Source: an optimization exercise on an open RTL-to-GDS flow (aim: small area). Production flows keep margins and buffers that such runs may drop.
Where RTL was checked, it was by simulation tests only, not by an equivalence proof against the original.
Not every run is shown, and edits may drop behaviour that the tests do not exercise.
Function not checked in runs 2 and 6: the RTL went through the layout flow alone.
Power figures rest on the tool's default switching activity, not on a simulated workload.

==> design.v <==
module IFU #(parameter PC_WIDTH = 32, INS_WIDTH = 32) (
  input resetn,
  input clk,
  input logic stall, w_stall,
  input logic doBranch,
  input logic [PC_WIDTH-1:0] branchAdr,
  input logic [INS_WIDTH-1:0] Instr,
  output logic [PC_WIDTH-1:0] PC, PC1CK,
  output logic InstrRd,
  output logic [INS_WIDTH-1:0] IR
);
  always @(posedge clk or negedge resetn) begin
    if(~resetn)
      PC1CK <= 0;
    else if (doBranch)
      PC1CK <= branchAdr;
    else if (w_stall)
      PC1CK <= PC1CK;
    else
      PC1CK <= PC1CK+(PC_WIDTH/8);
  end
  always @(posedge clk) PC <= PC1CK;
  always @(posedge clk) begin
    IR <= Instr;
    InstrRd <= ~stall;
  end
endmodule
module IDU  #(parameter REG_WIDTH = 32, INS_WIDTH = 32, IMMFULLWIDTH = 19, TOTAL_REGS=32, PC_WIDTH = 32)(
  input logic resetn,
  input logic clk,
  input logic [INS_WIDTH-1:0] IR,
  input logic [REG_WIDTH-1:0] rs1_data,
  input logic [REG_WIDTH-1:0] rs2_data,
  input logic [PC_WIDTH-1:0] PC,
  output logic [5-1:0] rs1_adr,
  output logic [5-1:0] rs2_adr,
  output logic [5-1:0] idu_rs1_adr,
  output logic [5-1:0] idu_rs2_adr,
  output logic [5-1:0] idu_rd_adr,
  output logic [REG_WIDTH-1:0] rs1,
  output logic [REG_WIDTH-1:0] rs2,
  output logic [2:0] funct3,
  output logic [6:0] funct7,
  output logic [6:0] opcode,
  output logic [31:0] immVal,
  output logic [PC_WIDTH-1:0] idu_PC
);
  wire [6:0] w_opcode = IR[6:0];
  assign rs1_adr = IR[19:15];
  assign rs2_adr = IR[24:20];
  always @(posedge clk or negedge resetn) begin
    if (~resetn) begin
      rs1 <= 0;
      rs2 <= 0;
      idu_rs1_adr <= 0;
      idu_rs2_adr <= 0;
      opcode <= 0;
      funct7 <= 0;
      funct3 <= 0;
      idu_rd_adr <= 0;
      idu_PC <= 0;
    end else begin
      rs1 <= rs1_data;
      rs2 <= rs2_data;  
      idu_rs1_adr <= rs1_adr;
      idu_rs2_adr <= rs2_adr;
      opcode <= w_opcode;
      funct7 <= IR[31:25];
      funct3 <= IR[14:12];
      idu_rd_adr <= IR[11:7];
      idu_PC <= PC;
    end
  end
  wire [31:0] imm_I = { {21{IR[31]}}, IR[30:25], IR[24:20] };
  wire [31:0] imm_S = { {21{IR[31]}}, IR[30:25], IR[11:8], IR[7] };
  wire [31:0] imm_B = { {20{IR[31]}}, IR[7],IR[30:25] ,IR[11:8], 1'b0 };
  wire [31:0] imm_U = { IR[31:12], 12'b0 };
  wire [31:0] imm_J = { {12{IR[31]}}, IR[19:12], IR[20], IR[30:25], IR[24:21], 1'b0 };
  wire [31:0] imm_C = { 27'b0, IR[19:15] };
  always @(posedge clk) begin
      case (w_opcode)
            7'h13 : immVal <= imm_I;
            7'h23 : immVal <= imm_S;
            7'h03 : immVal <= imm_I;
            7'h37 : immVal <= imm_U;
            7'h63 : immVal <= imm_B;
            7'h17 : immVal <= imm_U;
            7'h6F : immVal <= imm_J;
            7'h67 : immVal <= imm_I;
            7'h73 : immVal <= imm_C;
            default          : immVal <= 0;
        endcase
    end
endmodule
module EXU #( parameter REG_WIDTH = 32, PC_WIDTH = 32) (
  input logic resetn,
  input logic clk,
  input logic [5-1:0] idu_rd_adr,
  input logic [REG_WIDTH-1:0] opd1,
  input logic [REG_WIDTH-1:0] opd2,
  input logic [2:0] funct3,
  input logic [6:0] funct7,
  input logic [6:0] opcode,
  input logic [REG_WIDTH-1:0] immVal,
  input logic [PC_WIDTH-1:0] idu_PC,
  input logic [PC_WIDTH-1:0] lsu_PC,
  output logic [6:0] ex_opcode,
  output logic [REG_WIDTH-1:0] ex_rs1,
  output logic [REG_WIDTH-1:0] ex_rs2,
  output logic [REG_WIDTH-1:0] ex_immVal,
  output logic [REG_WIDTH-1:0] rslt,
  output logic [4:0] ex_rd_adr,
  output logic doBranch,
  output logic [PC_WIDTH-1:0] branchAdr,
  output logic [PC_WIDTH-1:0] mem_adr,
  output logic [REG_WIDTH-1:0] mem_wdata,
  output logic mem_we,
  output logic [PC_WIDTH-1:0] ex_PC
);
  wire [31:0] w_in2 = (opcode ==7'h13) ? immVal : (opcode == 7'h17) ? ex_PC + immVal: opd2;
  wire [31:0] w_in1 = opd1;
  wire signed [31:0] ws_in1 = w_in1;
  wire signed [31:0] ws_in2 = w_in2;
  wire [4:0] w_shamt = w_in2[4:0];
  logic branchTkn;
  logic [REG_WIDTH-1:0] w_rslt;
  always @(posedge clk or negedge resetn) begin
    if (~resetn) begin
      branchAdr <=0; 
      doBranch <= 0;
    end else begin
      branchAdr <= (opcode==7'h67) ? opd1 + immVal : (opcode == 7'h6F) ? lsu_PC   + immVal : ex_PC + immVal;
      doBranch  <= (opcode==7'h6F || opcode==7'h67) ? 1 :
      (opcode==7'h63) ? branchTkn : 0;
    end
  end
  always @(posedge clk or negedge resetn) begin
    if (!resetn)
      rslt<=0;
    else if ((opcode == 7'h33) || (opcode == 7'h13) || (opcode == 7'h17) || (opcode ==  7'h67) )
      rslt <= w_rslt;
    else if (opcode == 7'h37) 
      rslt <= immVal;
    else 
      rslt <=0;
  end
  always @(posedge clk or negedge resetn) begin
    if (!resetn) begin
      ex_opcode <= 0;
      ex_rs1 <= 0;
      ex_rs2 <= 0;
      ex_immVal <= 0;
      ex_rd_adr <= 0;
      ex_PC <= 0;
    end else begin
      ex_opcode <= opcode;
      ex_rs1 <= opd1;
      ex_rs2 <= opd2;
      ex_immVal <= immVal;
      ex_rd_adr <= idu_rd_adr;
      ex_PC <= idu_PC;
    end
  end
  always@(*) begin
    if (opcode == 7'h17) w_rslt = w_in1 + w_in2;
    else if (opcode == 7'h67) w_rslt = idu_PC;
    else
        case (funct3)
          3'h0 : w_rslt = (funct7 && (opcode == 7'h33)) ? w_in1 - w_in2 : w_in1 + w_in2;
            3'h1 : w_rslt = w_in1 << w_shamt;
            3'h2 : w_rslt = {31'b0, w_in1 < w_in2};
            3'h3 : w_rslt = {31'b0, w_in1 < w_in2};
            3'h4 : w_rslt = w_in1 ^ w_in2;
            3'h5 : begin
               if(funct7[5]) w_rslt = w_in1 >>> w_shamt;
               else          w_rslt = w_in1   >> w_shamt;
             end
            3'h6 : w_rslt = w_in1 | w_in2;
            3'h7 : w_rslt = w_in1 & w_in2;
            default        : begin
                w_rslt = 0;
            end
        endcase
  end
  always@(*) begin
        case(funct3)
            3'h0 : branchTkn = w_in1 == w_in2;
            3'h1 : branchTkn = w_in1 != w_in2;
            3'h4 : branchTkn = ws_in1 < ws_in2;
            3'h5 : branchTkn = ws_in1 >= ws_in2;
            3'h6 : branchTkn = w_in1 < w_in2;
            3'h7 : branchTkn = w_in1 >= w_in2;
            default        : branchTkn = 0;
        endcase
  end
  assign mem_we = (opcode == 7'h23);
  assign mem_wdata = (opcode == 7'h23)? opd2:0;
  assign mem_adr = (opcode == 7'h23 || opcode == 7'h03)? (opd1 + immVal):0;
endmodule
module LSU #(parameter REG_WIDTH = 32, PC_WIDTH = 32) (
  input logic clk,
  input logic resetn,
  input logic [REG_WIDTH-1:0] rslt,
  input logic [6:0] ex_opcode,
  input logic [REG_WIDTH-1:0] mem_rdata,
  input logic [REG_WIDTH-1:0] ex_rs1,
  input logic [REG_WIDTH-1:0] ex_immVal,
  input logic [REG_WIDTH-1:0] ex_rs2,
  input logic [4:0] ex_rd_adr,
  input logic [PC_WIDTH-1:0] ex_PC,
  output logic [REG_WIDTH-1:0] lsu_data,
  output logic [4:0] lsu_rd_adr,
  output logic [REG_WIDTH-1:0] lsu_rslt,
  output logic [6:0] lsu_opcode,
  output logic [PC_WIDTH-1:0] lsu_PC
);
  always @(posedge clk) lsu_data <= (ex_opcode == 7'h03)? mem_rdata: lsu_data;
  always @(posedge clk) lsu_rslt <= rslt;
  always @(posedge clk) lsu_opcode <= ex_opcode;
  always @(posedge clk) lsu_rd_adr <= ex_rd_adr;
  always @(posedge clk) lsu_PC <= ex_PC;
endmodule
module RUU #(parameter REG_WIDTH = 32, PC_WIDTH = 32) (
  input logic clk,
  input logic [REG_WIDTH-1:0] lsu_data,
  input logic [REG_WIDTH-1:0] lsu_rslt,
  input logic [6:0] lsu_opcode,
  input logic [PC_WIDTH-1:0] lsu_PC,
  output logic [REG_WIDTH-1:0] ruu_rdata,
  output logic ruu_rwe
);
  assign ruu_rdata = (lsu_opcode == 7'h03) ? lsu_data : ((lsu_opcode == 7'h6F) || (lsu_opcode == 7'h6F)) ? (lsu_PC + 4) : lsu_rslt;
  assign ruu_rwe = (lsu_opcode==7'h03) ? 1 :
    (lsu_opcode==7'h37) ? 1 :
    (lsu_opcode==7'h17) ? 1 :
    (lsu_opcode==7'h6F) ? 1 :
    (lsu_opcode==7'h67) ? 1 :
    (lsu_opcode==7'h33) ? 1 :
    (lsu_opcode==7'h13) ? 1 : 0;
endmodule
module riscvCpu #(parameter PC_WIDTH = 32, INS_WIDTH = 32, REG_WIDTH = 32, IMMFULLWIDTH = 19, REG_ADDR_WIDTH = 5, TOTAL_REGS = 32) (
  input logic resetn,
  input logic clk,
  input logic [REG_WIDTH-1:0] regRdData1,
  input logic [REG_WIDTH-1:0] regRdData2,
  input logic [REG_WIDTH-1:0] memrdData,
  input logic [INS_WIDTH-1:0] InstrData,
  output logic [REG_ADDR_WIDTH-1:0] regWrAdr,
  output logic [REG_ADDR_WIDTH-1:0] regRdAdr1,
  output logic [REG_ADDR_WIDTH-1:0] regRdAdr2,
  output logic regWE,
  output logic [REG_WIDTH-1:0] regWrData,
  output logic [PC_WIDTH-1:0] memAdr,
  output logic [REG_WIDTH-1:0] memwrData,
  output logic memWE,
  output logic [PC_WIDTH-1:0] InstrAdr
);
  logic [PC_WIDTH-1:0] branchAdr;
  logic [INS_WIDTH-1:0] Instr;
  logic stall;
  logic doBranch;
  logic [PC_WIDTH-1:0] PC, PC1CK;
  logic [INS_WIDTH-1:0] IR;
  logic InstrRd;
  logic [REG_WIDTH-1:0] rs1, rs2, rs1_data, rs2_data, opd1, opd2;
  logic [REG_ADDR_WIDTH-1:0] rs1_adr, rs2_adr, idu_rd_adr;
  logic [REG_ADDR_WIDTH-1:0] idu_rs1_adr, idu_rs2_adr;
  logic [2:0] funct3;
  logic [6:0] funct7;
  logic [6:0] opcode;
  logic [31:0] immVal;	
  logic [PC_WIDTH-1:0] idu_PC;
  logic [31:0] rslt;
  logic [PC_WIDTH-1:0] mem_adr;
  logic [REG_WIDTH-1:0] mem_wdata;
  logic [REG_WIDTH-1:0] mem_rdata;
  logic mem_we;
  logic [REG_WIDTH-1:0] lsu_data;
  logic [6:0] ex_opcode;
  logic [REG_WIDTH-1:0] ex_rs1;
  logic [REG_WIDTH-1:0] ex_rs2;
  logic [4:0] ex_rd_adr;
  logic [REG_WIDTH-1:0] ex_immVal;
  logic [PC_WIDTH-1:0] ex_PC;
  logic [REG_WIDTH-1:0] ruu_rdata;
  logic [REG_WIDTH-1:0] lsu_rslt;
  logic [4:0] lsu_rd_adr;
  logic [6:0] lsu_opcode;
  logic [PC_WIDTH-1:0] lsu_PC;
  logic ruu_rwe;
  logic w_stall;
  IFU ifu (.*);
  IDU idu (.*);
  EXU exu (.*);
  LSU lsu (.*);
  RUU ruu (.*);
  always @(*)
    w_stall = resetn && ( (Instr[6:0] == 7'h63) || (IR[6:0] == 7'h63) || (opcode == 7'h63) || (ex_opcode == 7'h63) 
                         || (Instr[6:0] == 7'h6F) || (IR[6:0] == 7'h6F) || (opcode == 7'h6F) || (ex_opcode == 7'h6F)
                         || (Instr[6:0] == 7'h67) || (IR[6:0] == 7'h67) || (opcode == 7'h67) || (ex_opcode == 7'h67) );
  always @(posedge clk) stall <= w_stall;
  assign InstrAdr = PC1CK;
  always @(posedge clk) begin
    if (~w_stall) Instr <= InstrData;
    else Instr <= 7'h13 ;
  end
  assign mem_rdata = memrdData;
  assign memwrData = mem_wdata;
  assign memWE = mem_we;
  assign memAdr = mem_adr;
  assign regWrData = ruu_rdata;
  assign regWE = ruu_rwe && (lsu_rd_adr != 0);
  assign regWrAdr = lsu_rd_adr;
  assign regRdAdr1 = rs1_adr;
  assign regRdAdr2 = rs2_adr;
  always @(*) rs1_data = ((lsu_rd_adr == rs1_adr) && (lsu_rd_adr !=0)) ? ruu_rdata: regRdData1;
  always @(*) if ( (ex_rd_adr == idu_rs1_adr)  && (ex_rd_adr != 0)) opd1 = rslt;
  else if ((lsu_rd_adr == idu_rs1_adr) && (lsu_rd_adr !=0)) opd1 = lsu_rslt;
  else opd1 = rs1;
  always @(*) rs2_data = ((lsu_rd_adr == rs2_adr) && (lsu_rd_adr !=0)) ? ruu_rdata: regRdData2;
  always @(*) if ( (ex_rd_adr == idu_rs2_adr)  && (ex_rd_adr != 0)) opd2 = rslt;
  else if ( (lsu_rd_adr == idu_rs2_adr) && (lsu_rd_adr != 0)) opd2 = lsu_rslt;
  else opd2 = rs2;
endmodule
==> run.sh <==
#!/bin/bash
# synth_recipe.tcl (not shown) runs the flow's synth.tcl, then flattens the netlist and writes it again
# the make line also repeats each setting of config.mk as NAME=value (left out here)
make -C /OpenROAD-flow-scripts/flow DESIGN_CONFIG=/design/flow/config.mk WORK_HOME=/design/flow/orfs CLKGATE_MAP_FILE= SYNTH_SCRIPT=/design/flow/synth_recipe.tcl finish
==> config.mk <==
export PLATFORM = sky130hd
export DESIGN_NAME = riscvCpu
export DESIGN_NICKNAME = riscvCpu
export VERILOG_FILES = /design/flow/design.v
export SDC_FILE = /design/flow/constraint.sdc
export NUM_CORES = 4
export LEC_CHECK = 0
export CAP_MARGIN = 20
export CORE_MARGIN = 2
export CORE_UTILIZATION = 40
export SLEW_MARGIN = 20
==> constraint.sdc <==
create_clock -name core_clock -period 9.0 [get_ports {clk}]
set_input_delay 1.8000 -clock core_clock [delete_from_list [all_inputs] [get_ports {clk}]]
set_output_delay 1.8000 -clock core_clock [all_outputs]
set_load 0.01 [all_outputs]
Fig. 1: run 1, metal 2
Scale bar: 100 um.
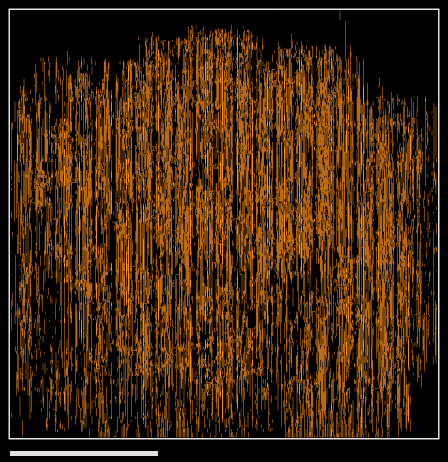
share of all routed wire: 43%
longest straight run: 109 um
main direction: vertical
wire length on this layer: 66.8 mm
nets with wire on the layer: 3481
Post-Route WL: 155 mm
met2 Use GR: 0.556
DR vias: 31300

Fig. 2: run 1, the metal 3 layer
Scale bar: 100 um.
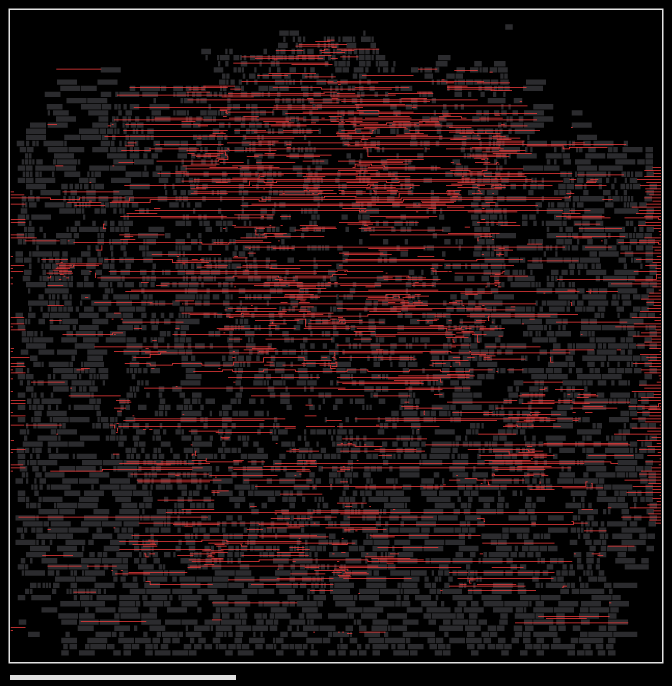
longest straight run: 201 um
wire length on this layer: 18300 um
main direction: horizontal
share of all routed wire: 12%

Fig. 3: run 1, signal wires on met1
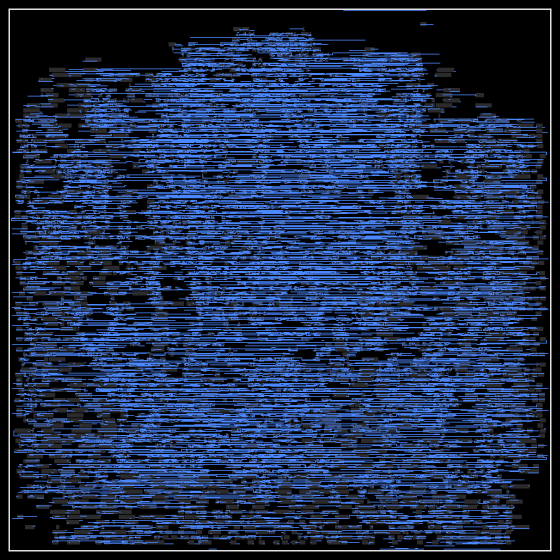
wire length on this layer: 63.6 mm
share of all routed wire: 41%
main direction: horizontal
longest straight run: 109 um

==> reports/qor.csv, run 1 <==
metric,value,unit
clock_path_buffers,3,
top_layer,met5,
rrSetupSlack,2.13,ns
insertion_delay,0.64,ns
rsz0062_at_grt,false,
ys_warn_count,5,
crit_type,reg -> out,
powerSeq,2.81,mW
crit_path_end,memAdr[30],
layout_common_cells,"nand2_1, nor2_1, clkdlybuf4s50_1",
globalplace.congestion,1.05,
final_util,0.478,
synthSimpleGateAreaFrac,0.156,
htreeDepth,2,
power_frac_comb,0.322,
cts_tree,done,
grt_max_degree,150,
path_delay_family,compound AO/OA/AOI/OAI gates,
die_area,83500,sq um
wl_per_cell,31.0,um
p_int,4.83,mW
die_w,289,um
met3_usage,0.104,
cp_cell_sequence,xnor2_1 > nand3_1 > or2_2 > a31oi_1 > ha_1 > a2111oi_0 > a211oi_1 > o2111a_1 > o21ai_0 > a31oi_1 > o41ai_1 > xor2_1 > nor2_1 > clkdlybuf4s50_1,
diodes,1,
cp.arrival,6.87,ns
drt_iter0_markers,4102,
post-route-min-period,8.67,ns
synth_top_area_frac,0.207,
worst-path-max-fanout,13,
final_layout_size_suffix_gt1_frac,0.0931,
dr_wl_met3,18.3,mm
synth_top_family_by_area,compound AO/OA/AOI/OAI gates,
tns,0,ns
synth-xor-area-share,0.0585,
slew_viol_final,0,
ys_seq_area_frac,0.362,
min_to,ifu.IR[24],
cts_resized,0,
finalPower,7.71,mW
skew,0.0304,ns
slowest_stage,a31oi_1,
status,"complete, no violations",
cp-end-kind,primary output,
slew_headroom,0.118,
grt_pass1_wl,218,mm
inverters,146,
dpl.hpwl,122,mm
grt_pass1_vias,29500,
fmax,0.115,GHz
area_delta_synth_final,18.5,%
max_cap_violations,0,
layout.nets,4221,
synth_compound_gate_area_share,0.221,
synth_edf_count,32,
hp-class,reg -> reg,
r2r-end,exu.rslt[24],
fin_crit_sh,0.963,
initial_core_util,0.403,
swShare,0.373,
cts-buffers-inserted,54,
via_per_inst,6.25,
port_buffers,274,
gr-total-overflow,0,
drc,0,
maxPowerGroup,sequential cells,
syn_area,32500,sq um
critPathLaunch,exu.ex_rd_adr[0],
clkbuf_count,71,
largestClassByArea,multi-input combinational cells,
syn_inst,3680,
dp_cells,4896,
ctsHoldBuffers,0,
antenna_found_initial,15,
wl_met2,66.8,mm
firstDrtPassIters,6,
==> run 2: a larger rewrite; changed files in full <==
==> design.v <==
module riscvCpu #(parameter PC_WIDTH = 32, INS_WIDTH = 32, REG_WIDTH = 32, IMMFULLWIDTH = 19, REG_ADDR_WIDTH = 5, TOTAL_REGS = 32) (
  input logic resetn,
  input logic clk,
  input logic [REG_WIDTH-1:0] regRdData1,
  input logic [REG_WIDTH-1:0] regRdData2,
  input logic [REG_WIDTH-1:0] memrdData,
  input logic [INS_WIDTH-1:0] InstrData,
  output logic [REG_ADDR_WIDTH-1:0] regWrAdr,
  output logic [REG_ADDR_WIDTH-1:0] regRdAdr1,
  output logic [REG_ADDR_WIDTH-1:0] regRdAdr2,
  output logic regWE,
  output logic [REG_WIDTH-1:0] regWrData,
  output logic [PC_WIDTH-1:0] memAdr,
  output logic [REG_WIDTH-1:0] memwrData,
  output logic memWE,
  output logic [PC_WIDTH-1:0] InstrAdr
);
  function automatic logic is_ctrl(input logic [6:0] op);
    is_ctrl = (op == 7'h63) || (op == 7'h6F) || (op == 7'h67);
  endfunction
  logic [31:0] pc;             
  logic [31:0] instr;          
  logic [31:0] ir;             
  logic [31:0] e_rs1, e_rs2;   
  logic [6:0]  e_op;
  logic [4:0]  e_rd, e_ra1, e_ra2;
  logic [2:0]  e_f3;
  logic [6:0]  e_f7;
  logic [31:0] m_res;          
  logic [31:0] badr;           
  logic        dobr;
  logic        m_ctrl, m_load, m_wr, m_fwd;
  logic [4:0]  m_rd;
  logic [31:0] w_val;          
  logic        w_wr, w_fwd;
  logic [4:0]  w_rd;
  logic        f0, f1, f2, f3;   
  logic        g1, g2, g3, g4;   
  logic w_stall;
  always_comb
    w_stall = resetn && (is_ctrl(instr[6:0]) || is_ctrl(ir[6:0]) || is_ctrl(e_op) || m_ctrl);
  logic [31:0] pc_inc;
  assign pc_inc = pc + 32'd4;
  assign InstrAdr = pc;
  always_ff @(posedge clk or negedge resetn)
    if (!resetn) pc <= 32'd0;
    else if (dobr) pc <= badr;
    else if (!w_stall) pc <= pc_inc;
  always_ff @(posedge clk) begin
    instr <= w_stall ? 32'h00000013 : InstrData;
    ir <= instr;
  end
  always_ff @(posedge clk or negedge resetn)
    if (!resetn) begin
      {f0, f1, f2, f3} <= 4'b0;
      {g1, g2, g3, g4} <= 4'b0;
    end else begin
      f0 <= !dobr && !w_stall;
      f1 <= f0;
      f2 <= f1;
      f3 <= f2;
      g1 <= dobr;
      g2 <= g1;
      g3 <= g2;
      g4 <= g3;
    end
  assign regRdAdr1 = ir[19:15];
  assign regRdAdr2 = ir[24:20];
  logic byp1, byp2;
  logic [31:0] rs1_data, rs2_data;
  assign byp1 = (w_rd == ir[19:15]) && (w_rd != 5'd0);
  assign byp2 = (w_rd == ir[24:20]) && (w_rd != 5'd0);
  assign rs1_data = byp1 ? (w_wr ? w_val : 32'd0) : regRdData1;
  assign rs2_data = byp2 ? (w_wr ? w_val : 32'd0) : regRdData2;
  always_ff @(posedge clk or negedge resetn)
    if (!resetn) begin
      e_op <= 7'd0;
      e_rd <= 5'd0;
    end else begin
      e_op <= ir[6:0];
      e_rd <= ir[11:7];
    end
  always_ff @(posedge clk) begin
    e_rs1 <= rs1_data;
    e_rs2 <= rs2_data;
    e_ra1 <= ir[19:15];
    e_ra2 <= ir[24:20];
    e_f3  <= ir[14:12];
    e_f7  <= ir[31:25];
  end
  logic is_op, is_opi, is_auipc, is_lui, is_jal, is_jalr, is_br, is_ld, is_st;
  assign is_op    = e_op == 7'h33;
  assign is_opi   = e_op == 7'h13;
  assign is_auipc = e_op == 7'h17;
  assign is_lui   = e_op == 7'h37;
  assign is_jal   = e_op == 7'h6F;
  assign is_jalr  = e_op == 7'h67;
  assign is_br    = e_op == 7'h63;
  assign is_ld    = e_op == 7'h03;
  assign is_st    = e_op == 7'h23;
  logic [31:0] imm;
  always_comb begin
    if (is_opi || is_ld || is_jalr) imm = {{21{e_f7[6]}}, e_f7[5:0], e_ra2};
    else if (is_st)                 imm = {{21{e_f7[6]}}, e_f7[5:0], e_rd};
    else if (is_br)                 imm = {{20{e_f7[6]}}, e_rd[0], e_f7[5:0], e_rd[4:1], 1'b0};
    else if (is_lui || is_auipc)    imm = {e_f7, e_ra2, e_ra1, e_f3, 12'b0};
    else if (is_jal)                imm = {{12{e_f7[6]}}, e_ra1, e_f3, e_ra2[0], e_f7[5:0], e_ra2[4:1], 1'b0};
    else                            imm = 32'd0;
  end
  logic mh1, mh2, wh1, wh2;
  logic [31:0] opd1, opd2;
  assign mh1 = (m_rd == e_ra1) && (m_rd != 5'd0);
  assign mh2 = (m_rd == e_ra2) && (m_rd != 5'd0);
  assign wh1 = (w_rd == e_ra1) && (w_rd != 5'd0);
  assign wh2 = (w_rd == e_ra2) && (w_rd != 5'd0);
  assign opd1 = mh1 ? (m_fwd ? m_res : 32'd0) : wh1 ? (w_fwd ? w_val : 32'd0) : e_rs1;
  assign opd2 = mh2 ? (m_fwd ? m_res : 32'd0) : wh2 ? (w_fwd ? w_val : 32'd0) : e_rs2;
  logic [2:0]  n_adv;
  logic [31:0] pc_back, base, tgt;
  assign n_adv   = {2'b0, f0} + {2'b0, f1} + {2'b0, f2} + {2'b0, is_jal & f3};
  assign pc_back = pc - {27'd0, n_adv, 2'b00};
  always_comb begin
    if (is_jalr || is_ld || is_st)             base = opd1;
    else if (is_auipc || is_br || (is_jal && !g4)) base = pc_back;
    else if (is_jal)                           base = badr;
    else                                       base = 32'd0;
  end
  assign tgt = base + imm;
  assign memWE     = is_st;
  assign memwrData = opd2;
  assign memAdr    = (is_ld || is_st) ? tgt : 32'd0;
  logic        sub;
  logic [31:0] ain, bin, bx, sum;
  logic        cout, ult, eq, slt_s, btkn;
  assign ain = opd1;
  assign bin = (is_op || is_br) ? opd2 : tgt;
  assign sub = is_br || ((is_op || is_opi) &&
               ((e_f3 == 3'd0) ? (is_op && (e_f7 != 7'd0)) : (e_f3 == 3'd2 || e_f3 == 3'd3)));
  assign bx  = bin ^ {32{sub}};
  assign {cout, sum} = {1'b0, ain} + {1'b0, bx} + {32'd0, sub};
  assign ult   = !cout;
  assign eq    = (ain == bin);
  assign slt_s = (ain[31] ^ bin[31]) ? ain[31] : ult;
  always_comb
    case (e_f3)
      3'd0: btkn = eq;
      3'd1: btkn = !eq;
      3'd4: btkn = slt_s;
      3'd5: btkn = !slt_s;
      3'd6: btkn = ult;
      3'd7: btkn = !ult;
      default: btkn = 1'b0;
    endcase
  logic        left;
  logic [31:0] shin, shout, shres;
  assign left = (e_f3 == 3'd1);
  always_comb
    for (int i = 0; i < 32; i++) shin[i] = left ? ain[31-i] : ain[i];
  assign shout = shin >> bin[4:0];
  always_comb
    for (int i = 0; i < 32; i++) shres[i] = left ? shout[31-i] : shout[i];
  logic [31:0] alu;
  always_comb
    case (e_f3)
      3'd0: alu = sum;
      3'd1: alu = shres;
      3'd2: alu = {31'd0, ult};
      3'd3: alu = {31'd0, ult};
      3'd4: alu = ain ^ bin;
      3'd5: alu = shres;
      3'd6: alu = ain | bin;
      default: alu = ain & bin;
    endcase
  logic [31:0] res;
  always_comb begin
    if (is_auipc)     res = sum;
    else if (is_jalr) res = pc;
    else if (is_jal)  res = pc_inc;
    else if (is_lui)  res = imm;
    else              res = alu;
  end
  logic fwd_next;
  assign fwd_next = is_op || is_opi || is_auipc || is_jalr || is_lui;
  always_ff @(posedge clk) begin
    m_res  <= res;
    m_fwd  <= fwd_next;
    m_load <= is_ld;
    m_wr   <= fwd_next || is_ld || is_jal;
    m_ctrl <= is_br || is_jal || is_jalr;
    m_rd   <= e_rd;
    dobr   <= is_jal || is_jalr || (is_br && btkn);
    if (is_br || is_jal || is_jalr) badr <= tgt;
    else if (dobr)                  badr <= pc;
  end
  always_ff @(posedge clk) begin
    w_val <= m_load ? memrdData : m_res;
    w_wr  <= m_wr;
    w_fwd <= m_fwd;
    w_rd  <= m_rd;
  end
  assign regWE     = w_wr && (w_rd != 5'd0);
  assign regWrAdr  = w_rd;
  assign regWrData = w_val;
endmodule
==> config.mk <==
export PLATFORM = sky130hd
export DESIGN_NAME = riscvCpu
export DESIGN_NICKNAME = riscvCpu
export VERILOG_FILES = /design/flow/design.v
export SDC_FILE = /design/flow/constraint.sdc
export NUM_CORES = 4
export LEC_CHECK = 0
export ABC_AREA = 1
export CAP_MARGIN = 20
export CORE_MARGIN = 2
export CORE_UTILIZATION = 40
export SLEW_MARGIN = 20
==> reports/qor.csv, run 2 <==
metric,value,unit
ys_seq_area_frac,0.279,
die_area,63300,sq um
dr_wl_met3,12.0,mm
synthSimpleGateAreaFrac,0.341,
largestClassByArea,multi-input combinational cells,
final-setup-viol-count,0,
final_layout_size_suffix_gt1_frac,0.0910,
fillers,6406,
rsz0062_at_grt,true,
via_per_inst,5.67,
area_delta_synth_final,20.6,%
dp_cells,4746,
rrSetupSlack,0.42,ns
ios,275,
cts_tree,done,
inverters,398,
ys_ff_latch,313,
globalplace.congestion,1.09,
die_y,252,um
path_delay_family,simple AND/OR/NAND/NOR gates,
p_leak,14.2,nW
synthMuxAreaShare,0.0147,
diodes,3,
swShare,0.432,
cts_setup_buffers,2,
antenna_found_initial,5,
drt_wl_total,126,mm
async_reset_ff_frac,0.166,
drc,0,
clock_path_buffers,3,
p_int,3.36,mW
critPathLaunch,e_op[6],
ys_warn_count,1,
fin_crit_sh,0.960,
wl_per_cell,26.0,um
tns,0,ns
finalPower,5.90,mW
power_frac_comb,0.397,
synth_area_leaders,"dfxtp_1, nand2_1, nand3_1, ha_1, inv_1",
required,7.20,ns
slew_headroom,0.210,
clock_tree_area_fraction,0.0425,
slowest_stage,fa_1,
firstDrtPassIters,6,
synth_top_family_by_area,simple AND/OR/NAND/NOR gates,
synth_compound_gate_area_share,0.146,
gr-total-overflow,0,
p_sw,2.55,mW
pwr_density_cell,199,nW/um^2
cp-end-kind,primary output,
synth-xor-area-share,0.0468,
drt_iter0_markers,3124,
final_util,0.489,
grt_pass1_wl,179,mm
port_buffers,274,
synth_edf_count,32,
ctsHoldBuffers,0,
synth_top_area_frac,0.187,
syn_inst,3795,
num_rows,90,
ir_drop,0.000162,V
grt_pass1_vias,25800,
worstSetupStartpointType,register,
r2r-end,m_res[13],
nWellTaps,782,
cts-buffers-inserted,38,
powerSeq,1.97,mW
worstMarginPinSlew,1.17,ns
max_cap_violations,0,
nonClkBufAreaFrac,0.120,
cp_num_buf_inv,10,
crit_type,reg -> out,
status,"complete, no violations",
skew,0.0462,ns
yosysMostFrequentCell,nand2_1,
clkbuf_count,52,
use_met2,0.580,
cp.arrival,6.84,ns
finalHoldViolCount,0,
worst-path-max-fanout,3,
synth_fa_ha_area_frac,0.0716,
layout.nets,4281,
synth-main-ff-cell,dfxtp_1,
whs,0.319,ns
clkTransAtPathRegs,0.06,ns
initial_core_util,0.406,
slew_viol_final,0,
sequentialPowerShare,0.334,
maxPowerGroup,combinational cells,
grt_max_degree,65,
m1WireLength,51.9,mm
max_stage_delay,0.42,ns
wl_met2,53.3,mm
comb-power,2.34,mW
hp-class,reg -> reg,
min_to,ir[22],
die_w,252,um
finalNonFillerCells,4828,
synth_common_cells,"nand2_1, nand3_1, inv_1",
crit_path_end,memAdr[28],
syn_area,24500,sq um
grt_usage,0.388,
post-route-min-period,8.64,ns
p_clk_frac,0.269,
core_area,60500,sq um
top_layer,met5,
multi_input_gates,2878,
fmax,0.116,GHz
top_usage_layer,met2,
ys_types,64,
cts_resized,15,
dpl.hpwl,99.6,mm
multi_input_area_share,0.522,
post-place-ws,0.0329,ns
insertion_delay,0.61,ns
layout_common_cells,"nand2_1, nand3_1, inv_1",
Fig. 4: run 2, metal 2
Scale bar: 100 um.
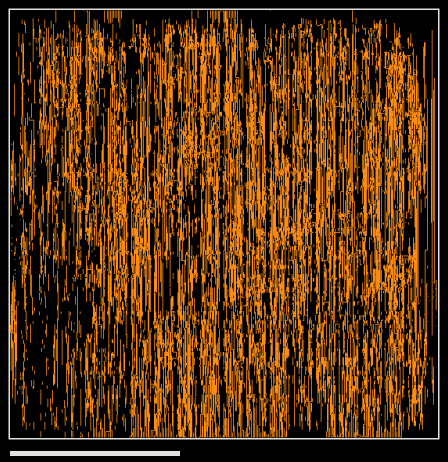
longest straight run: 180 um
nets with wire on the layer: 3362
wire length on this layer: 53.3 mm

Fig. 5: run 2, CTS result over the die
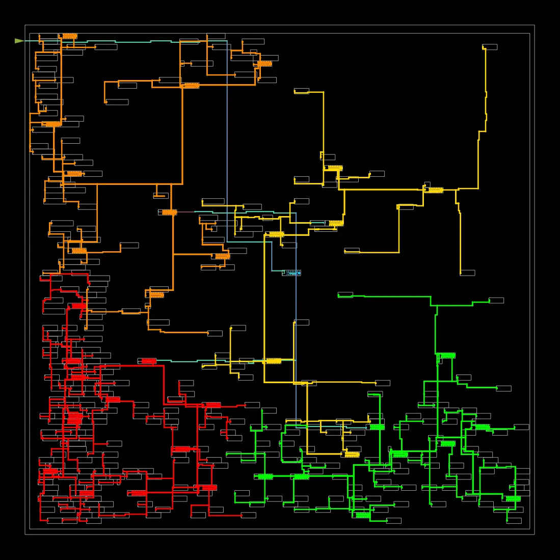
seq_cells: 313
clk root buf: clkbuf_16
H-Tree Level Count: 2
clk sink count: 313

Fig. 6: run 2, signal wires on met1
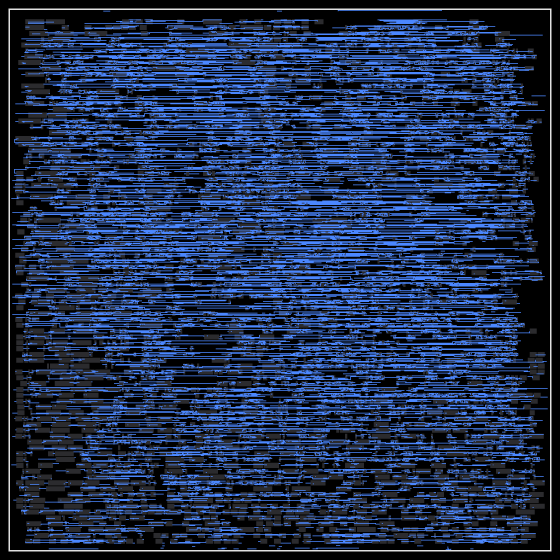
share of all routed wire: 41%
wire length on this layer: 51.9 mm
nets with wire on the layer: 4018
longest straight run: 126 um

Fig. 7: run 2, the metal 3 layer
Scale bar: 100 um.
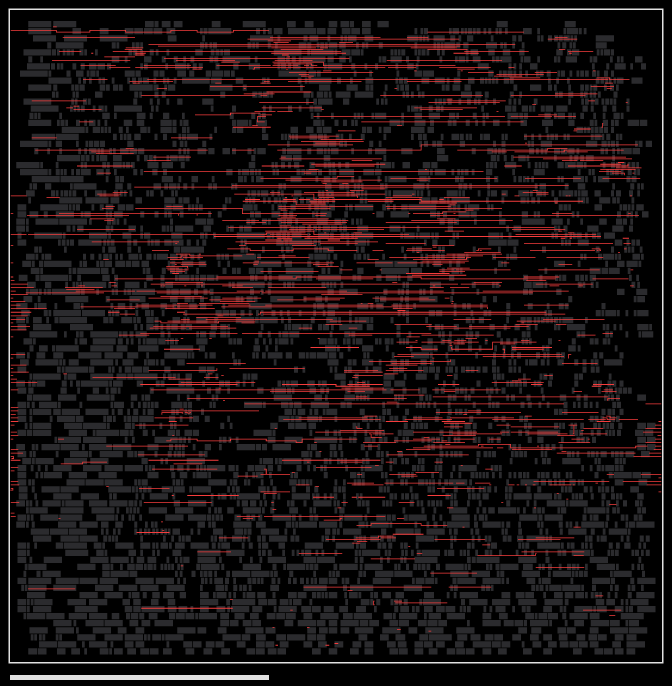
longest straight run: 178 um
share of all routed wire: 9.5%
wire length on this layer: 12000 um
nets with wire on the layer: 493
main direction: horizontal
DR vias: 27400
GR Util met3: 0.0933

Fig. 8: run 2, M4 wires
Scale bar: 100 um.
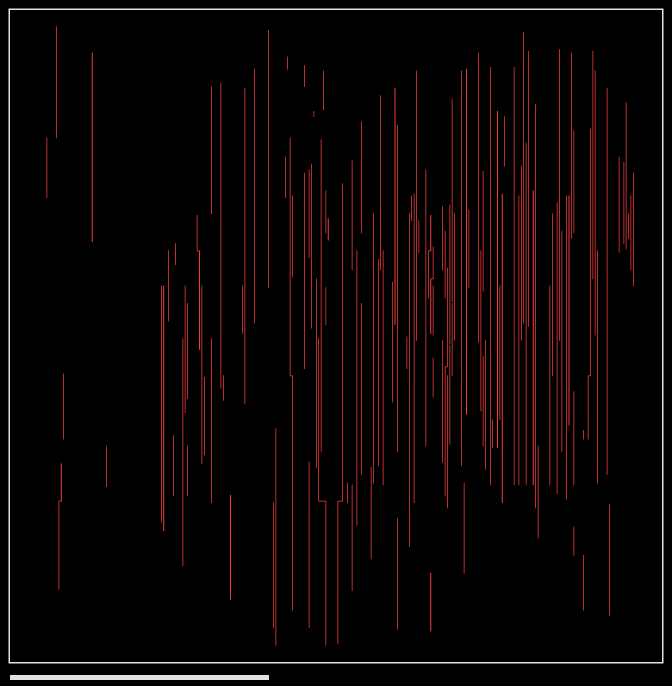

==> inputs of run 3 (changes only) <==
--- a/design.v
+++ b/design.v
@@ -42,3 +42,11 @@
   logic [31:0] pc_inc;
-  assign pc_inc = pc + 32'd4;
+  always_comb begin : inc
+    logic c;
+    c = 1'b1;
+    pc_inc[1:0] = pc[1:0];
+    for (int i = 2; i < 32; i++) begin
+      pc_inc[i] = pc[i] ^ c;
+      c = c & pc[i];
+    end
+  end
   assign InstrAdr = pc;
@@ -117,13 +125,15 @@
   assign opd2 = mh2 ? (m_fwd ? m_res : 32'd0) : wh2 ? (w_fwd ? w_val : 32'd0) : e_rs2;
-  logic [2:0]  n_adv;
+  logic [1:0]  n_adv;
+  logic [29:0] pcb_hi;
   logic [31:0] pc_back, base, tgt;
-  assign n_adv   = {2'b0, f0} + {2'b0, f1} + {2'b0, f2} + {2'b0, is_jal & f3};
-  assign pc_back = pc - {27'd0, n_adv, 2'b00};
-  always_comb begin
-    if (is_jalr || is_ld || is_st)             base = opd1;
+  assign n_adv = is_jal ? ({1'b0, f2} + {1'b0, f3}) : ({1'b0, f0} + {1'b0, f1} + {1'b0, f2});
+  bk_add #(30) u_back (.a(pc[31:2]), .b({28'hfffffff, ~n_adv}), .cin(1'b1), .s(pcb_hi), .cout(), .p(), .g());
+  assign pc_back = {pcb_hi, pc[1:0]};
+  always_comb begin
+    if (is_jalr || is_ld || is_st)                 base = opd1;
     else if (is_auipc || is_br || (is_jal && !g4)) base = pc_back;
-    else if (is_jal)                           base = badr;
-    else                                       base = 32'd0;
-  end
-  assign tgt = base + imm;
+    else if (is_jal)                               base = badr;
+    else                                           base = 32'd0;
+  end
+  bk_add #(32) u_tgt (.a(base), .b(imm), .cin(1'b0), .s(tgt), .cout(), .p(), .g());
   assign memWE     = is_st;
@@ -132,3 +142,3 @@
   logic        sub;
-  logic [31:0] ain, bin, bx, sum;
+  logic [31:0] ain, bin, bx, sum, ap, ag;
   logic        cout, ult, eq, slt_s, btkn;
@@ -139,5 +149,5 @@
   assign bx  = bin ^ {32{sub}};
-  assign {cout, sum} = {1'b0, ain} + {1'b0, bx} + {32'd0, sub};
+  bk_add #(32) u_alu (.a(ain), .b(bx), .cin(sub), .s(sum), .cout(cout), .p(ap), .g(ag));
   assign ult   = !cout;
-  assign eq    = (ain == bin);
+  assign eq    = &ap;
   assign slt_s = (ain[31] ^ bin[31]) ? ain[31] : ult;
@@ -154,7 +164,9 @@
   logic        left;
+  logic [4:0]  shamt;
   logic [31:0] shin, shout, shres;
-  assign left = (e_f3 == 3'd1);
+  assign left  = (e_f3 == 3'd1);
+  assign shamt = is_op ? opd2[4:0] : e_ra2;
   always_comb
     for (int i = 0; i < 32; i++) shin[i] = left ? ain[31-i] : ain[i];
-  assign shout = shin >> bin[4:0];
+  assign shout = shin >> shamt;
   always_comb
@@ -168,6 +180,6 @@
       3'd3: alu = {31'd0, ult};
-      3'd4: alu = ain ^ bin;
+      3'd4: alu = ap;
       3'd5: alu = shres;
-      3'd6: alu = ain | bin;
-      default: alu = ain & bin;
+      3'd6: alu = ap | ag;
+      default: alu = ag;
     endcase
@@ -204 +216,32 @@
 endmodule
+module bk_add #(parameter W = 32) (
+  input  logic [W-1:0] a,
+  input  logic [W-1:0] b,
+  input  logic         cin,
+  output logic [W-1:0] s,
+  output logic         cout,
+  output logic [W-1:0] p,
+  output logic [W-1:0] g
+);
+  logic [W-1:0] gg, pp;
+  assign p = a ^ b;
+  assign g = a & b;
+  always_comb begin
+    gg = g;
+    pp = p;
+    gg[0] = g[0] | (p[0] & cin);
+    for (int k = 0; (1 << k) < W; k++)
+      for (int i = (2 << k) - 1; i < W; i += (2 << k)) begin
+        gg[i] = gg[i] | (pp[i] & gg[i - (1 << k)]);
+        pp[i] = pp[i] & pp[i - (1 << k)];
+      end
+    for (int k = 4; k >= 0; k--)
+      if ((3 << k) - 1 < W)
+        for (int i = (3 << k) - 1; i < W; i += (2 << k)) begin
+          gg[i] = gg[i] | (pp[i] & gg[i - (1 << k)]);
+          pp[i] = pp[i] & pp[i - (1 << k)];
+        end
+  end
+  assign s = p ^ {gg[W-2:0], cin};
+  assign cout = gg[W-1];
+endmodule
==> flow/run.sh (new file) <==
#!/bin/bash
# Own layout flow: the standard ORFS flow (standard.sh, standard synthesis
# unchanged) with two changes to how the layout is made:
#  * the input and output port buffers are the platform's smallest buffer
#    (sky130_fd_sc_hd__buf_1) instead of the delay buffer buffer_ports picks;
#  * clock tree synthesis inserts no dummy loads.
# Each tool's full output is kept in a log file in the folder this runs in.
set -euo pipefail
bash standard.sh \
  "BUFFER_PORTS_ARGS=-buffer_cell sky130_fd_sc_hd__buf_1" \
  "CTS_ARGS=-sink_clustering_enable -repair_clock_nets -dont_use_dummy_load" \
  finish > make_finish.log 2>&1
cp orfs/logs/sky130hd/riscvCpu/base/*.log . 2>/dev/null || true
==> standard.sh (new file) <==
#!/bin/bash
# synth_recipe.tcl (not shown) runs the flow's synth.tcl, then flattens the netlist and writes it again
# the make line also repeats each setting of config.mk as NAME=value (left out here)
make -C /OpenROAD-flow-scripts/flow DESIGN_CONFIG=/design/flow/config.mk WORK_HOME=/design/flow/orfs CLKGATE_MAP_FILE= SYNTH_SCRIPT=/design/flow/synth_recipe.tcl "${@:-finish}"
--- a/config.mk
+++ b/config.mk
@@ -7,3 +7,2 @@
 export LEC_CHECK = 0
-export ABC_AREA = 1
 export CAP_MARGIN = 20
removed: run.sh
Fig. 9: run 3, M4 wires
Scale bar: 50 um.
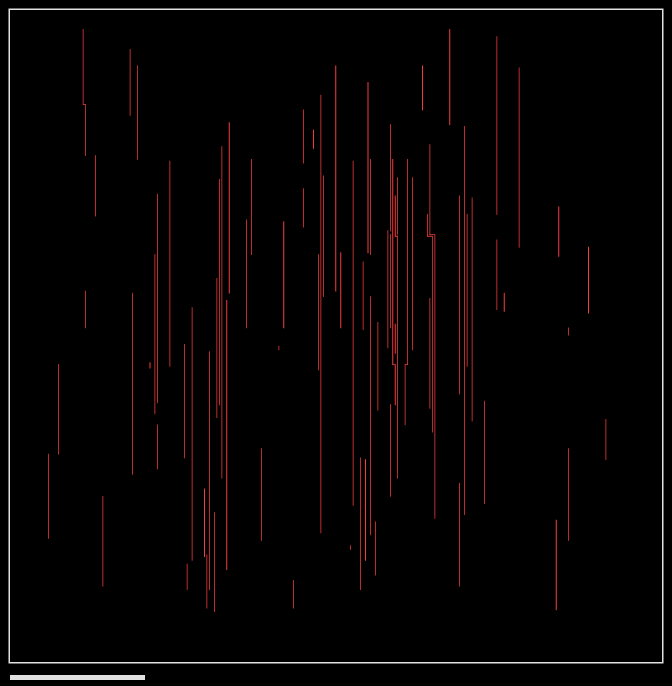
wire length on this layer: 3910 um
share of all routed wire: 3.7%
main direction: vertical
longest straight run: 163 um
Post-Route WL: 105 mm
DR vias: 23300

Fig. 10: run 3, the metal 3 layer
Scale bar: 50 um.
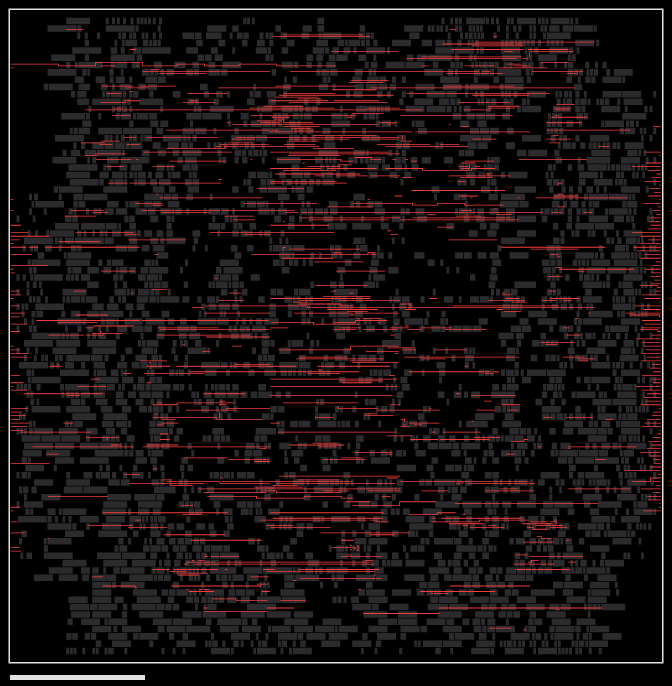
main direction: horizontal
longest straight run: 125 um
share of all routed wire: 8.5%
wire length on this layer: 8940 um

Fig. 11: run 3, metal 2
Scale bar: 50 um.
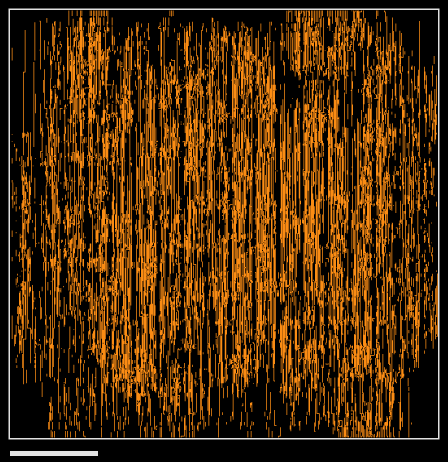
main direction: vertical
share of all routed wire: 42%
longest straight run: 130 um
wire length on this layer: 44.4 mm
met2 Use GR: 0.519

Fig. 12: run 3, CTS result over the die
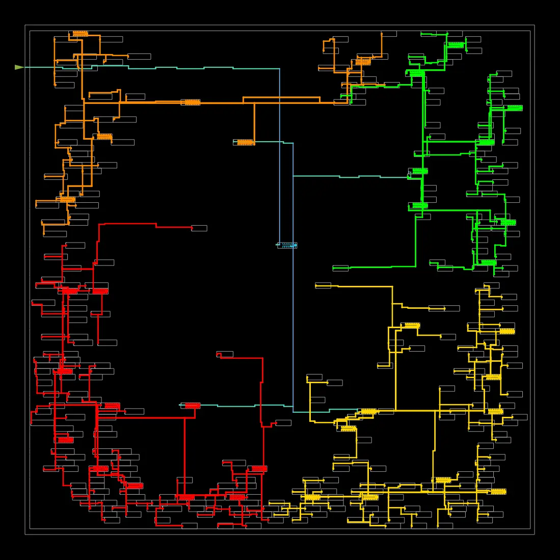
cts bufs inserted: 36

==> reports/qor.csv, run 3 <==
metric,value,unit
wl_per_cell,27.2,um
ys_ff_latch,313,
cts.root.buffer_cell,clkbuf_16,
clkbuf_count,36,
die_y,242,um
required,7.20,ns
worstSetupStartpointType,register,
slew_headroom,0.201,
cts_sinks,313,
crit_path_end,memAdr[31],
comb-power,1.69,mW
wl_met2,44.4,mm
whs,0.316,ns
nWellTaps,756,
fillers,5748,
grt_max_degree,66,
cts_setup_buffers,3,
htreeDepth,2,
syn_area,22700,sq um
finalNonFillerCells,3855,
via_per_inst,6.06,
maxPowerGroup,sequential cells,
hp-class,reg -> reg,
fmax,0.114,GHz
num_rows,87,
cp.arrival,6.97,ns
rrSetupSlack,0.35,ns
die_w,242,um
yosysMostFrequentCell,nand2_1,
skew,0.0576,ns
dr_wl_met3,8.94,mm
path_delay_family,simple AND/OR/NAND/NOR gates,
slew_viol_final,0,
layout.nets,3401,
worstMarginPinSlew,1.19,ns
top_usage_layer,met2,
power_frac_comb,0.350,
ys_seq_area_frac,0.302,
ys_types,91,
insertion_delay,0.58,ns
dp_cells,3803,
clock_tree_area_fraction,0.0343,
grt_usage,0.346,
async_reset_ff_frac,0.166,
dpl.hpwl,81.7,mm
rsz0062_at_grt,true,
p_int,2.96,mW
area_delta_synth_final,15.7,%
finalHoldViolCount,0,
r2r-end,m_res[23],
synth-xor-area-share,0.0444,
ys_warn_count,3,
m1WireLength,47.4,mm
synthMuxAreaShare,0.0730,
cts_resized,8,
synthSimpleGateAreaFrac,0.178,
drt_iter0_markers,2402,
post-route-min-period,8.77,ns
clock_path_buffers,3,
crit_type,reg -> out,
powerSeq,1.87,mW
top_layer,met5,
drc,0,
synth_common_cells,"nand2_1, o21ai_0, dfxtp_1",
multi_input_gates,2170,
max_cap_violations,0,
globalplace.congestion,1.01,
port_buffers,274,
synth_fa_ha_area_frac,0.106,
multi_input_area_share,0.558,
fin_crit_sh,0.974,
cp-end-kind,primary output,
synth-main-ff-cell,dfxtp_1,
diodes,1,
cp_num_buf_inv,2,
synth_edf_count,32,
post-place-ws,0.0599,ns
slowest_stage,fa_1,
layout_common_cells,"nand2_1, buf_1, o21ai_0",
critPathLaunch,f0,
status,"complete, no violations",
==> inputs of run 4 (changes only) <==
--- a/flow/run.sh
+++ b/flow/run.sh
@@ -5,3 +5,4 @@
 #    (sky130_fd_sc_hd__buf_1) instead of the delay buffer buffer_ports picks;
-#  * clock tree synthesis inserts no dummy loads.
+#  * clock tree synthesis inserts no dummy loads and builds the tree from
+#    sky130_fd_sc_hd__clkbuf_4 buffers.
 # Each tool's full output is kept in a log file in the folder this runs in.
@@ -10,3 +11,3 @@
   "BUFFER_PORTS_ARGS=-buffer_cell sky130_fd_sc_hd__buf_1" \
-  "CTS_ARGS=-sink_clustering_enable -repair_clock_nets -dont_use_dummy_load" \
+  "CTS_ARGS=-sink_clustering_enable -repair_clock_nets -dont_use_dummy_load -buf_list sky130_fd_sc_hd__clkbuf_4" \
   finish > make_finish.log 2>&1
Fig. 13: run 4, metal 2
Scale bar: 50 um.
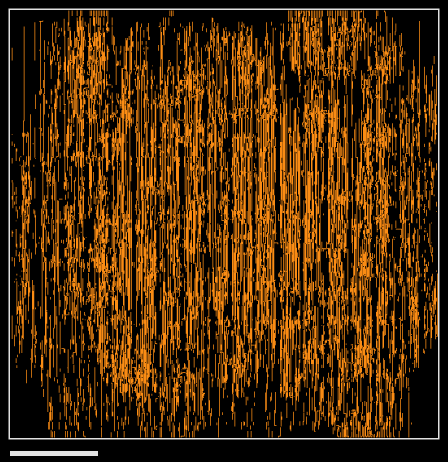
share of all routed wire: 42%
wire length on this layer: 44.6 mm

Fig. 14: run 4, signal wires on met1
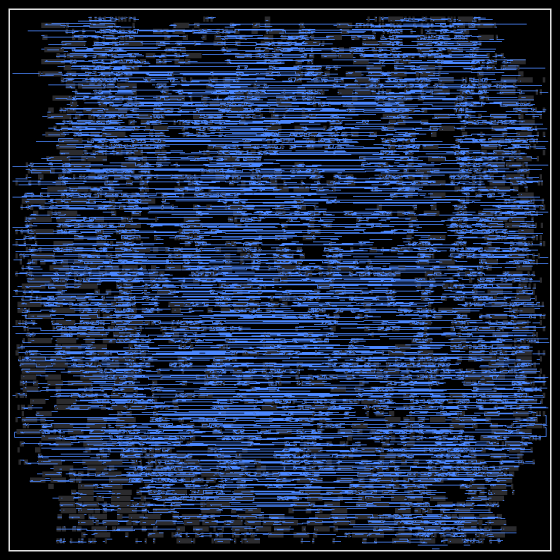
nets with wire on the layer: 3196
longest straight run: 117 um
global routing usage on met1: 0.504
DR vias: 23700
Post-Route WL: 105 mm

==> reports/qor.csv, run 4 <==
metric,value,unit
post-route-min-period,8.95,ns
p_clk_frac,0.218,
dr_wl_met3,8.85,mm
top_usage_layer,met2,
crit_type,reg -> out,
ios,275,
gr-total-overflow,0,
synth_fa_ha_area_frac,0.106,
ys_warn_count,3,
fillers,5810,
multi_input_area_share,0.564,
die_y,242,um
crit_path_end,memAdr[29],
synth-main-ff-cell,dfxtp_1,
p_leak,11.0,nW
m1WireLength,47.7,mm
maxPowerGroup,sequential cells,
wl_per_cell,26.9,um
fin_crit_sh,0.994,
num_rows,87,
nWellTaps,756,
cp_num_buf_inv,3,
power_frac_comb,0.372,
cts_tree,done,
synth_area_leaders,"dfxtp_1, ha_1, nand2_1, dfrtp_1, o21ai_0",
max_cap_violations,0,
swShare,0.410,
fmax,0.112,GHz
top_layer,met4,
synth_top_area_frac,0.202,
grt_max_degree,66,
finalPower,4.58,mW
synth_edf_count,32,
p_sw,1.88,mW
synthSimpleGateAreaFrac,0.178,
seq_cell_count,313,
rsz0062_at_grt,true,
clkbuf_count,88,
sequentialPowerShare,0.410,
tns,0,ns
drc,0,
ys_ff_latch,313,
cts_resized,28,
worstMarginPinSlew,1.20,ns
clkTransAtPathRegs,0.06,ns
min_to,ir[16],
area_delta_synth_final,15.3,%
critPathLaunch,f0,
status,"complete, no violations",
path_delay_family,simple AND/OR/NAND/NOR gates,
antenna_found_initial,1,
grt_pass1_vias,22600,
die_w,242,um
inverters,127,
synthMuxAreaShare,0.0730,
firstDrtPassIters,6,
synth_common_cells,"nand2_1, o21ai_0, dfxtp_1",
syn_inst,2820,
post-place-ws,0.0599,ns
r2r-end,m_res[30],
p_int,2.70,mW
rrSetupSlack,0.40,ns
grt_pass1_wl,154,mm
drt_iter0_markers,2399,
via_per_inst,6.06,
slowest_stage,fa_1,
use_met2,0.526,
worst-path-max-fanout,3,
cts_sinks,313,
finalHoldViolCount,0,
wl_met2,44.6,mm
clock_tree_area_fraction,0.0253,
async_reset_ff_frac,0.166,
diodes,3,
synth-xor-area-share,0.0444,
port_buffers,274,
largestClassByArea,multi-input combinational cells,
ys_types,91,
core_area,56300,sq um
required,7.20,ns
yosysMostFrequentCell,nand2_1,
initial_core_util,0.403,
die_area,58600,sq um
ys_seq_area_frac,0.302,
globalplace.congestion,1.01,
Fig. 15: run 4, the metal 3 layer
Scale bar: 50 um.
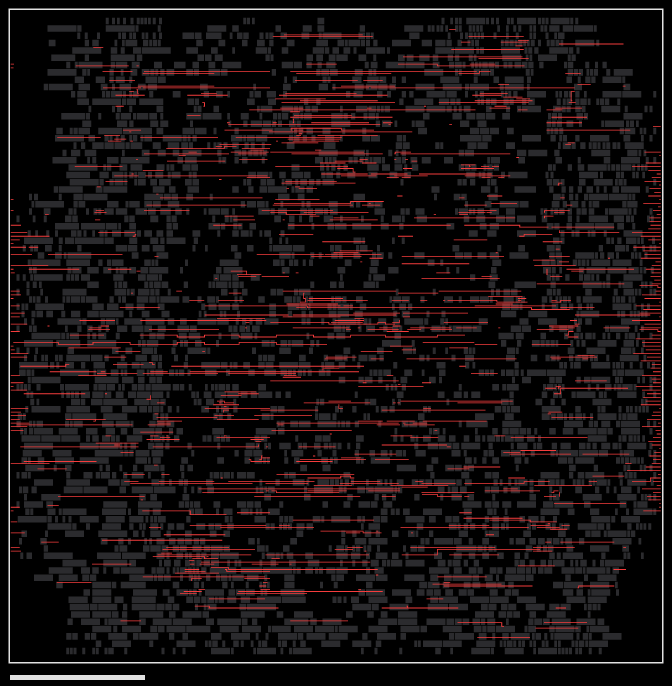
nets with wire on the layer: 485
longest straight run: 83.7 um
main direction: horizontal
GR Util met3: 0.0566

Fig. 16: run 4, CTS result over the die
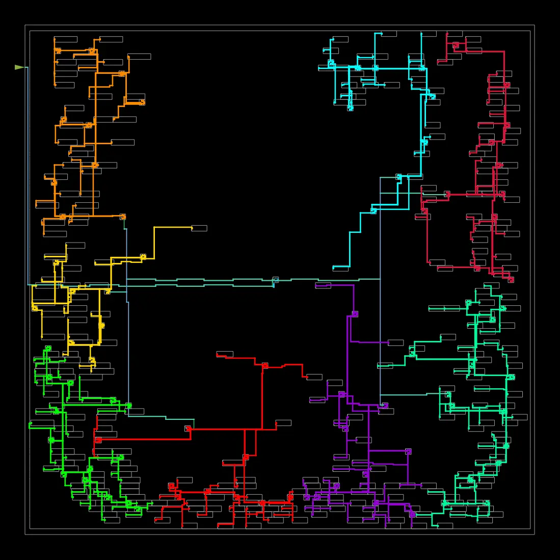
cts bufs inserted: 88
H-Tree Level Count: 3
clk root buf: clkbuf_4

==> inputs of run 5 (changes only) <==
==> run.sh (new file) <==
#!/bin/bash
# synth_recipe.tcl (not shown) runs the flow's synth.tcl, then flattens the netlist and writes it again
# the make line also repeats each setting of config.mk as NAME=value (left out here)
make -C /OpenROAD-flow-scripts/flow DESIGN_CONFIG=/design/flow/config.mk WORK_HOME=/design/flow/orfs CLKGATE_MAP_FILE= SYNTH_SCRIPT=/design/flow/synth_recipe.tcl finish
removed: flow/run.sh
removed: standard.sh
==> reports/qor.csv, run 5 <==
metric,value,unit
dpl.hpwl,81.4,mm
finalPower,5.32,mW
ctsHoldBuffers,0,
crit_path_end,memAdr[31],
syn_inst,2820,
synth-xor-area-share,0.0444,
grt_max_degree,66,
dp_cells,3801,
synth_compound_gate_area_share,0.236,
fmax,0.113,GHz
required,7.20,ns
synth_top_area_frac,0.202,
r2r-end,m_res[23],
die_y,242,um
slew_viol_final,0,
gr-total-overflow,0,
p_int,3.36,mW
rsz0062_at_grt,true,
synthMuxAreaShare,0.0730,
ios,275,
firstDrtPassIters,7,
maxPowerGroup,sequential cells,
post-route-min-period,8.86,ns
synth_fa_ha_area_frac,0.106,
whs,0.314,ns
nonClkBufAreaFrac,0.142,
synth_top_family_by_area,compound AO/OA/AOI/OAI gates,
max_cap_violations,0,
synth-main-ff-cell,dfxtp_1,
grt_pass1_vias,22400,
final-setup-viol-count,0,
critPathLaunch,e_op[4],
worstMarginPinSlew,1.22,ns
swShare,0.368,
finalNonFillerCells,3877,
status,"complete, no violations",
ys_seq_area_frac,0.302,
syn_area,22700,sq um
cp-end-kind,primary output,
cp.arrival,7.06,ns
drt_iter0_markers,2504,
slew_headroom,0.186,
clkTransAtPathRegs,0.06,ns
ir_drop,0.000157,V
p_clk_frac,0.297,
powerSeq,1.87,mW
met3_usage,0.0624,
final_layout_size_suffix_gt1_frac,0.116,
die_w,242,um
antenna_found_initial,0,
clock_tree_area_fraction,0.0454,
p_leak,11.9,nW
cts_setup_buffers,2,
crit_type,reg -> out,
hp-class,reg -> reg,
nWellTaps,756,
area_delta_synth_final,24.5,%
layout_common_cells,"nand2_1, clkdlybuf4s50_1, o21ai_0",
max_stage_delay,0.37,ns
largestClassByArea,multi-input combinational cells,
sequentialPowerShare,0.352,
wl_met2,44.7,mm
cts_tree,done,
path_delay_family,simple AND/OR/NAND/NOR gates,
multi_input_gates,2170,
grt_pass1_wl,153,mm
ys_ff_latch,313,
comb-power,1.87,mW
layout.nets,3393,
worstSetupStartpointType,register,
top_usage_layer,met2,
ys_warn_count,3,
Fig. 17: run 5, M4 wires
Scale bar: 50 um.
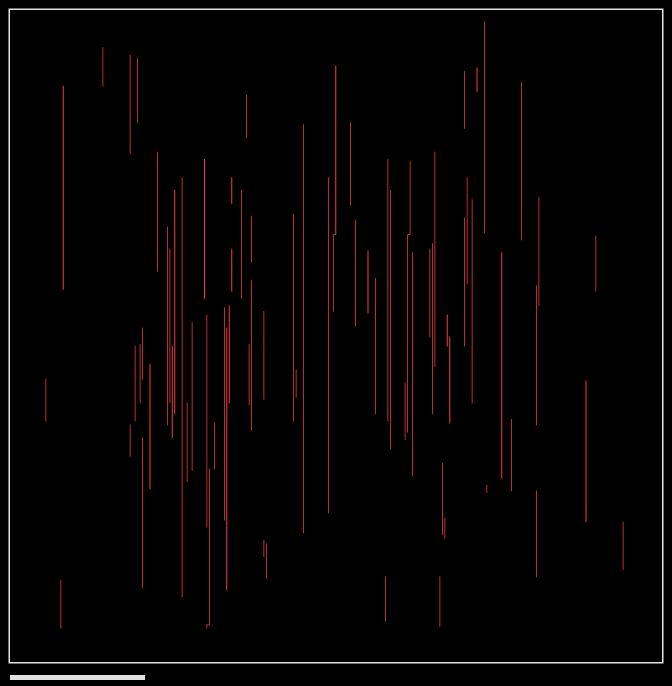
main direction: vertical
nets with wire on the layer: 61
longest straight run: 156 um
wire length on this layer: 3490 um

Fig. 18: run 5, signal wires on met1
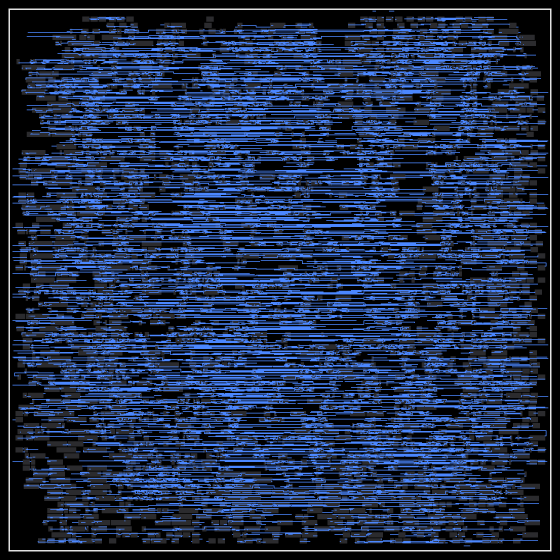
main direction: horizontal
nets with wire on the layer: 3168
share of all routed wire: 46%
global routing usage on met1: 0.502
Post-Route WL: 105 mm
DR vias: 23500

Fig. 19: run 5, CTS result over the die
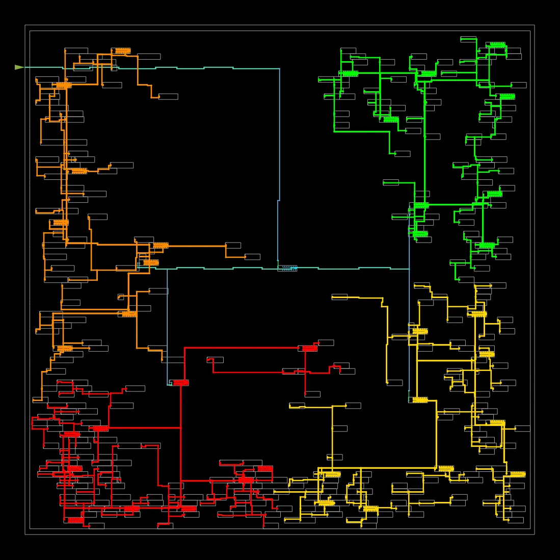
H-Tree Level Count: 2
clk root buf: clkbuf_16
cts bufs inserted: 38

Fig. 20: run 5, metal 2
Scale bar: 50 um.
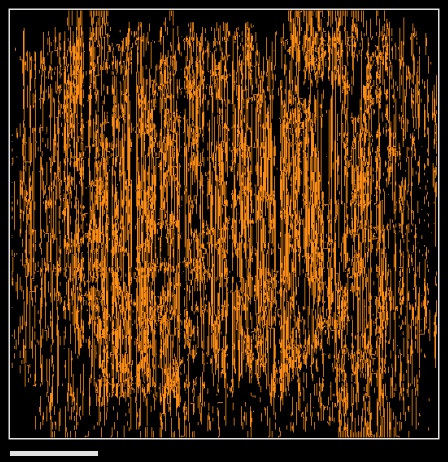
longest straight run: 97.4 um
wire length on this layer: 44.7 mm
nets with wire on the layer: 2814

==> inputs of run 6 (changes only) <==
--- a/design.v
+++ b/design.v
@@ -34,6 +34,8 @@
   logic [31:0] w_val;          
-  logic        w_wr, w_fwd;
+  logic        w_wr;
   logic [4:0]  w_rd;
-  logic        f0, f1, f2, f3;   
-  logic        g1, g2, g3, g4;   
+  logic        f0, f1, f2;     
+  logic        d1, d2, d3;     
+  logic [1:0]  e_n;            
+  logic        e_j;            
   logic w_stall;
@@ -60,24 +62,33 @@
   end
-  always_ff @(posedge clk or negedge resetn)
-    if (!resetn) begin
-      {f0, f1, f2, f3} <= 4'b0;
-      {g1, g2, g3, g4} <= 4'b0;
-    end else begin
-      f0 <= !dobr && !w_stall;
-      f1 <= f0;
-      f2 <= f1;
-      f3 <= f2;
-      g1 <= dobr;
-      g2 <= g1;
-      g3 <= g2;
-      g4 <= g3;
-    end
+  logic inc_now, ir_jal;
+  assign inc_now = resetn && !dobr && !w_stall;
+  assign ir_jal  = ir[6:0] == 7'h6F;
+  always_ff @(posedge clk) begin
+    f0 <= inc_now;
+    f1 <= f0;
+    f2 <= f1;
+    d1 <= resetn && dobr;
+    d2 <= d1;
+    d3 <= d2;
+    e_n <= ir_jal ? ({1'b0, f1} + {1'b0, f2}) : ({1'b0, inc_now} + {1'b0, f0} + {1'b0, f1});
+    e_j <= d3;
+  end
   assign regRdAdr1 = ir[19:15];
   assign regRdAdr2 = ir[24:20];
-  logic byp1, byp2;
+  logic [31:0] res, res_fwd, m_fwdv, w_byp;
+  logic        fwd_next;
   logic [31:0] rs1_data, rs2_data;
-  assign byp1 = (w_rd == ir[19:15]) && (w_rd != 5'd0);
-  assign byp2 = (w_rd == ir[24:20]) && (w_rd != 5'd0);
-  assign rs1_data = byp1 ? (w_wr ? w_val : 32'd0) : regRdData1;
-  assign rs2_data = byp2 ? (w_wr ? w_val : 32'd0) : regRdData2;
+  assign res_fwd = fwd_next ? res : 32'd0;
+  assign m_fwdv  = m_fwd ? m_res : 32'd0;
+  assign w_byp   = w_wr ? w_val : 32'd0;
+  always_comb begin
+    if ((e_rd == ir[19:15]) && (e_rd != 5'd0))      rs1_data = res_fwd;
+    else if ((m_rd == ir[19:15]) && (m_rd != 5'd0)) rs1_data = m_fwdv;
+    else if ((w_rd == ir[19:15]) && (w_rd != 5'd0)) rs1_data = w_byp;
+    else                                            rs1_data = regRdData1;
+    if ((e_rd == ir[24:20]) && (e_rd != 5'd0))      rs2_data = res_fwd;
+    else if ((m_rd == ir[24:20]) && (m_rd != 5'd0)) rs2_data = m_fwdv;
+    else if ((w_rd == ir[24:20]) && (w_rd != 5'd0)) rs2_data = w_byp;
+    else                                            rs2_data = regRdData2;
+  end
   always_ff @(posedge clk or negedge resetn)
@@ -117,15 +128,8 @@
   end
-  logic mh1, mh2, wh1, wh2;
   logic [31:0] opd1, opd2;
-  assign mh1 = (m_rd == e_ra1) && (m_rd != 5'd0);
-  assign mh2 = (m_rd == e_ra2) && (m_rd != 5'd0);
-  assign wh1 = (w_rd == e_ra1) && (w_rd != 5'd0);
-  assign wh2 = (w_rd == e_ra2) && (w_rd != 5'd0);
-  assign opd1 = mh1 ? (m_fwd ? m_res : 32'd0) : wh1 ? (w_fwd ? w_val : 32'd0) : e_rs1;
-  assign opd2 = mh2 ? (m_fwd ? m_res : 32'd0) : wh2 ? (w_fwd ? w_val : 32'd0) : e_rs2;
-  logic [1:0]  n_adv;
+  assign opd1 = e_rs1;
+  assign opd2 = e_rs2;
   logic [29:0] pcb_hi;
   logic [31:0] pc_back, base, tgt;
-  assign n_adv = is_jal ? ({1'b0, f2} + {1'b0, f3}) : ({1'b0, f0} + {1'b0, f1} + {1'b0, f2});
-  bk_add #(30) u_back (.a(pc[31:2]), .b({28'hfffffff, ~n_adv}), .cin(1'b1), .s(pcb_hi), .cout(), .p(), .g());
+  bk_add #(30) u_back (.a(pc[31:2]), .b({28'hfffffff, ~e_n}), .cin(1'b1), .s(pcb_hi), .cout(), .p(), .g());
   assign pc_back = {pcb_hi, pc[1:0]};
@@ -133,3 +137,3 @@
     if (is_jalr || is_ld || is_st)                 base = opd1;
-    else if (is_auipc || is_br || (is_jal && !g4)) base = pc_back;
+    else if (is_auipc || is_br || (is_jal && !e_j)) base = pc_back;
     else if (is_jal)                               base = badr;
@@ -185,3 +189,2 @@
     endcase
-  logic [31:0] res;
   always_comb begin
@@ -193,3 +196,2 @@
   end
-  logic fwd_next;
   assign fwd_next = is_op || is_opi || is_auipc || is_jalr || is_lui;
@@ -209,3 +211,2 @@
     w_wr  <= m_wr;
-    w_fwd <= m_fwd;
     w_rd  <= m_rd;
==> flow/run.sh (new file) <==
#!/bin/bash
# Own layout flow: the standard ORFS flow (standard.sh, standard synthesis
# unchanged) with two changes to how the layout is made:
#  * the input and output port buffers are the platform's smallest buffer
#    (sky130_fd_sc_hd__buf_1) instead of the delay buffer buffer_ports picks;
#  * clock tree synthesis inserts no dummy loads and builds the tree from
#    sky130_fd_sc_hd__clkbuf_4 buffers.
# Each tool's full output is kept in a log file in the folder this runs in.
set -euo pipefail
bash standard.sh \
  "BUFFER_PORTS_ARGS=-buffer_cell sky130_fd_sc_hd__buf_1" \
  "CTS_ARGS=-sink_clustering_enable -repair_clock_nets -dont_use_dummy_load -buf_list sky130_fd_sc_hd__clkbuf_4" \
  finish > make_finish.log 2>&1
cp orfs/logs/sky130hd/riscvCpu/base/*.log . 2>/dev/null || true
==> standard.sh (new file) <==
#!/bin/bash
# synth_recipe.tcl (not shown) runs the flow's synth.tcl, then flattens the netlist and writes it again
# the make line also repeats each setting of config.mk as NAME=value (left out here)
make -C /OpenROAD-flow-scripts/flow DESIGN_CONFIG=/design/flow/config.mk WORK_HOME=/design/flow/orfs CLKGATE_MAP_FILE= SYNTH_SCRIPT=/design/flow/synth_recipe.tcl "${@:-finish}"
--- a/config.mk
+++ b/config.mk
@@ -7,5 +7,5 @@
 export LEC_CHECK = 0
-export CAP_MARGIN = 20
+export CAP_MARGIN = 0
 export CORE_MARGIN = 2
 export CORE_UTILIZATION = 40
-export SLEW_MARGIN = 20
+export SLEW_MARGIN = 0
removed: run.sh
Fig. 21: run 6, CTS result over the die
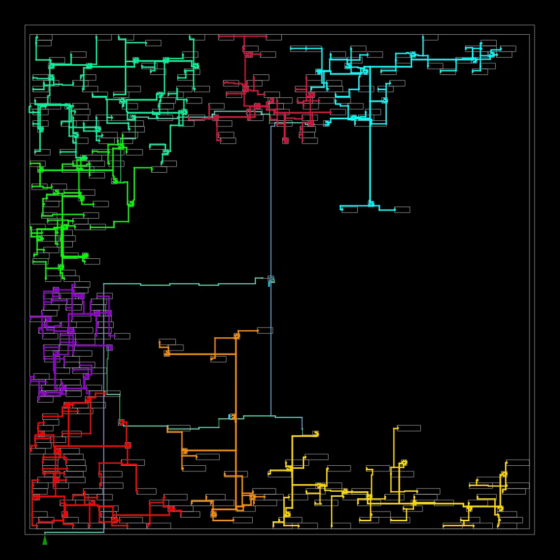
H-Tree Level Count: 3
cts bufs inserted: 85

Fig. 22: run 6, metal 2
Scale bar: 50 um.
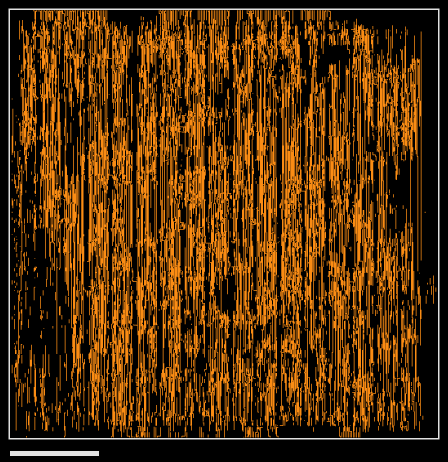
longest straight run: 129 um
wire length on this layer: 49.3 mm
share of all routed wire: 44%
main direction: vertical
nets with wire on the layer: 2902
met2 Use GR: 0.576
Post-Route WL: 112 mm

Fig. 23: run 6, M4 wires
Scale bar: 50 um.
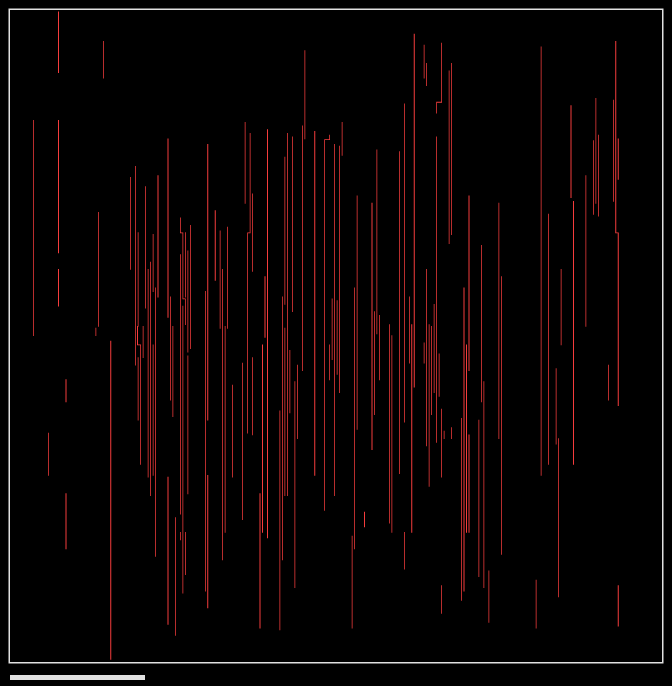
wire length on this layer: 7370 um
nets with wire on the layer: 110
DR vias: 23700

Fig. 24: run 6, signal wires on met1
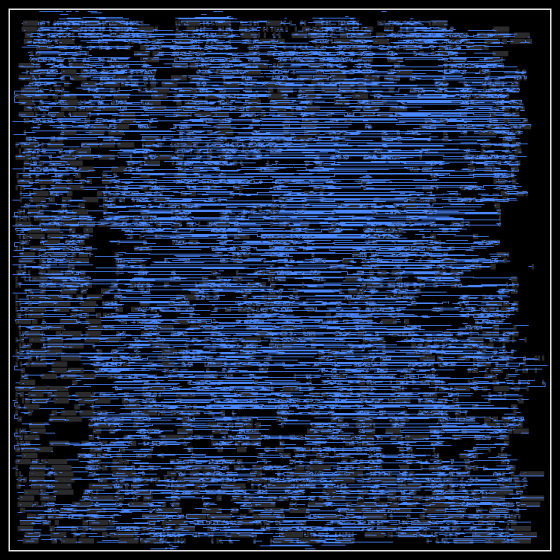
longest straight run: 81.9 um
wire length on this layer: 45.4 mm

==> reports/qor.csv, run 6 <==
metric,value,unit
whs,0.314,ns
ys_types,105,
ys_seq_area_frac,0.303,
dpl.hpwl,88.6,mm
cts_resized,0,
synth_compound_gate_area_share,0.230,
max_cap_violations,0,
grt_max_degree,65,
slew_headroom,0.0995,
layout.nets,3377,
ctsHoldBuffers,0,
crit_type,reg -> out,
p_leak,10.7,nW
async_reset_ff_frac,0.141,
firstDrtPassIters,8,
wl_met2,49.3,mm
comb-power,1.67,mW
synth_top_family_by_area,compound AO/OA/AOI/OAI gates,
post-place-ws,0.375,ns
rsz0062_at_grt,false,
post_dp_cell_area,25000,sq um
synth-xor-area-share,0.0438,
seq_area,6810,sq um
wl_per_cell,29.4,um
yosysMostFrequentCell,nand2_1,
finalPower,4.65,mW
top_layer,met5,
clock_path_buffers,3,
critPathLaunch,pc[2],
final-setup-viol-count,0,
finalNonFillerCells,3825,
met1_usage,0.498,
grt_pass1_vias,22800,
r2r-end,e_rs2[22],
multi_input_area_share,0.561,
fillers,5617,
die_area,58100,sq um
p_sw,1.93,mW
ys_ff_latch,313,
synth_edf_count,32,
layout_common_cells,"buf_1, nand2_1, a21oi_1",
worstMarginPinSlew,1.34,ns
buffers,450,
cp_num_buf_inv,6,
path_delay_family,simple AND/OR/NAND/NOR gates,
reg2reg_depth,38,
top_usage_layer,met2,
seq_share,0.265,
slew_viol_final,0,
port_buffers,274,
nWellTaps,748,
fin_crit_sh,0.949,
final_util,0.464,
diodes,3,
min_to,e_f7[5],
synthMuxAreaShare,0.0707,
fin_ws,0.456,ns
largestClassByArea,multi-input combinational cells,
status,"complete, no violations",
slowest_stage,xnor3_2,
clock_tree_area_fraction,0.0248,
synthSimpleGateAreaFrac,0.183,
syn-num-nets,3046,
crit_path_end,memAdr[31],
holdCritStartpoint,ir[30],
post-route-min-period,8.54,ns
antenna_left,0,
r2r-start,e_op[6],
cp.depth,26,
cts_setup_buffers,0,
grt_usage,0.381,
pwr_density_cell,181,nW/um^2
nonClkBufAreaFrac,0.0918,
swShare,0.416,
via_per_inst,6.21,
yosysTopAreaCell,dfxtp_1,
seq_cell_count,313,
hp-class,reg -> reg,
skew,0.130,ns
fmax,0.117,GHz
max_stage_delay,0.47,ns
antenna_found_initial,5,
synth_area_leaders,"dfxtp_1, ha_1, a21oi_1, dfrtp_1, mux2i_1",
finalHoldViolCount,0,
power_frac_comb,0.359,
clkTransAtPathRegs,0.06,ns
maxPowerGroup,sequential cells,
drc,0,
die_w,241,um
m1WireLength,45.4,mm
die_y,241,um
syn_inst,2745,
dp_cells,3736,
layout_commonest_cell,buf_1,
ios,275,
core_area,55300,sq um
drt_iter0_markers,2585,
p_int,2.72,mW
inverters,141,
syn_area,22500,sq um
multi_input_gates,2085,
final_layout_size_suffix_gt1_frac,0.126,
sequentialPowerShare,0.434,
met3_usage,0.0793,
dr_wl_met3,10.3,mm
multi_input_area,14400,sq um
p_clk_frac,0.207,
cp.arrival,6.74,ns
cts_tree,done,
rrSetupSlack,0.46,ns
required,7.20,ns
synth-main-ff-cell,dfxtp_1,
globalplace.congestion,1.09,
cts_sinks,313,
gr-total-overflow,0,
worstSetupStartpointType,register,
cts.root.buffer_cell,clkbuf_4,
num_rows,86,
grt_pass1_wl,159,mm
postSynthAreaPerCell,8.19,sq um
ys_warn_count,3,
ir_drop,0.000134,V
clkbuf_count,85,
synth_common_cells,"nand2_1, a21oi_1, dfxtp_1",
hold_depth,0,
insertion_delay,0.84,ns
powerSeq,2.02,mW
cp_common_cell,or3_1,
stdcell_area,25700,sq um
tns,0,ns
synth_top_area_frac,0.211,
initial_core_util,0.407,
cp-end-kind,primary output,
area_delta_synth_final,14.2,%
synth_fa_ha_area_frac,0.106,
worst-path-max-fanout,4,
==> inputs of run 7 (changes only) <==
--- a/design.v
+++ b/design.v
@@ -46,3 +46,3 @@
     logic c;
-    c = 1'b1;
+    c = !is_jalr;
     pc_inc[1:0] = pc[1:0];
@@ -77,18 +77,20 @@
   assign regRdAdr2 = ir[24:20];
-  logic [31:0] res, res_fwd, m_fwdv, w_byp;
+  logic [31:0] res;
   logic        fwd_next;
   logic [31:0] rs1_data, rs2_data;
-  assign res_fwd = fwd_next ? res : 32'd0;
-  assign m_fwdv  = m_fwd ? m_res : 32'd0;
-  assign w_byp   = w_wr ? w_val : 32'd0;
-  always_comb begin
-    if ((e_rd == ir[19:15]) && (e_rd != 5'd0))      rs1_data = res_fwd;
-    else if ((m_rd == ir[19:15]) && (m_rd != 5'd0)) rs1_data = m_fwdv;
-    else if ((w_rd == ir[19:15]) && (w_rd != 5'd0)) rs1_data = w_byp;
-    else                                            rs1_data = regRdData1;
-    if ((e_rd == ir[24:20]) && (e_rd != 5'd0))      rs2_data = res_fwd;
-    else if ((m_rd == ir[24:20]) && (m_rd != 5'd0)) rs2_data = m_fwdv;
-    else if ((w_rd == ir[24:20]) && (w_rd != 5'd0)) rs2_data = w_byp;
-    else                                            rs2_data = regRdData2;
-  end
+  logic hE1, hM1, hW1, hE2, hM2, hW2;
+  assign hE1 = (e_rd == ir[19:15]) && (e_rd != 5'd0);
+  assign hM1 = (m_rd == ir[19:15]) && (m_rd != 5'd0);
+  assign hW1 = (w_rd == ir[19:15]) && (w_rd != 5'd0);
+  assign hE2 = (e_rd == ir[24:20]) && (e_rd != 5'd0);
+  assign hM2 = (m_rd == ir[24:20]) && (m_rd != 5'd0);
+  assign hW2 = (w_rd == ir[24:20]) && (w_rd != 5'd0);
+  assign rs1_data = ({32{hE1 && fwd_next}} & res)
+                  | ({32{!hE1 && hM1 && m_fwd}} & m_res)
+                  | ({32{!hE1 && !hM1 && hW1 && w_wr}} & w_val)
+                  | ({32{!hE1 && !hM1 && !hW1}} & regRdData1);
+  assign rs2_data = ({32{hE2 && fwd_next}} & res)
+                  | ({32{!hE2 && hM2 && m_fwd}} & m_res)
+                  | ({32{!hE2 && !hM2 && hW2 && w_wr}} & w_val)
+                  | ({32{!hE2 && !hM2 && !hW2}} & regRdData2);
   always_ff @(posedge clk or negedge resetn)
@@ -120,10 +122,16 @@
   logic [31:0] imm;
-  always_comb begin
-    if (is_opi || is_ld || is_jalr) imm = {{21{e_f7[6]}}, e_f7[5:0], e_ra2};
-    else if (is_st)                 imm = {{21{e_f7[6]}}, e_f7[5:0], e_rd};
-    else if (is_br)                 imm = {{20{e_f7[6]}}, e_rd[0], e_f7[5:0], e_rd[4:1], 1'b0};
-    else if (is_lui || is_auipc)    imm = {e_f7, e_ra2, e_ra1, e_f3, 12'b0};
-    else if (is_jal)                imm = {{12{e_f7[6]}}, e_ra1, e_f3, e_ra2[0], e_f7[5:0], e_ra2[4:1], 1'b0};
-    else                            imm = 32'd0;
-  end
+  logic        sS, sB, sU, sJ, sI, sgn;
+  assign sS  = is_st;
+  assign sB  = is_br;
+  assign sU  = is_lui || is_auipc;
+  assign sJ  = is_jal;
+  assign sI  = !(sS || sB || sU || sJ);
+  assign sgn = e_f7[6];
+  assign imm[0]     = (sI & e_ra2[0]) | (sS & e_rd[0]);
+  assign imm[4:1]   = ({4{sI || sJ}} & e_ra2[4:1]) | ({4{sS || sB}} & e_rd[4:1]);
+  assign imm[10:5]  = {6{!sU}} & e_f7[5:0];
+  assign imm[11]    = ((sI || sS) & sgn) | (sB & e_rd[0]) | (sJ & e_ra2[0]);
+  assign imm[19:12] = ({8{sU || sJ}} & {e_ra1, e_f3}) | ({8{!(sU || sJ)}} & {8{sgn}});
+  assign imm[30:20] = ({11{sU}} & {e_f7[5:0], e_ra2}) | ({11{!sU}} & {11{sgn}});
+  assign imm[31]    = sgn;
   logic [31:0] opd1, opd2;
@@ -135,8 +143,5 @@
   assign pc_back = {pcb_hi, pc[1:0]};
-  always_comb begin
-    if (is_jalr || is_ld || is_st)                 base = opd1;
-    else if (is_auipc || is_br || (is_jal && !e_j)) base = pc_back;
-    else if (is_jal)                               base = badr;
-    else                                           base = 32'd0;
-  end
+  assign base = ({32{is_jalr || is_ld || is_st}} & opd1)
+              | ({32{is_auipc || is_br || (is_jal && !e_j)}} & pc_back)
+              | ({32{is_jal && e_j}} & badr);
   bk_add #(32) u_tgt (.a(base), .b(imm), .cin(1'b0), .s(tgt), .cout(), .p(), .g());
@@ -149,3 +154,3 @@
   assign ain = opd1;
-  assign bin = (is_op || is_br) ? opd2 : tgt;
+  assign bin = ({32{is_op || is_br}} & opd2) | ({32{!(is_op || is_br)}} & tgt);
   assign sub = is_br || ((is_op || is_opi) &&
@@ -176,21 +181,17 @@
   always_comb
-    for (int i = 0; i < 32; i++) shres[i] = left ? shout[31-i] : shout[i];
-  logic [31:0] alu;
-  always_comb
-    case (e_f3)
-      3'd0: alu = sum;
-      3'd1: alu = shres;
-      3'd2: alu = {31'd0, ult};
-      3'd3: alu = {31'd0, ult};
-      3'd4: alu = ap;
-      3'd5: alu = shres;
-      3'd6: alu = ap | ag;
-      default: alu = ag;
-    endcase
+    for (int i = 0; i < 32; i++) shres[i] = shout[31-i];
+  logic        alu_op, sel_sum, sel_shl, sel_shr, sel_lt, sel_p, sel_g, sel_pc;
+  assign alu_op  = is_op || is_opi;
+  assign sel_sum = is_auipc || (alu_op && e_f3 == 3'd0);
+  assign sel_shl = alu_op && e_f3 == 3'd1;
+  assign sel_shr = alu_op && e_f3 == 3'd5;
+  assign sel_lt  = alu_op && (e_f3 == 3'd2 || e_f3 == 3'd3);
+  assign sel_p   = alu_op && (e_f3 == 3'd4 || e_f3 == 3'd6);
+  assign sel_g   = alu_op && (e_f3 == 3'd6 || e_f3 == 3'd7);
+  assign sel_pc  = is_jal || is_jalr;
   always_comb begin
-    if (is_auipc)     res = sum;
-    else if (is_jalr) res = pc;
-    else if (is_jal)  res = pc_inc;
-    else if (is_lui)  res = imm;
-    else              res = alu;
+    res = ({32{sel_sum}} & sum) | ({32{sel_shl}} & shres) | ({32{sel_shr}} & shout)
+        | ({32{sel_p}} & ap) | ({32{sel_g}} & ag) | ({32{sel_pc}} & pc_inc)
+        | ({32{is_lui}} & imm);
+    res[0] = res[0] | (sel_lt & ult);
   end
--- a/flow/run.sh
+++ b/flow/run.sh
@@ -1,4 +1,7 @@
 #!/bin/bash
-# Own layout flow: the standard ORFS flow (standard.sh, standard synthesis
-# unchanged) with two changes to how the layout is made:
+# Own layout flow: the standard ORFS flow (standard.sh) with these changes
+# to how the layout is made:
+#  * synthesis is the standard synthesis script with an area-oriented ABC
+#    mapping script (flow/synth.tcl, flow/abc_area.script); registers are
+#    unchanged;
 #  * the input and output port buffers are the platform's smallest buffer
@@ -7,5 +10,9 @@
 #    sky130_fd_sc_hd__clkbuf_4 buffers.
-# Each tool's full output is kept in a log file in the folder this runs in.
+# make's full output goes to make_finish.log here; each ORFS step's log is
+# copied here too.
 set -euo pipefail
+export FLOW_WORK="$PWD"
+export FLOW_ABC_SCRIPT="$PWD/flow/abc_area.script"
 bash standard.sh \
+  "SYNTH_SCRIPT=$PWD/flow/synth.tcl" \
   "BUFFER_PORTS_ARGS=-buffer_cell sky130_fd_sc_hd__buf_1" \
==> flow/abc_area.script (new file) <==
strash
&get -n
&st
&syn2
&dch -f
&nf -a
&put
topo
dnsize -c
==> flow/synth.tcl (new file) <==
# The standard synthesis (synth_recipe.tcl, sourced unchanged), with one
# change: Yosys's abc pass maps the combinational logic with the
# area-oriented ABC script in abc_area.script instead of ORFS's script.
# Flip-flops are mapped before abc runs, so the registers, their names and
# their cell types are exactly those of the standard synthesis.
proc abc {args} {
  set i [lsearch -exact $args -script]
  if { $i >= 0 } {
    set args [lreplace $args [expr {$i + 1}] [expr {$i + 1}] $::env(FLOW_ABC_SCRIPT)]
  }
  yosys abc {*}$args
}
source $::env(FLOW_WORK)/synth_recipe.tcl
--- a/config.mk
+++ b/config.mk
@@ -9,3 +9,3 @@
 export CORE_MARGIN = 2
-export CORE_UTILIZATION = 40
+export CORE_UTILIZATION = 55
 export SLEW_MARGIN = 0
Fig. 25: run 7, metal 2
Scale bar: 50 um.
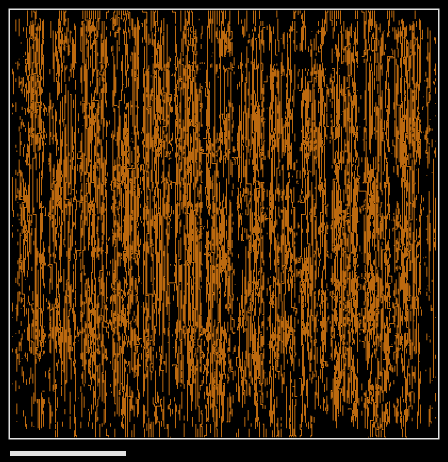
wire length on this layer: 30.7 mm
longest straight run: 94.5 um
share of all routed wire: 43%
DR vias: 18400
Post-Route WL: 72.0 mm
met2 Use GR: 0.622

Fig. 26: run 7, M4 wires
Scale bar: 50 um.
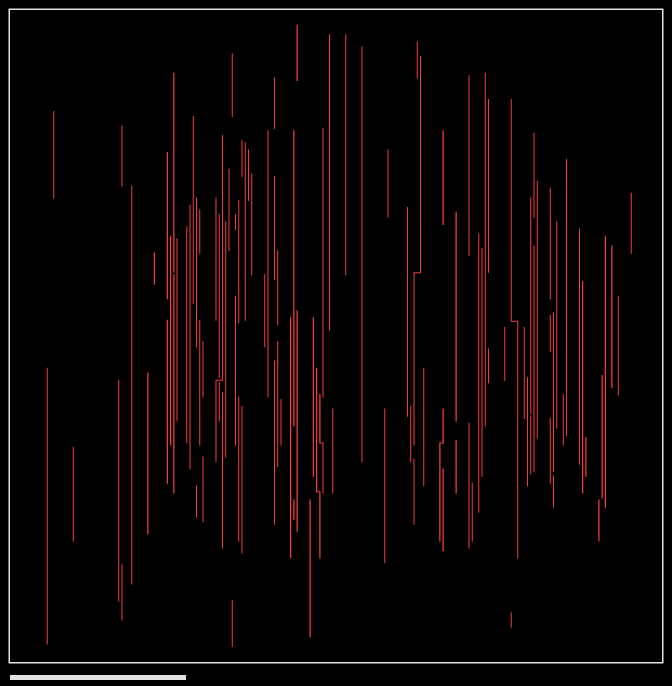
wire length on this layer: 4610 um
nets with wire on the layer: 95
longest straight run: 118 um
main direction: vertical
share of all routed wire: 6.4%

==> reports/qor.csv, run 7 <==
metric,value,unit
wl_per_cell,25.5,um
p_sw,1.54,mW
tns,0,ns
antenna_left,0,
whs,0.262,ns
dpl.hpwl,51.9,mm
ios,275,
cp_num_buf_inv,6,
grt_max_degree,59,
crit_type,reg -> out,
fin_ws,0.204,ns
insertion_delay,0.82,ns
cts_sinks,313,
worstSetupStartpointType,register,
globalplace.congestion,1.02,
drc,0,
p_int,2.51,mW
skew,0.109,ns
inverters,100,
final-setup-viol-count,0,
cts_tree,done,
power_frac_comb,0.311,
ys_ff_latch,313,
holdCritStartpoint,instr[25],
buffers,368,
required,7.20,ns
dp_cells,2728,
synth_edf_count,32,
cts.root.buffer_cell,clkbuf_4,
post-place-ws,0.205,ns
synth_fa_ha_area_frac,0.112,
fmax,0.114,GHz
antenna_found_initial,3,
grt_pass1_vias,17300,
gr-total-overflow,0,
final_util,0.648,
finalPower,4.04,mW
yosysTopAreaCell,dfxtp_1,
num_rows,66,
ir_drop,0.000173,V
syn_inst,1935,
layout.nets,2645,
grt_usage,0.416,
post-route-min-period,8.80,ns
path_delay_family,simple AND/OR/NAND/NOR gates,
port_buffers,274,
die_y,185,um
fin_crit_sh,0.977,
p_leak,8.22,nW
dr_wl_met3,8.50,mm
top_layer,met4,
pwr_density_cell,193,nW/um^2
via_per_inst,6.52,
crit_path_end,memAdr[31],
nonClkBufAreaFrac,0.0827,
hp-class,reg -> reg,
diodes,4,
status,"complete, no violations",
core_area,32400,sq um
synth-main-ff-cell,dfxtp_1,
worst-path-max-fanout,3,
initial_core_util,0.556,
p_clk_frac,0.229,
met3_usage,0.105,
seq_cell_count,313,
Fig. 27: run 7, signal wires on met1
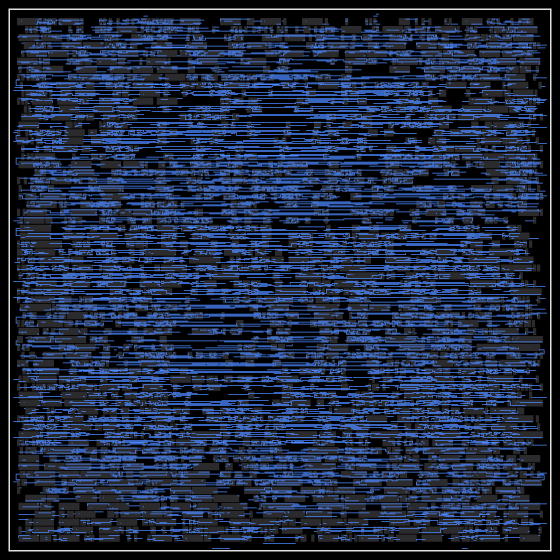
longest straight run: 54.7 um
wire length on this layer: 28.2 mm
main direction: horizontal
nets with wire on the layer: 2424
share of all routed wire: 39%
global routing usage on met1: 0.535

Fig. 28: run 7, the metal 3 layer
Scale bar: 50 um.
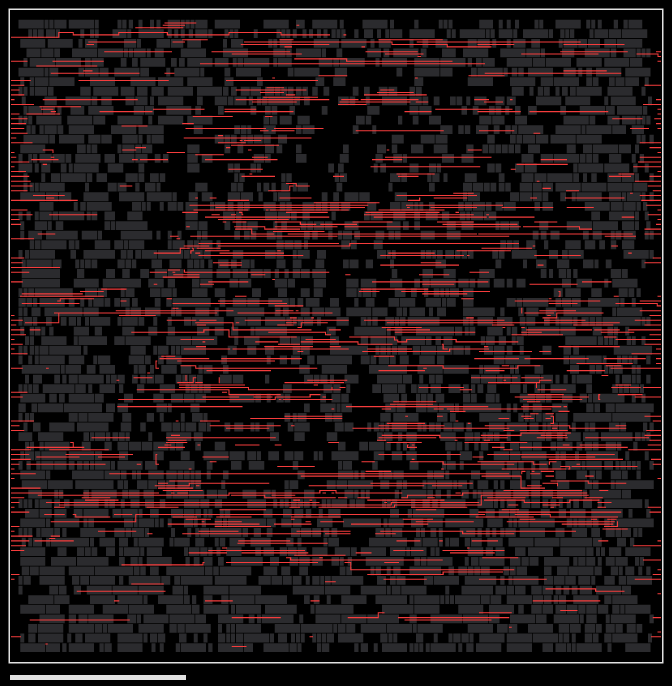
share of all routed wire: 12%
longest straight run: 113 um
wire length on this layer: 8500 um
main direction: horizontal
nets with wire on the layer: 471

==> inputs of run 8 (changes only) <==
--- a/config.mk
+++ b/config.mk
@@ -9,3 +9,4 @@
 export CORE_MARGIN = 2
-export CORE_UTILIZATION = 55
+export CORE_UTILIZATION = 40
+export GPL_TIMING_DRIVEN = 0
 export SLEW_MARGIN = 0
Fig. 29: run 8, signal wires on met1
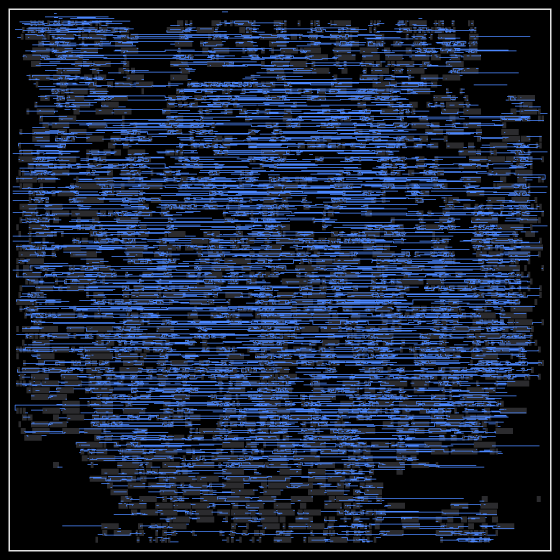
longest straight run: 68.1 um
main direction: horizontal
nets with wire on the layer: 2407

Fig. 30: run 8, M4 wires
Scale bar: 50 um.
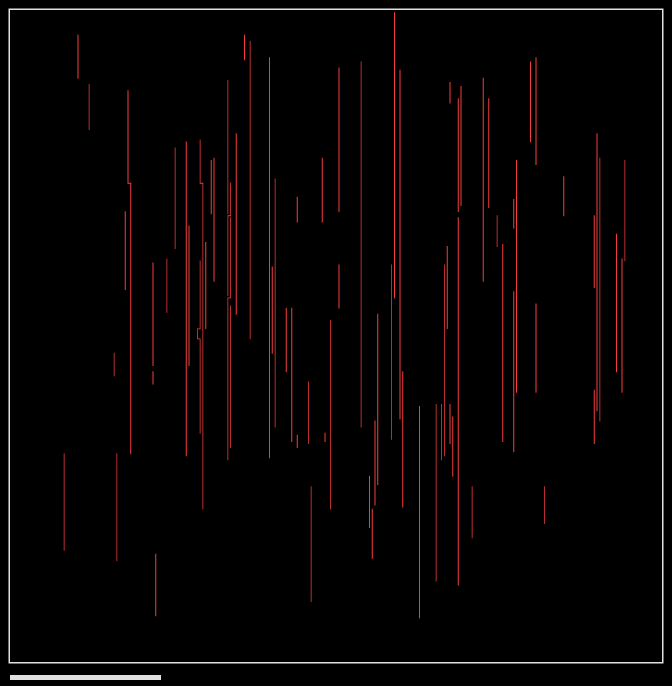
main direction: vertical
nets with wire on the layer: 66

==> reports/qor.csv, run 8 <==
metric,value,unit
status,"complete, no violations",
die_w,216,um
post-place-ws,-2.10,ns
r2r-start,e_op[4],
clkbuf_count,86,
stdcell_area,21600,sq um
fin_ws,0.246,ns
antenna_found_initial,1,
die_y,216,um
final_util,0.487,
layout.nets,2626,
finalNonFillerCells,2947,
maxPowerGroup,sequential cells,
cts_sinks,313,
cp-end-kind,primary output,
comb-power,1.27,mW
drt_wl_total,76.4,mm
synth_edf_count,32,
grt_pass1_vias,17800,
final-setup-viol-count,0,
cp.arrival,6.95,ns
largestClassByArea,multi-input combinational cells,
async_reset_ff_frac,0.141,
fin_crit_sh,0.973,
syn-num-nets,2205,
fillers,4392,
nWellTaps,592,
whs,0.284,ns
slew_viol_final,0,
r2r-end,e_rs2[30],
min_to,ir[30],
sequentialPowerShare,0.454,
insertion_delay,0.84,ns
slew_headroom,0.0688,
synthMuxAreaShare,0.0628,
layout_commonest_cell,buf_1,
post_dp_cell_area,20400,sq um
drt_iter0_markers,2201,
antenna_left,0,
synth-main-ff-cell,dfxtp_1,
clock_path_buffers,3,
ys_ff_latch,313,
synth_fa_ha_area_frac,0.112,
yosysTopAreaCell,dfxtp_1,
via_per_inst,6.14,
synthSimpleGateAreaFrac,0.144,
core_area,44300,sq um
nonClkBufAreaFrac,0.0864,
tns,0,ns
multi_input_area,11100,sq um
num_rows,77,
synth_top_area_frac,0.264,
crit_path_end,memAdr[31],
m1WireLength,31.7,mm
p_leak,8.30,nW
final_layout_size_suffix_gt1_frac,0.0960,
seq_area,6820,sq um
top_usage_layer,met2,
cts_setup_buffers,7,
layout_common_cells,"buf_1, dfxtp_1, a21oi_1",
met3_usage,0.0637,
slowest_stage,dfrtp_2,
hp-class,reg -> reg,
area_delta_synth_final,19.9,%
worst-path-max-fanout,5,
max_stage_delay,0.44,ns
cp.depth,30,
fmax,0.114,GHz
seq_share,0.316,
grt_max_degree,40,
drc,0,
hold_depth,0,
wl_per_cell,25.9,um
holdCritStartpoint,instr[30],
skew,0.0848,ns
crit_type,reg -> out,
inverters,100,
buffers,342,
p_sw,1.57,mW
synth-xor-area-share,0.0526,
globalplace.congestion,0.983,
path_delay_family,simple AND/OR/NAND/NOR gates,
grt_pass1_wl,112,mm
swShare,0.382,
cts_resized,43,
die_area,46700,sq um
multi_input_gates,1513,
multi_input_area_share,0.516,
yosysMostFrequentCell,dfxtp_1,
power_frac_comb,0.310,
synth_area_leaders,"dfxtp_1, ha_1, dfrtp_1, a21oi_1, edfxtp_1",
max_cap_violations,0,
p_int,2.53,mW
dp_cells,2833,
synth_common_cells,"dfxtp_1, a21oi_1, nand2_1",
ys_seq_area_frac,0.378,
initial_core_util,0.406,
dr_wl_met3,6.92,mm
ctsHoldBuffers,0,
ir_drop,0.000128,V
met1_usage,0.422,
port_buffers,274,
top_layer,met4,
ios,275,
cp_num_buf_inv,4,
required,7.20,ns
rrSetupSlack,0.33,ns
power_clock,0.970,mW
firstDrtPassIters,9,
seq_cell_count,313,
cts_tree,done,
ys_types,65,
powerSeq,1.86,mW
clock_tree_area_fraction,0.0299,
num_vias,18100,
reg2reg_depth,37,
clkTransAtPathRegs,0.06,ns
syn_inst,1935,
dpl.hpwl,57.0,mm
finalPower,4.10,mW
htreeDepth,3,
finalHoldViolCount,0,
pwr_density_cell,190,nW/um^2
synth_top_family_by_area,compound AO/OA/AOI/OAI gates,
Fig. 31: run 8, metal 2
Scale bar: 50 um.
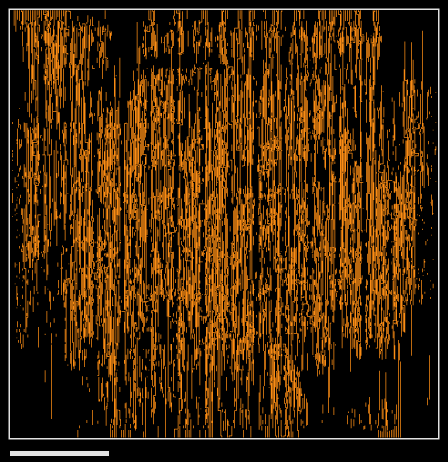
wire length on this layer: 34.3 mm
longest straight run: 85.1 um
nets with wire on the layer: 2272

Fig. 32: run 8, CTS result over the die
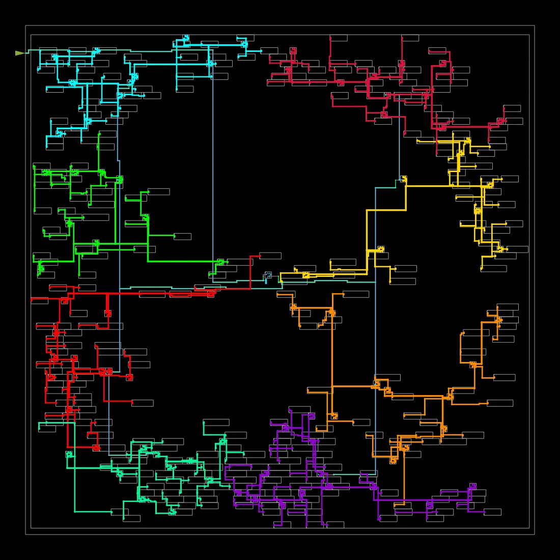
clk root buf: clkbuf_4
cts bufs inserted: 86

==> inputs of run 9 (changes only) <==
--- a/config.mk
+++ b/config.mk
@@ -10,3 +10,2 @@
 export CORE_UTILIZATION = 40
-export GPL_TIMING_DRIVEN = 0
 export SLEW_MARGIN = 0
==> reports/qor.csv, run 9 <==
metric,value,unit
power_clock,0.971,mW
wl_met2,34.5,mm
core_area,44300,sq um
drc,0,
worstMarginPinSlew,1.13,ns
cp.depth,33,
multi_input_area,10900,sq um
tns,0,ns
layout_common_cells,"buf_1, dfxtp_1, a21oi_1",
cts_setup_buffers,2,
p_int,2.56,mW
status,"complete, no violations",
post_dp_cell_area,20700,sq um
cp-end-kind,primary output,
met3_usage,0.0682,
cts_tree,done,
initial_core_util,0.406,
m1WireLength,32.7,mm
pwr_density_cell,193,nW/um^2
stdcell_area,21500,sq um
seq_cell_count,313,
seq_share,0.317,
ctsHoldBuffers,0,
dr_wl_met3,6.70,mm
nWellTaps,592,
async_reset_ff_frac,0.141,
synth_edf_count,32,
ir_drop,0.000139,V
max_stage_delay,0.44,ns
min_to,ir[8],
die_area,46700,sq um
drt_iter0_markers,2110,
multi_input_gates,1512,
die_y,216,um
rrSetupSlack,0.57,ns
ys_warn_count,3,
dpl.hpwl,57.3,mm
worst-path-max-fanout,3,
diodes,3,
hold_depth,0,
r2r-end,e_rs2[29],
synth_common_cells,"dfxtp_1, a21oi_1, nand2_1",
crit_type,reg -> out,
insertion_delay,0.85,ns
layout_commonest_cell,buf_1,
crit_path_end,memAdr[31],
via_per_inst,6.08,
grt_pass1_wl,114,mm
holdCritStartpoint,instr[8],
worstSetupStartpointType,register,
required,7.20,ns
synthMuxAreaShare,0.0628,
finalNonFillerCells,3010,
cp_num_buf_inv,7,
cts_sinks,313,
clock_path_buffers,3,
clock_tree_area_fraction,0.0304,
nonClkBufAreaFrac,0.0932,
largestClassByArea,multi-input combinational cells,
antenna_left,0,
top_layer,met4,
max_cap_violations,0,
maxPowerGroup,sequential cells,
post-route-min-period,8.71,ns
num_rows,77,
wl_per_cell,25.7,um
fillers,4428,
synthSimpleGateAreaFrac,0.144,
syn_inst,1935,
seq_area,6810,sq um
antenna_found_initial,2,
p_leak,8.42,nW
grt_pass1_vias,18000,
syn-num-nets,2205,
dp_cells,2915,
powerSeq,1.86,mW
multi_input_area_share,0.507,
port_buffers,274,
synth_top_family_by_area,compound AO/OA/AOI/OAI gates,
Fig. 33: run 9, the metal 3 layer
Scale bar: 50 um.
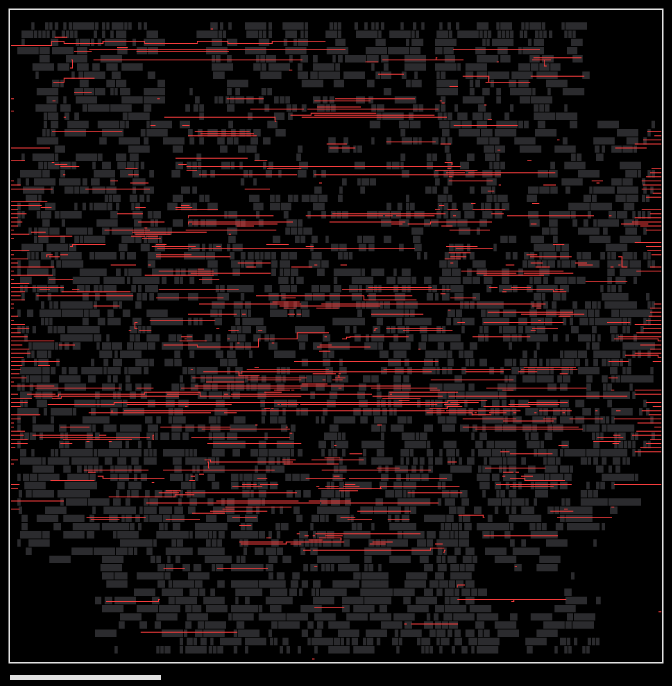
share of all routed wire: 8.7%
longest straight run: 111 um

Fig. 34: run 9, metal 2
Scale bar: 50 um.
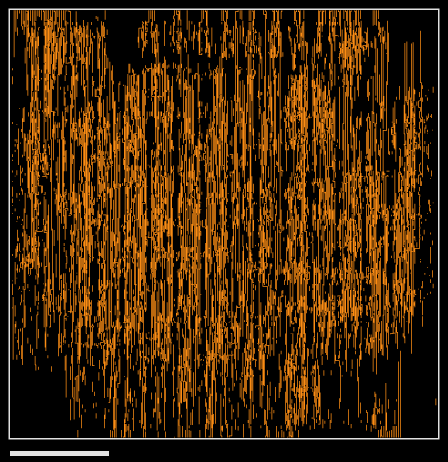
longest straight run: 93.8 um
share of all routed wire: 45%

Fig. 35: run 9, M4 wires
Scale bar: 50 um.
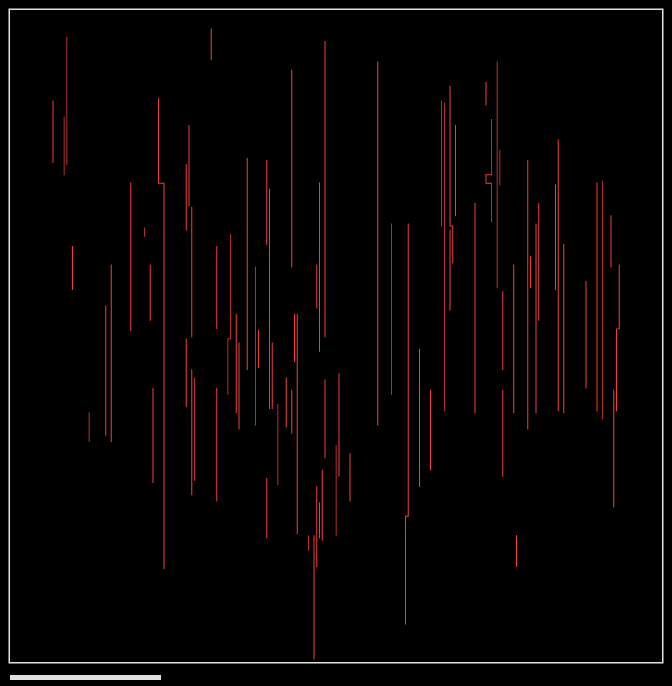
main direction: vertical
share of all routed wire: 4.3%
wire length on this layer: 3340 um
Post-Route WL: 77.3 mm
DR vias: 18300

Fig. 36: run 9, CTS result over the die
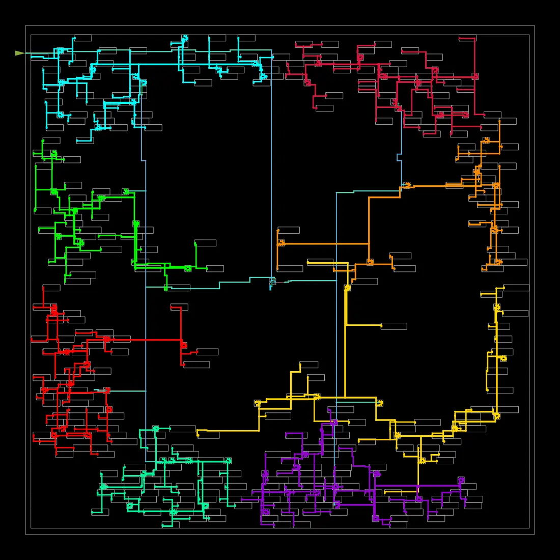
cts bufs inserted: 87

Fig. 37: run 9, signal wires on met1
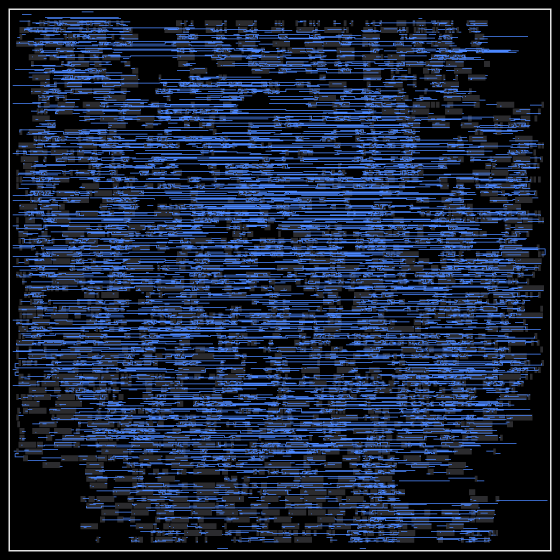

==> inputs of run 10 (changes only) <==
--- a/flow/run.sh
+++ b/flow/run.sh
@@ -9,3 +9,3 @@
 #  * clock tree synthesis inserts no dummy loads and builds the tree from
-#    sky130_fd_sc_hd__clkbuf_4 buffers.
+#    sky130_fd_sc_hd__clkbuf_8 buffers, in sink clusters of up to 20 within 60 um.
 # make's full output goes to make_finish.log here; each ORFS step's log is
@@ -18,3 +18,3 @@
   "BUFFER_PORTS_ARGS=-buffer_cell sky130_fd_sc_hd__buf_1" \
-  "CTS_ARGS=-sink_clustering_enable -repair_clock_nets -dont_use_dummy_load -buf_list sky130_fd_sc_hd__clkbuf_4" \
+  "CTS_ARGS=-sink_clustering_enable -repair_clock_nets -dont_use_dummy_load -buf_list sky130_fd_sc_hd__clkbuf_8 -sink_clustering_size 20 -sink_clustering_max_diameter 60" \
   finish > make_finish.log 2>&1
--- a/config.mk
+++ b/config.mk
@@ -9,3 +9,3 @@
 export CORE_MARGIN = 2
-export CORE_UTILIZATION = 40
+export CORE_UTILIZATION = 55
 export SLEW_MARGIN = 0
Fig. 38: run 10, signal wires on met1
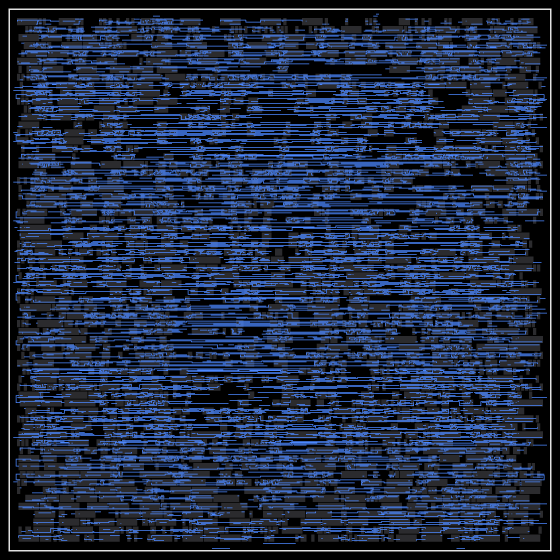
longest straight run: 65.3 um
share of all routed wire: 40%
main direction: horizontal
wire length on this layer: 28.3 mm
nets with wire on the layer: 2349
global routing usage on met1: 0.535
DR vias: 18000
Post-Route WL: 70.9 mm

Fig. 39: run 10, the metal 3 layer
Scale bar: 50 um.
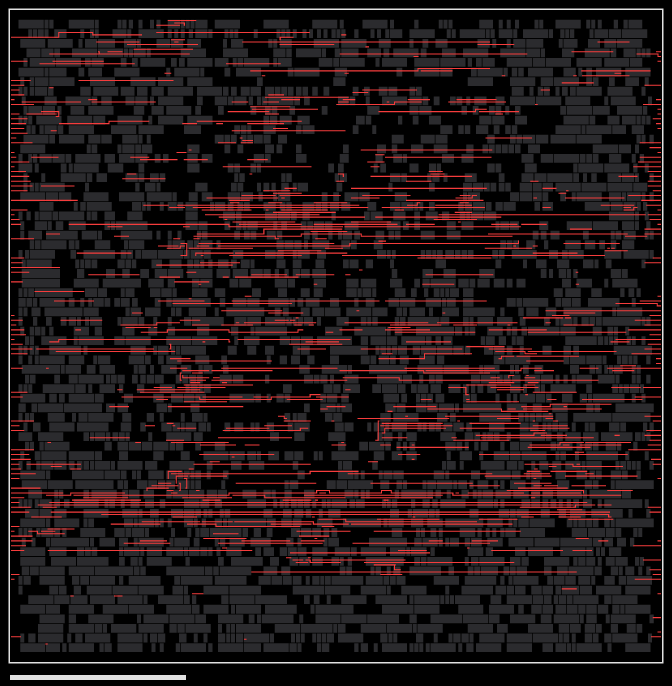
wire length on this layer: 7850 um
main direction: horizontal
share of all routed wire: 11%

==> reports/qor.csv, run 10 <==
metric,value,unit
status,"complete, no violations",
final_layout_size_suffix_gt1_frac,0.0605,
finalHoldViolCount,0,
cts_resized,2,
seq_share,0.329,
diodes,0,
clkbuf_count,24,
required,9.48,ns
min_to,ir[19],
worst-path-max-fanout,7,
dpl.hpwl,51.9,mm
seq_cell_count,313,
cts_tree,done,
synth_edf_count,32,
ys_types,65,
async_reset_ff_frac,0.141,
p_clk_frac,0.180,
clkTransAtPathRegs,0.12,ns
layout_common_cells,"buf_1, dfxtp_1, a21oi_1",
rrSetupSlack,0.36,ns
initial_core_util,0.556,
whs,0.304,ns
die_area,34200,sq um
reg2reg_depth,37,
hold_depth,0,
cp_num_buf_inv,5,
met3_usage,0.0899,
synth_common_cells,"dfxtp_1, a21oi_1, nand2_1",
synth_top_family_by_area,compound AO/OA/AOI/OAI gates,
fin_ws,0.357,ns
drt_iter0_markers,2497,
nWellTaps,442,
synth-xor-area-share,0.0526,
p_sw,1.45,mW
cp.depth,37,
cts.root.buffer_cell,clkbuf_8,
dr_wl_met3,7.85,mm
cp-end-kind,register,
tns,0,ns
ios,275,
multi_input_area_share,0.527,
hp-class,reg -> reg,
p_leak,8.02,nW
wl_met2,30.1,mm
max_cap_violations,0,
clock_tree_area_fraction,0.0160,
post-place-ws,0.205,ns
synth-main-ff-cell,dfxtp_1,
top_usage_layer,met2,
finalNonFillerCells,2757,
power_clock,0.682,mW
maxPowerGroup,sequential cells,
grt_pass1_vias,16800,
r2r-start,e_op[3],
slowest_stage,a211oi_1,
use_met2,0.613,
synth_area_leaders,"dfxtp_1, ha_1, dfrtp_1, a21oi_1, edfxtp_1",
multi_input_area,10900,sq um
synthSimpleGateAreaFrac,0.144,
comb-power,1.25,mW
cts_setup_buffers,0,
grt_usage,0.405,
multi_input_gates,1512,
cp.arrival,9.13,ns
worstMarginPinSlew,1.13,ns
slew_headroom,0.245,
swShare,0.383,
drc,0,
grt_max_degree,59,
stdcell_area,20700,sq um
powerSeq,1.85,mW
syn-num-nets,2205,
synth_fa_ha_area_frac,0.112,
antenna_found_initial,3,
yosysMostFrequentCell,dfxtp_1,
cts_sinks,313,
via_per_inst,6.51,
inverters,100,
die_w,185,um
yosysTopAreaCell,dfxtp_1,
synth_top_area_frac,0.264,
crit_path_end,e_rs1[31],
syn_area,18000,sq um
ys_ff_latch,313,
ir_drop,0.000173,V
ctsHoldBuffers,0,
wl_per_cell,25.7,um
final_util,0.639,
slew_viol_final,0,
Fig. 40: run 10, M4 wires
Scale bar: 50 um.
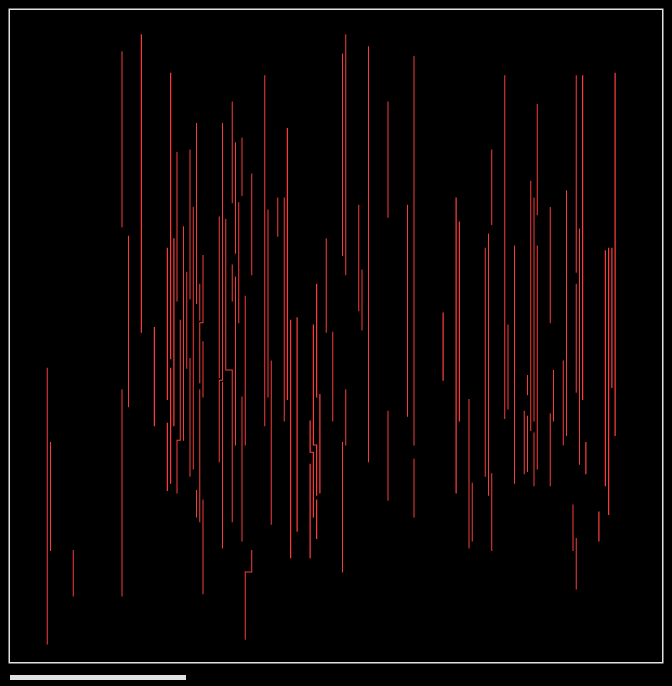
nets with wire on the layer: 89
wire length on this layer: 4610 um
longest straight run: 118 um

Fig. 41: run 10, CTS result over the die
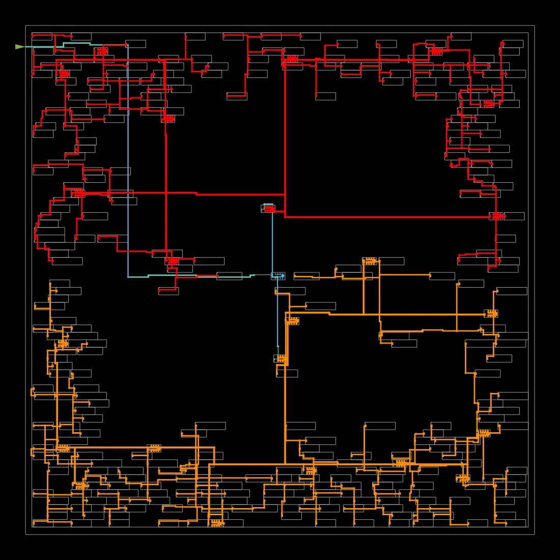
H-Tree Level Count: 1
cts bufs inserted: 24

==> inputs of run 11 (changes only) <==
==> flow/abc_area.script (replaced) <==
strash
dch
amap
topo
dnsize -c
Fig. 42: run 11, M4 wires
Scale bar: 50 um.
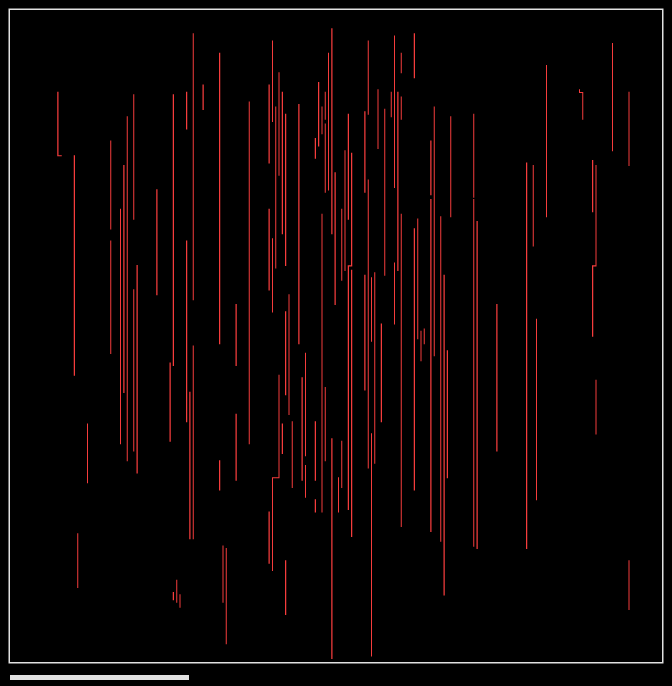
share of all routed wire: 5.8%
nets with wire on the layer: 92
wire length on this layer: 4130 um
main direction: vertical
longest straight run: 107 um
Post-Route WL: 71.6 mm
DR vias: 18800

Fig. 43: run 11, the metal 3 layer
Scale bar: 50 um.
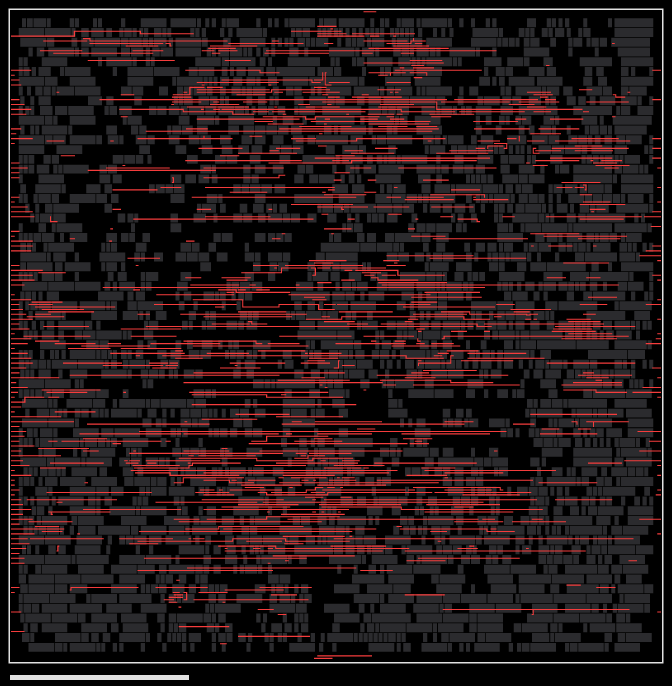
wire length on this layer: 9280 um
share of all routed wire: 13%
nets with wire on the layer: 481
GR Util met3: 0.117

==> reports/qor.csv, run 11 <==
metric,value,unit
required,7.20,ns
max_cap_violations,0,
largestClassByArea,multi-input combinational cells,
synth_top_family_by_area,compound AO/OA/AOI/OAI gates,
synth-main-ff-cell,dfxtp_1,
clock_tree_area_fraction,0.0165,
cp.arrival,6.83,ns
yosysTopAreaCell,dfxtp_1,
ios,275,
sequentialPowerShare,0.455,
holdCritStartpoint,instr[20],
r2r-start,e_op[1],
seq_share,0.327,
ir_drop,0.000154,V
gr-total-overflow,0,
critPathLaunch,pc[2],
comb-power,1.43,mW
fin_ws,0.374,ns
antenna_left,0,
finalHoldViolCount,0,
finalPower,3.90,mW
synth_area_leaders,"dfxtp_1, ha_1, o22ai_1, dfrtp_1, clkinv_1",
max_stage_delay,0.59,ns
buffers,450,
whs,0.281,ns
ys_warn_count,3,
dr_wl_met3,9.28,mm
ys_seq_area_frac,0.392,
layout.nets,2696,
ys_types,41,
cp.depth,32,
insertion_delay,0.62,ns
die_y,182,um
grt_usage,0.417,
rsz0062_at_grt,true,
grt_pass1_vias,17600,
worstSetupStartpointType,register,
nonClkBufAreaFrac,0.113,
hp-class,reg -> reg,
pwr_density_cell,187,nW/um^2
use_met2,0.623,
wl_per_cell,25.3,um
initial_core_util,0.555,
final_util,0.665,
postSynthAreaPerCell,8.87,sq um
inverters,272,
crit_path_end,memAdr[30],
cts_setup_buffers,1,
rrSetupSlack,0.47,ns
clkTransAtPathRegs,0.11,ns
seq_cell_count,313,
skew,0.0787,ns
multi_input_area_share,0.470,
post-route-min-period,8.63,ns
die_w,182,um
port_buffers,274,
core_area,31300,sq um
drt_iter0_markers,2598,
top_usage_layer,met2,
final-setup-viol-count,0,
p_clk_frac,0.178,
yosysMostFrequentCell,clkinv_1,
cts_sinks,313,
synthSimpleGateAreaFrac,0.107,
powerSeq,1.77,mW
crit_type,reg -> out,
multi_input_gates,1364,
fin_crit_sh,0.958,
r2r-end,e_rs1[31],
synth_compound_gate_area_share,0.323,
power_clock,0.694,mW
wl_met2,29.8,mm
multi_input_area,9780,sq um
worstMarginPinSlew,1.18,ns
slew_viol_final,0,
reg2reg_depth,45,
maxPowerGroup,sequential cells,
top_layer,met5,
async_reset_ff_frac,0.141,
m1WireLength,28.3,mm
num_rows,65,
die_area,33000,sq um
cp-end-kind,primary output,
grt_pass1_wl,104,mm
area_delta_synth_final,19.8,%
firstDrtPassIters,9,
syn_inst,1959,
p_int,2.42,mW
ys_ff_latch,313,
dpl.hpwl,53.8,mm
p_sw,1.48,mW
slowest_stage,fa_2,
power_frac_comb,0.367,
cts_resized,6,
synth_common_cells,"clkinv_1, dfxtp_1, o22ai_1",
dp_cells,2796,
path_delay_family,simple AND/OR/NAND/NOR gates,
synth-xor-area-share,0,
stdcell_area,20800,sq um
drc,0,
hold_depth,0,
synth_fa_ha_area_frac,0.116,
fmax,0.116,GHz
synthMuxAreaShare,0,
layout_common_cells,"buf_1, clkinv_1, dfxtp_1",
clkbuf_count,25,
synth_top_area_frac,0.273,
post-place-ws,-0.234,ns
seq_area,6810,sq um
syn_area,17400,sq um
fillers,2603,
p_leak,7.91,nW
final_layout_size_suffix_gt1_frac,0.109,
cts_tree,done,
ctsHoldBuffers,0,
min_to,ir[20],
via_per_inst,6.65,
layout_commonest_cell,buf_1,
htreeDepth,1,
finalNonFillerCells,2826,
cp_num_buf_inv,8,
status,"complete, no violations",
nWellTaps,402,
worst-path-max-fanout,4,
swShare,0.380,
syn-num-nets,2229,
antenna_found_initial,1,
clock_path_buffers,3,
met1_usage,0.557,
grt_max_degree,65,
diodes,0,
synth_edf_count,32,
globalplace.congestion,1.05,
post_dp_cell_area,20200,sq um
tns,0,ns
slew_headroom,0.206,
Fig. 44: run 11, signal wires on met1
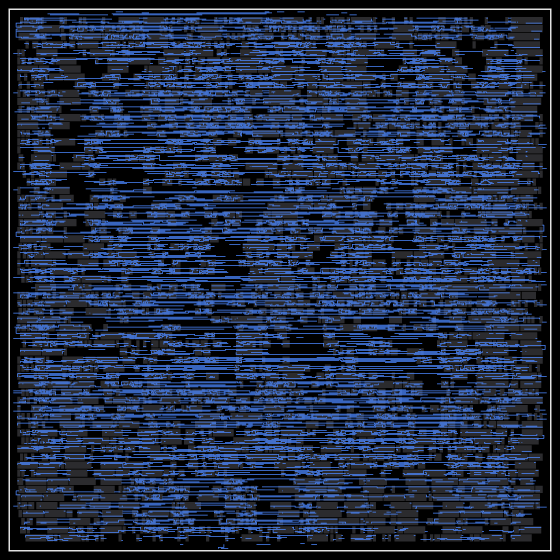
share of all routed wire: 40%
nets with wire on the layer: 2503
longest straight run: 55.2 um
main direction: horizontal

Fig. 45: run 11, CTS result over the die
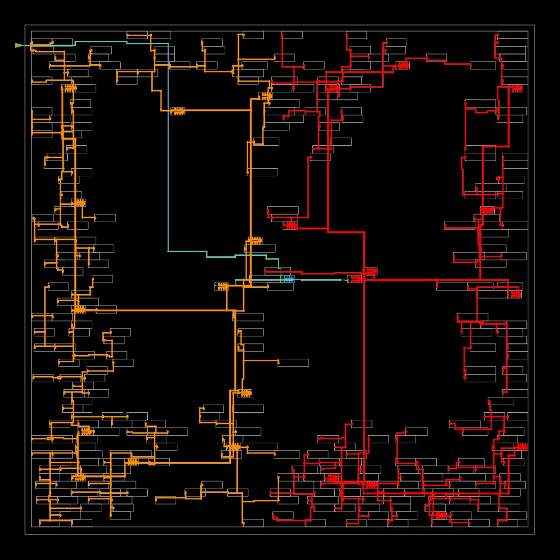
cts bufs inserted: 25
clk root buf: clkbuf_8

[separate check: timing with driven ports]
How much do the figures lean on ideal ports? The routed layouts below were timed once more, with nothing changed but the port constraints.
Step 1 assumes that a clkbuf_16 drives the clock port and a buf_2 every other input.
Step 2 times the ports against the registers' clock, not the clock port: input delays grow and output delays shrink by t, the midpoint of the rising clock arrivals with the driver on.
a / b / c = ideal ports / drivers / drivers and shift; a / b = the first two.
run	t (ns)	slack for setup (ns)	worst setup path after step 2	worst register clock-pin slew, ns
run 1	0.687	0.334 / 0.267 / 0.954	register to output	0.07 / 0.07
run 2	0.658	0.363 / 0.296 / 0.416	register to register	0.08 / 0.08
run 3	0.606	0.234 / 0.174 / 0.353	register to register	0.06 / 0.06
run 4	0.856	0.050 / -0.004 / 0.401	register to register	0.07 / 0.07
run 5	0.617	0.145 / 0.082 / 0.262	register to register	0.07 / 0.07
run 6	0.835	0.456 / 0.395 / 0.462	register to register	0.07 / 0.07
run 7	0.819	0.204 / 0.152 / 0.374	register to register	0.07 / 0.07
run 8	0.859	0.246 / 0.189 / 0.330	register to register	0.07 / 0.07
run 9	0.860	0.288 / 0.230 / 0.569	register to register	0.07 / 0.07
run 10	0.639	0.357 / 0.327 / 0.357	register to register	0.12 / 0.12
run 11	0.637	0.374 / 0.321 / 0.467	register to register	0.12 / 0.12
After both steps every run listed still meets setup and hold.
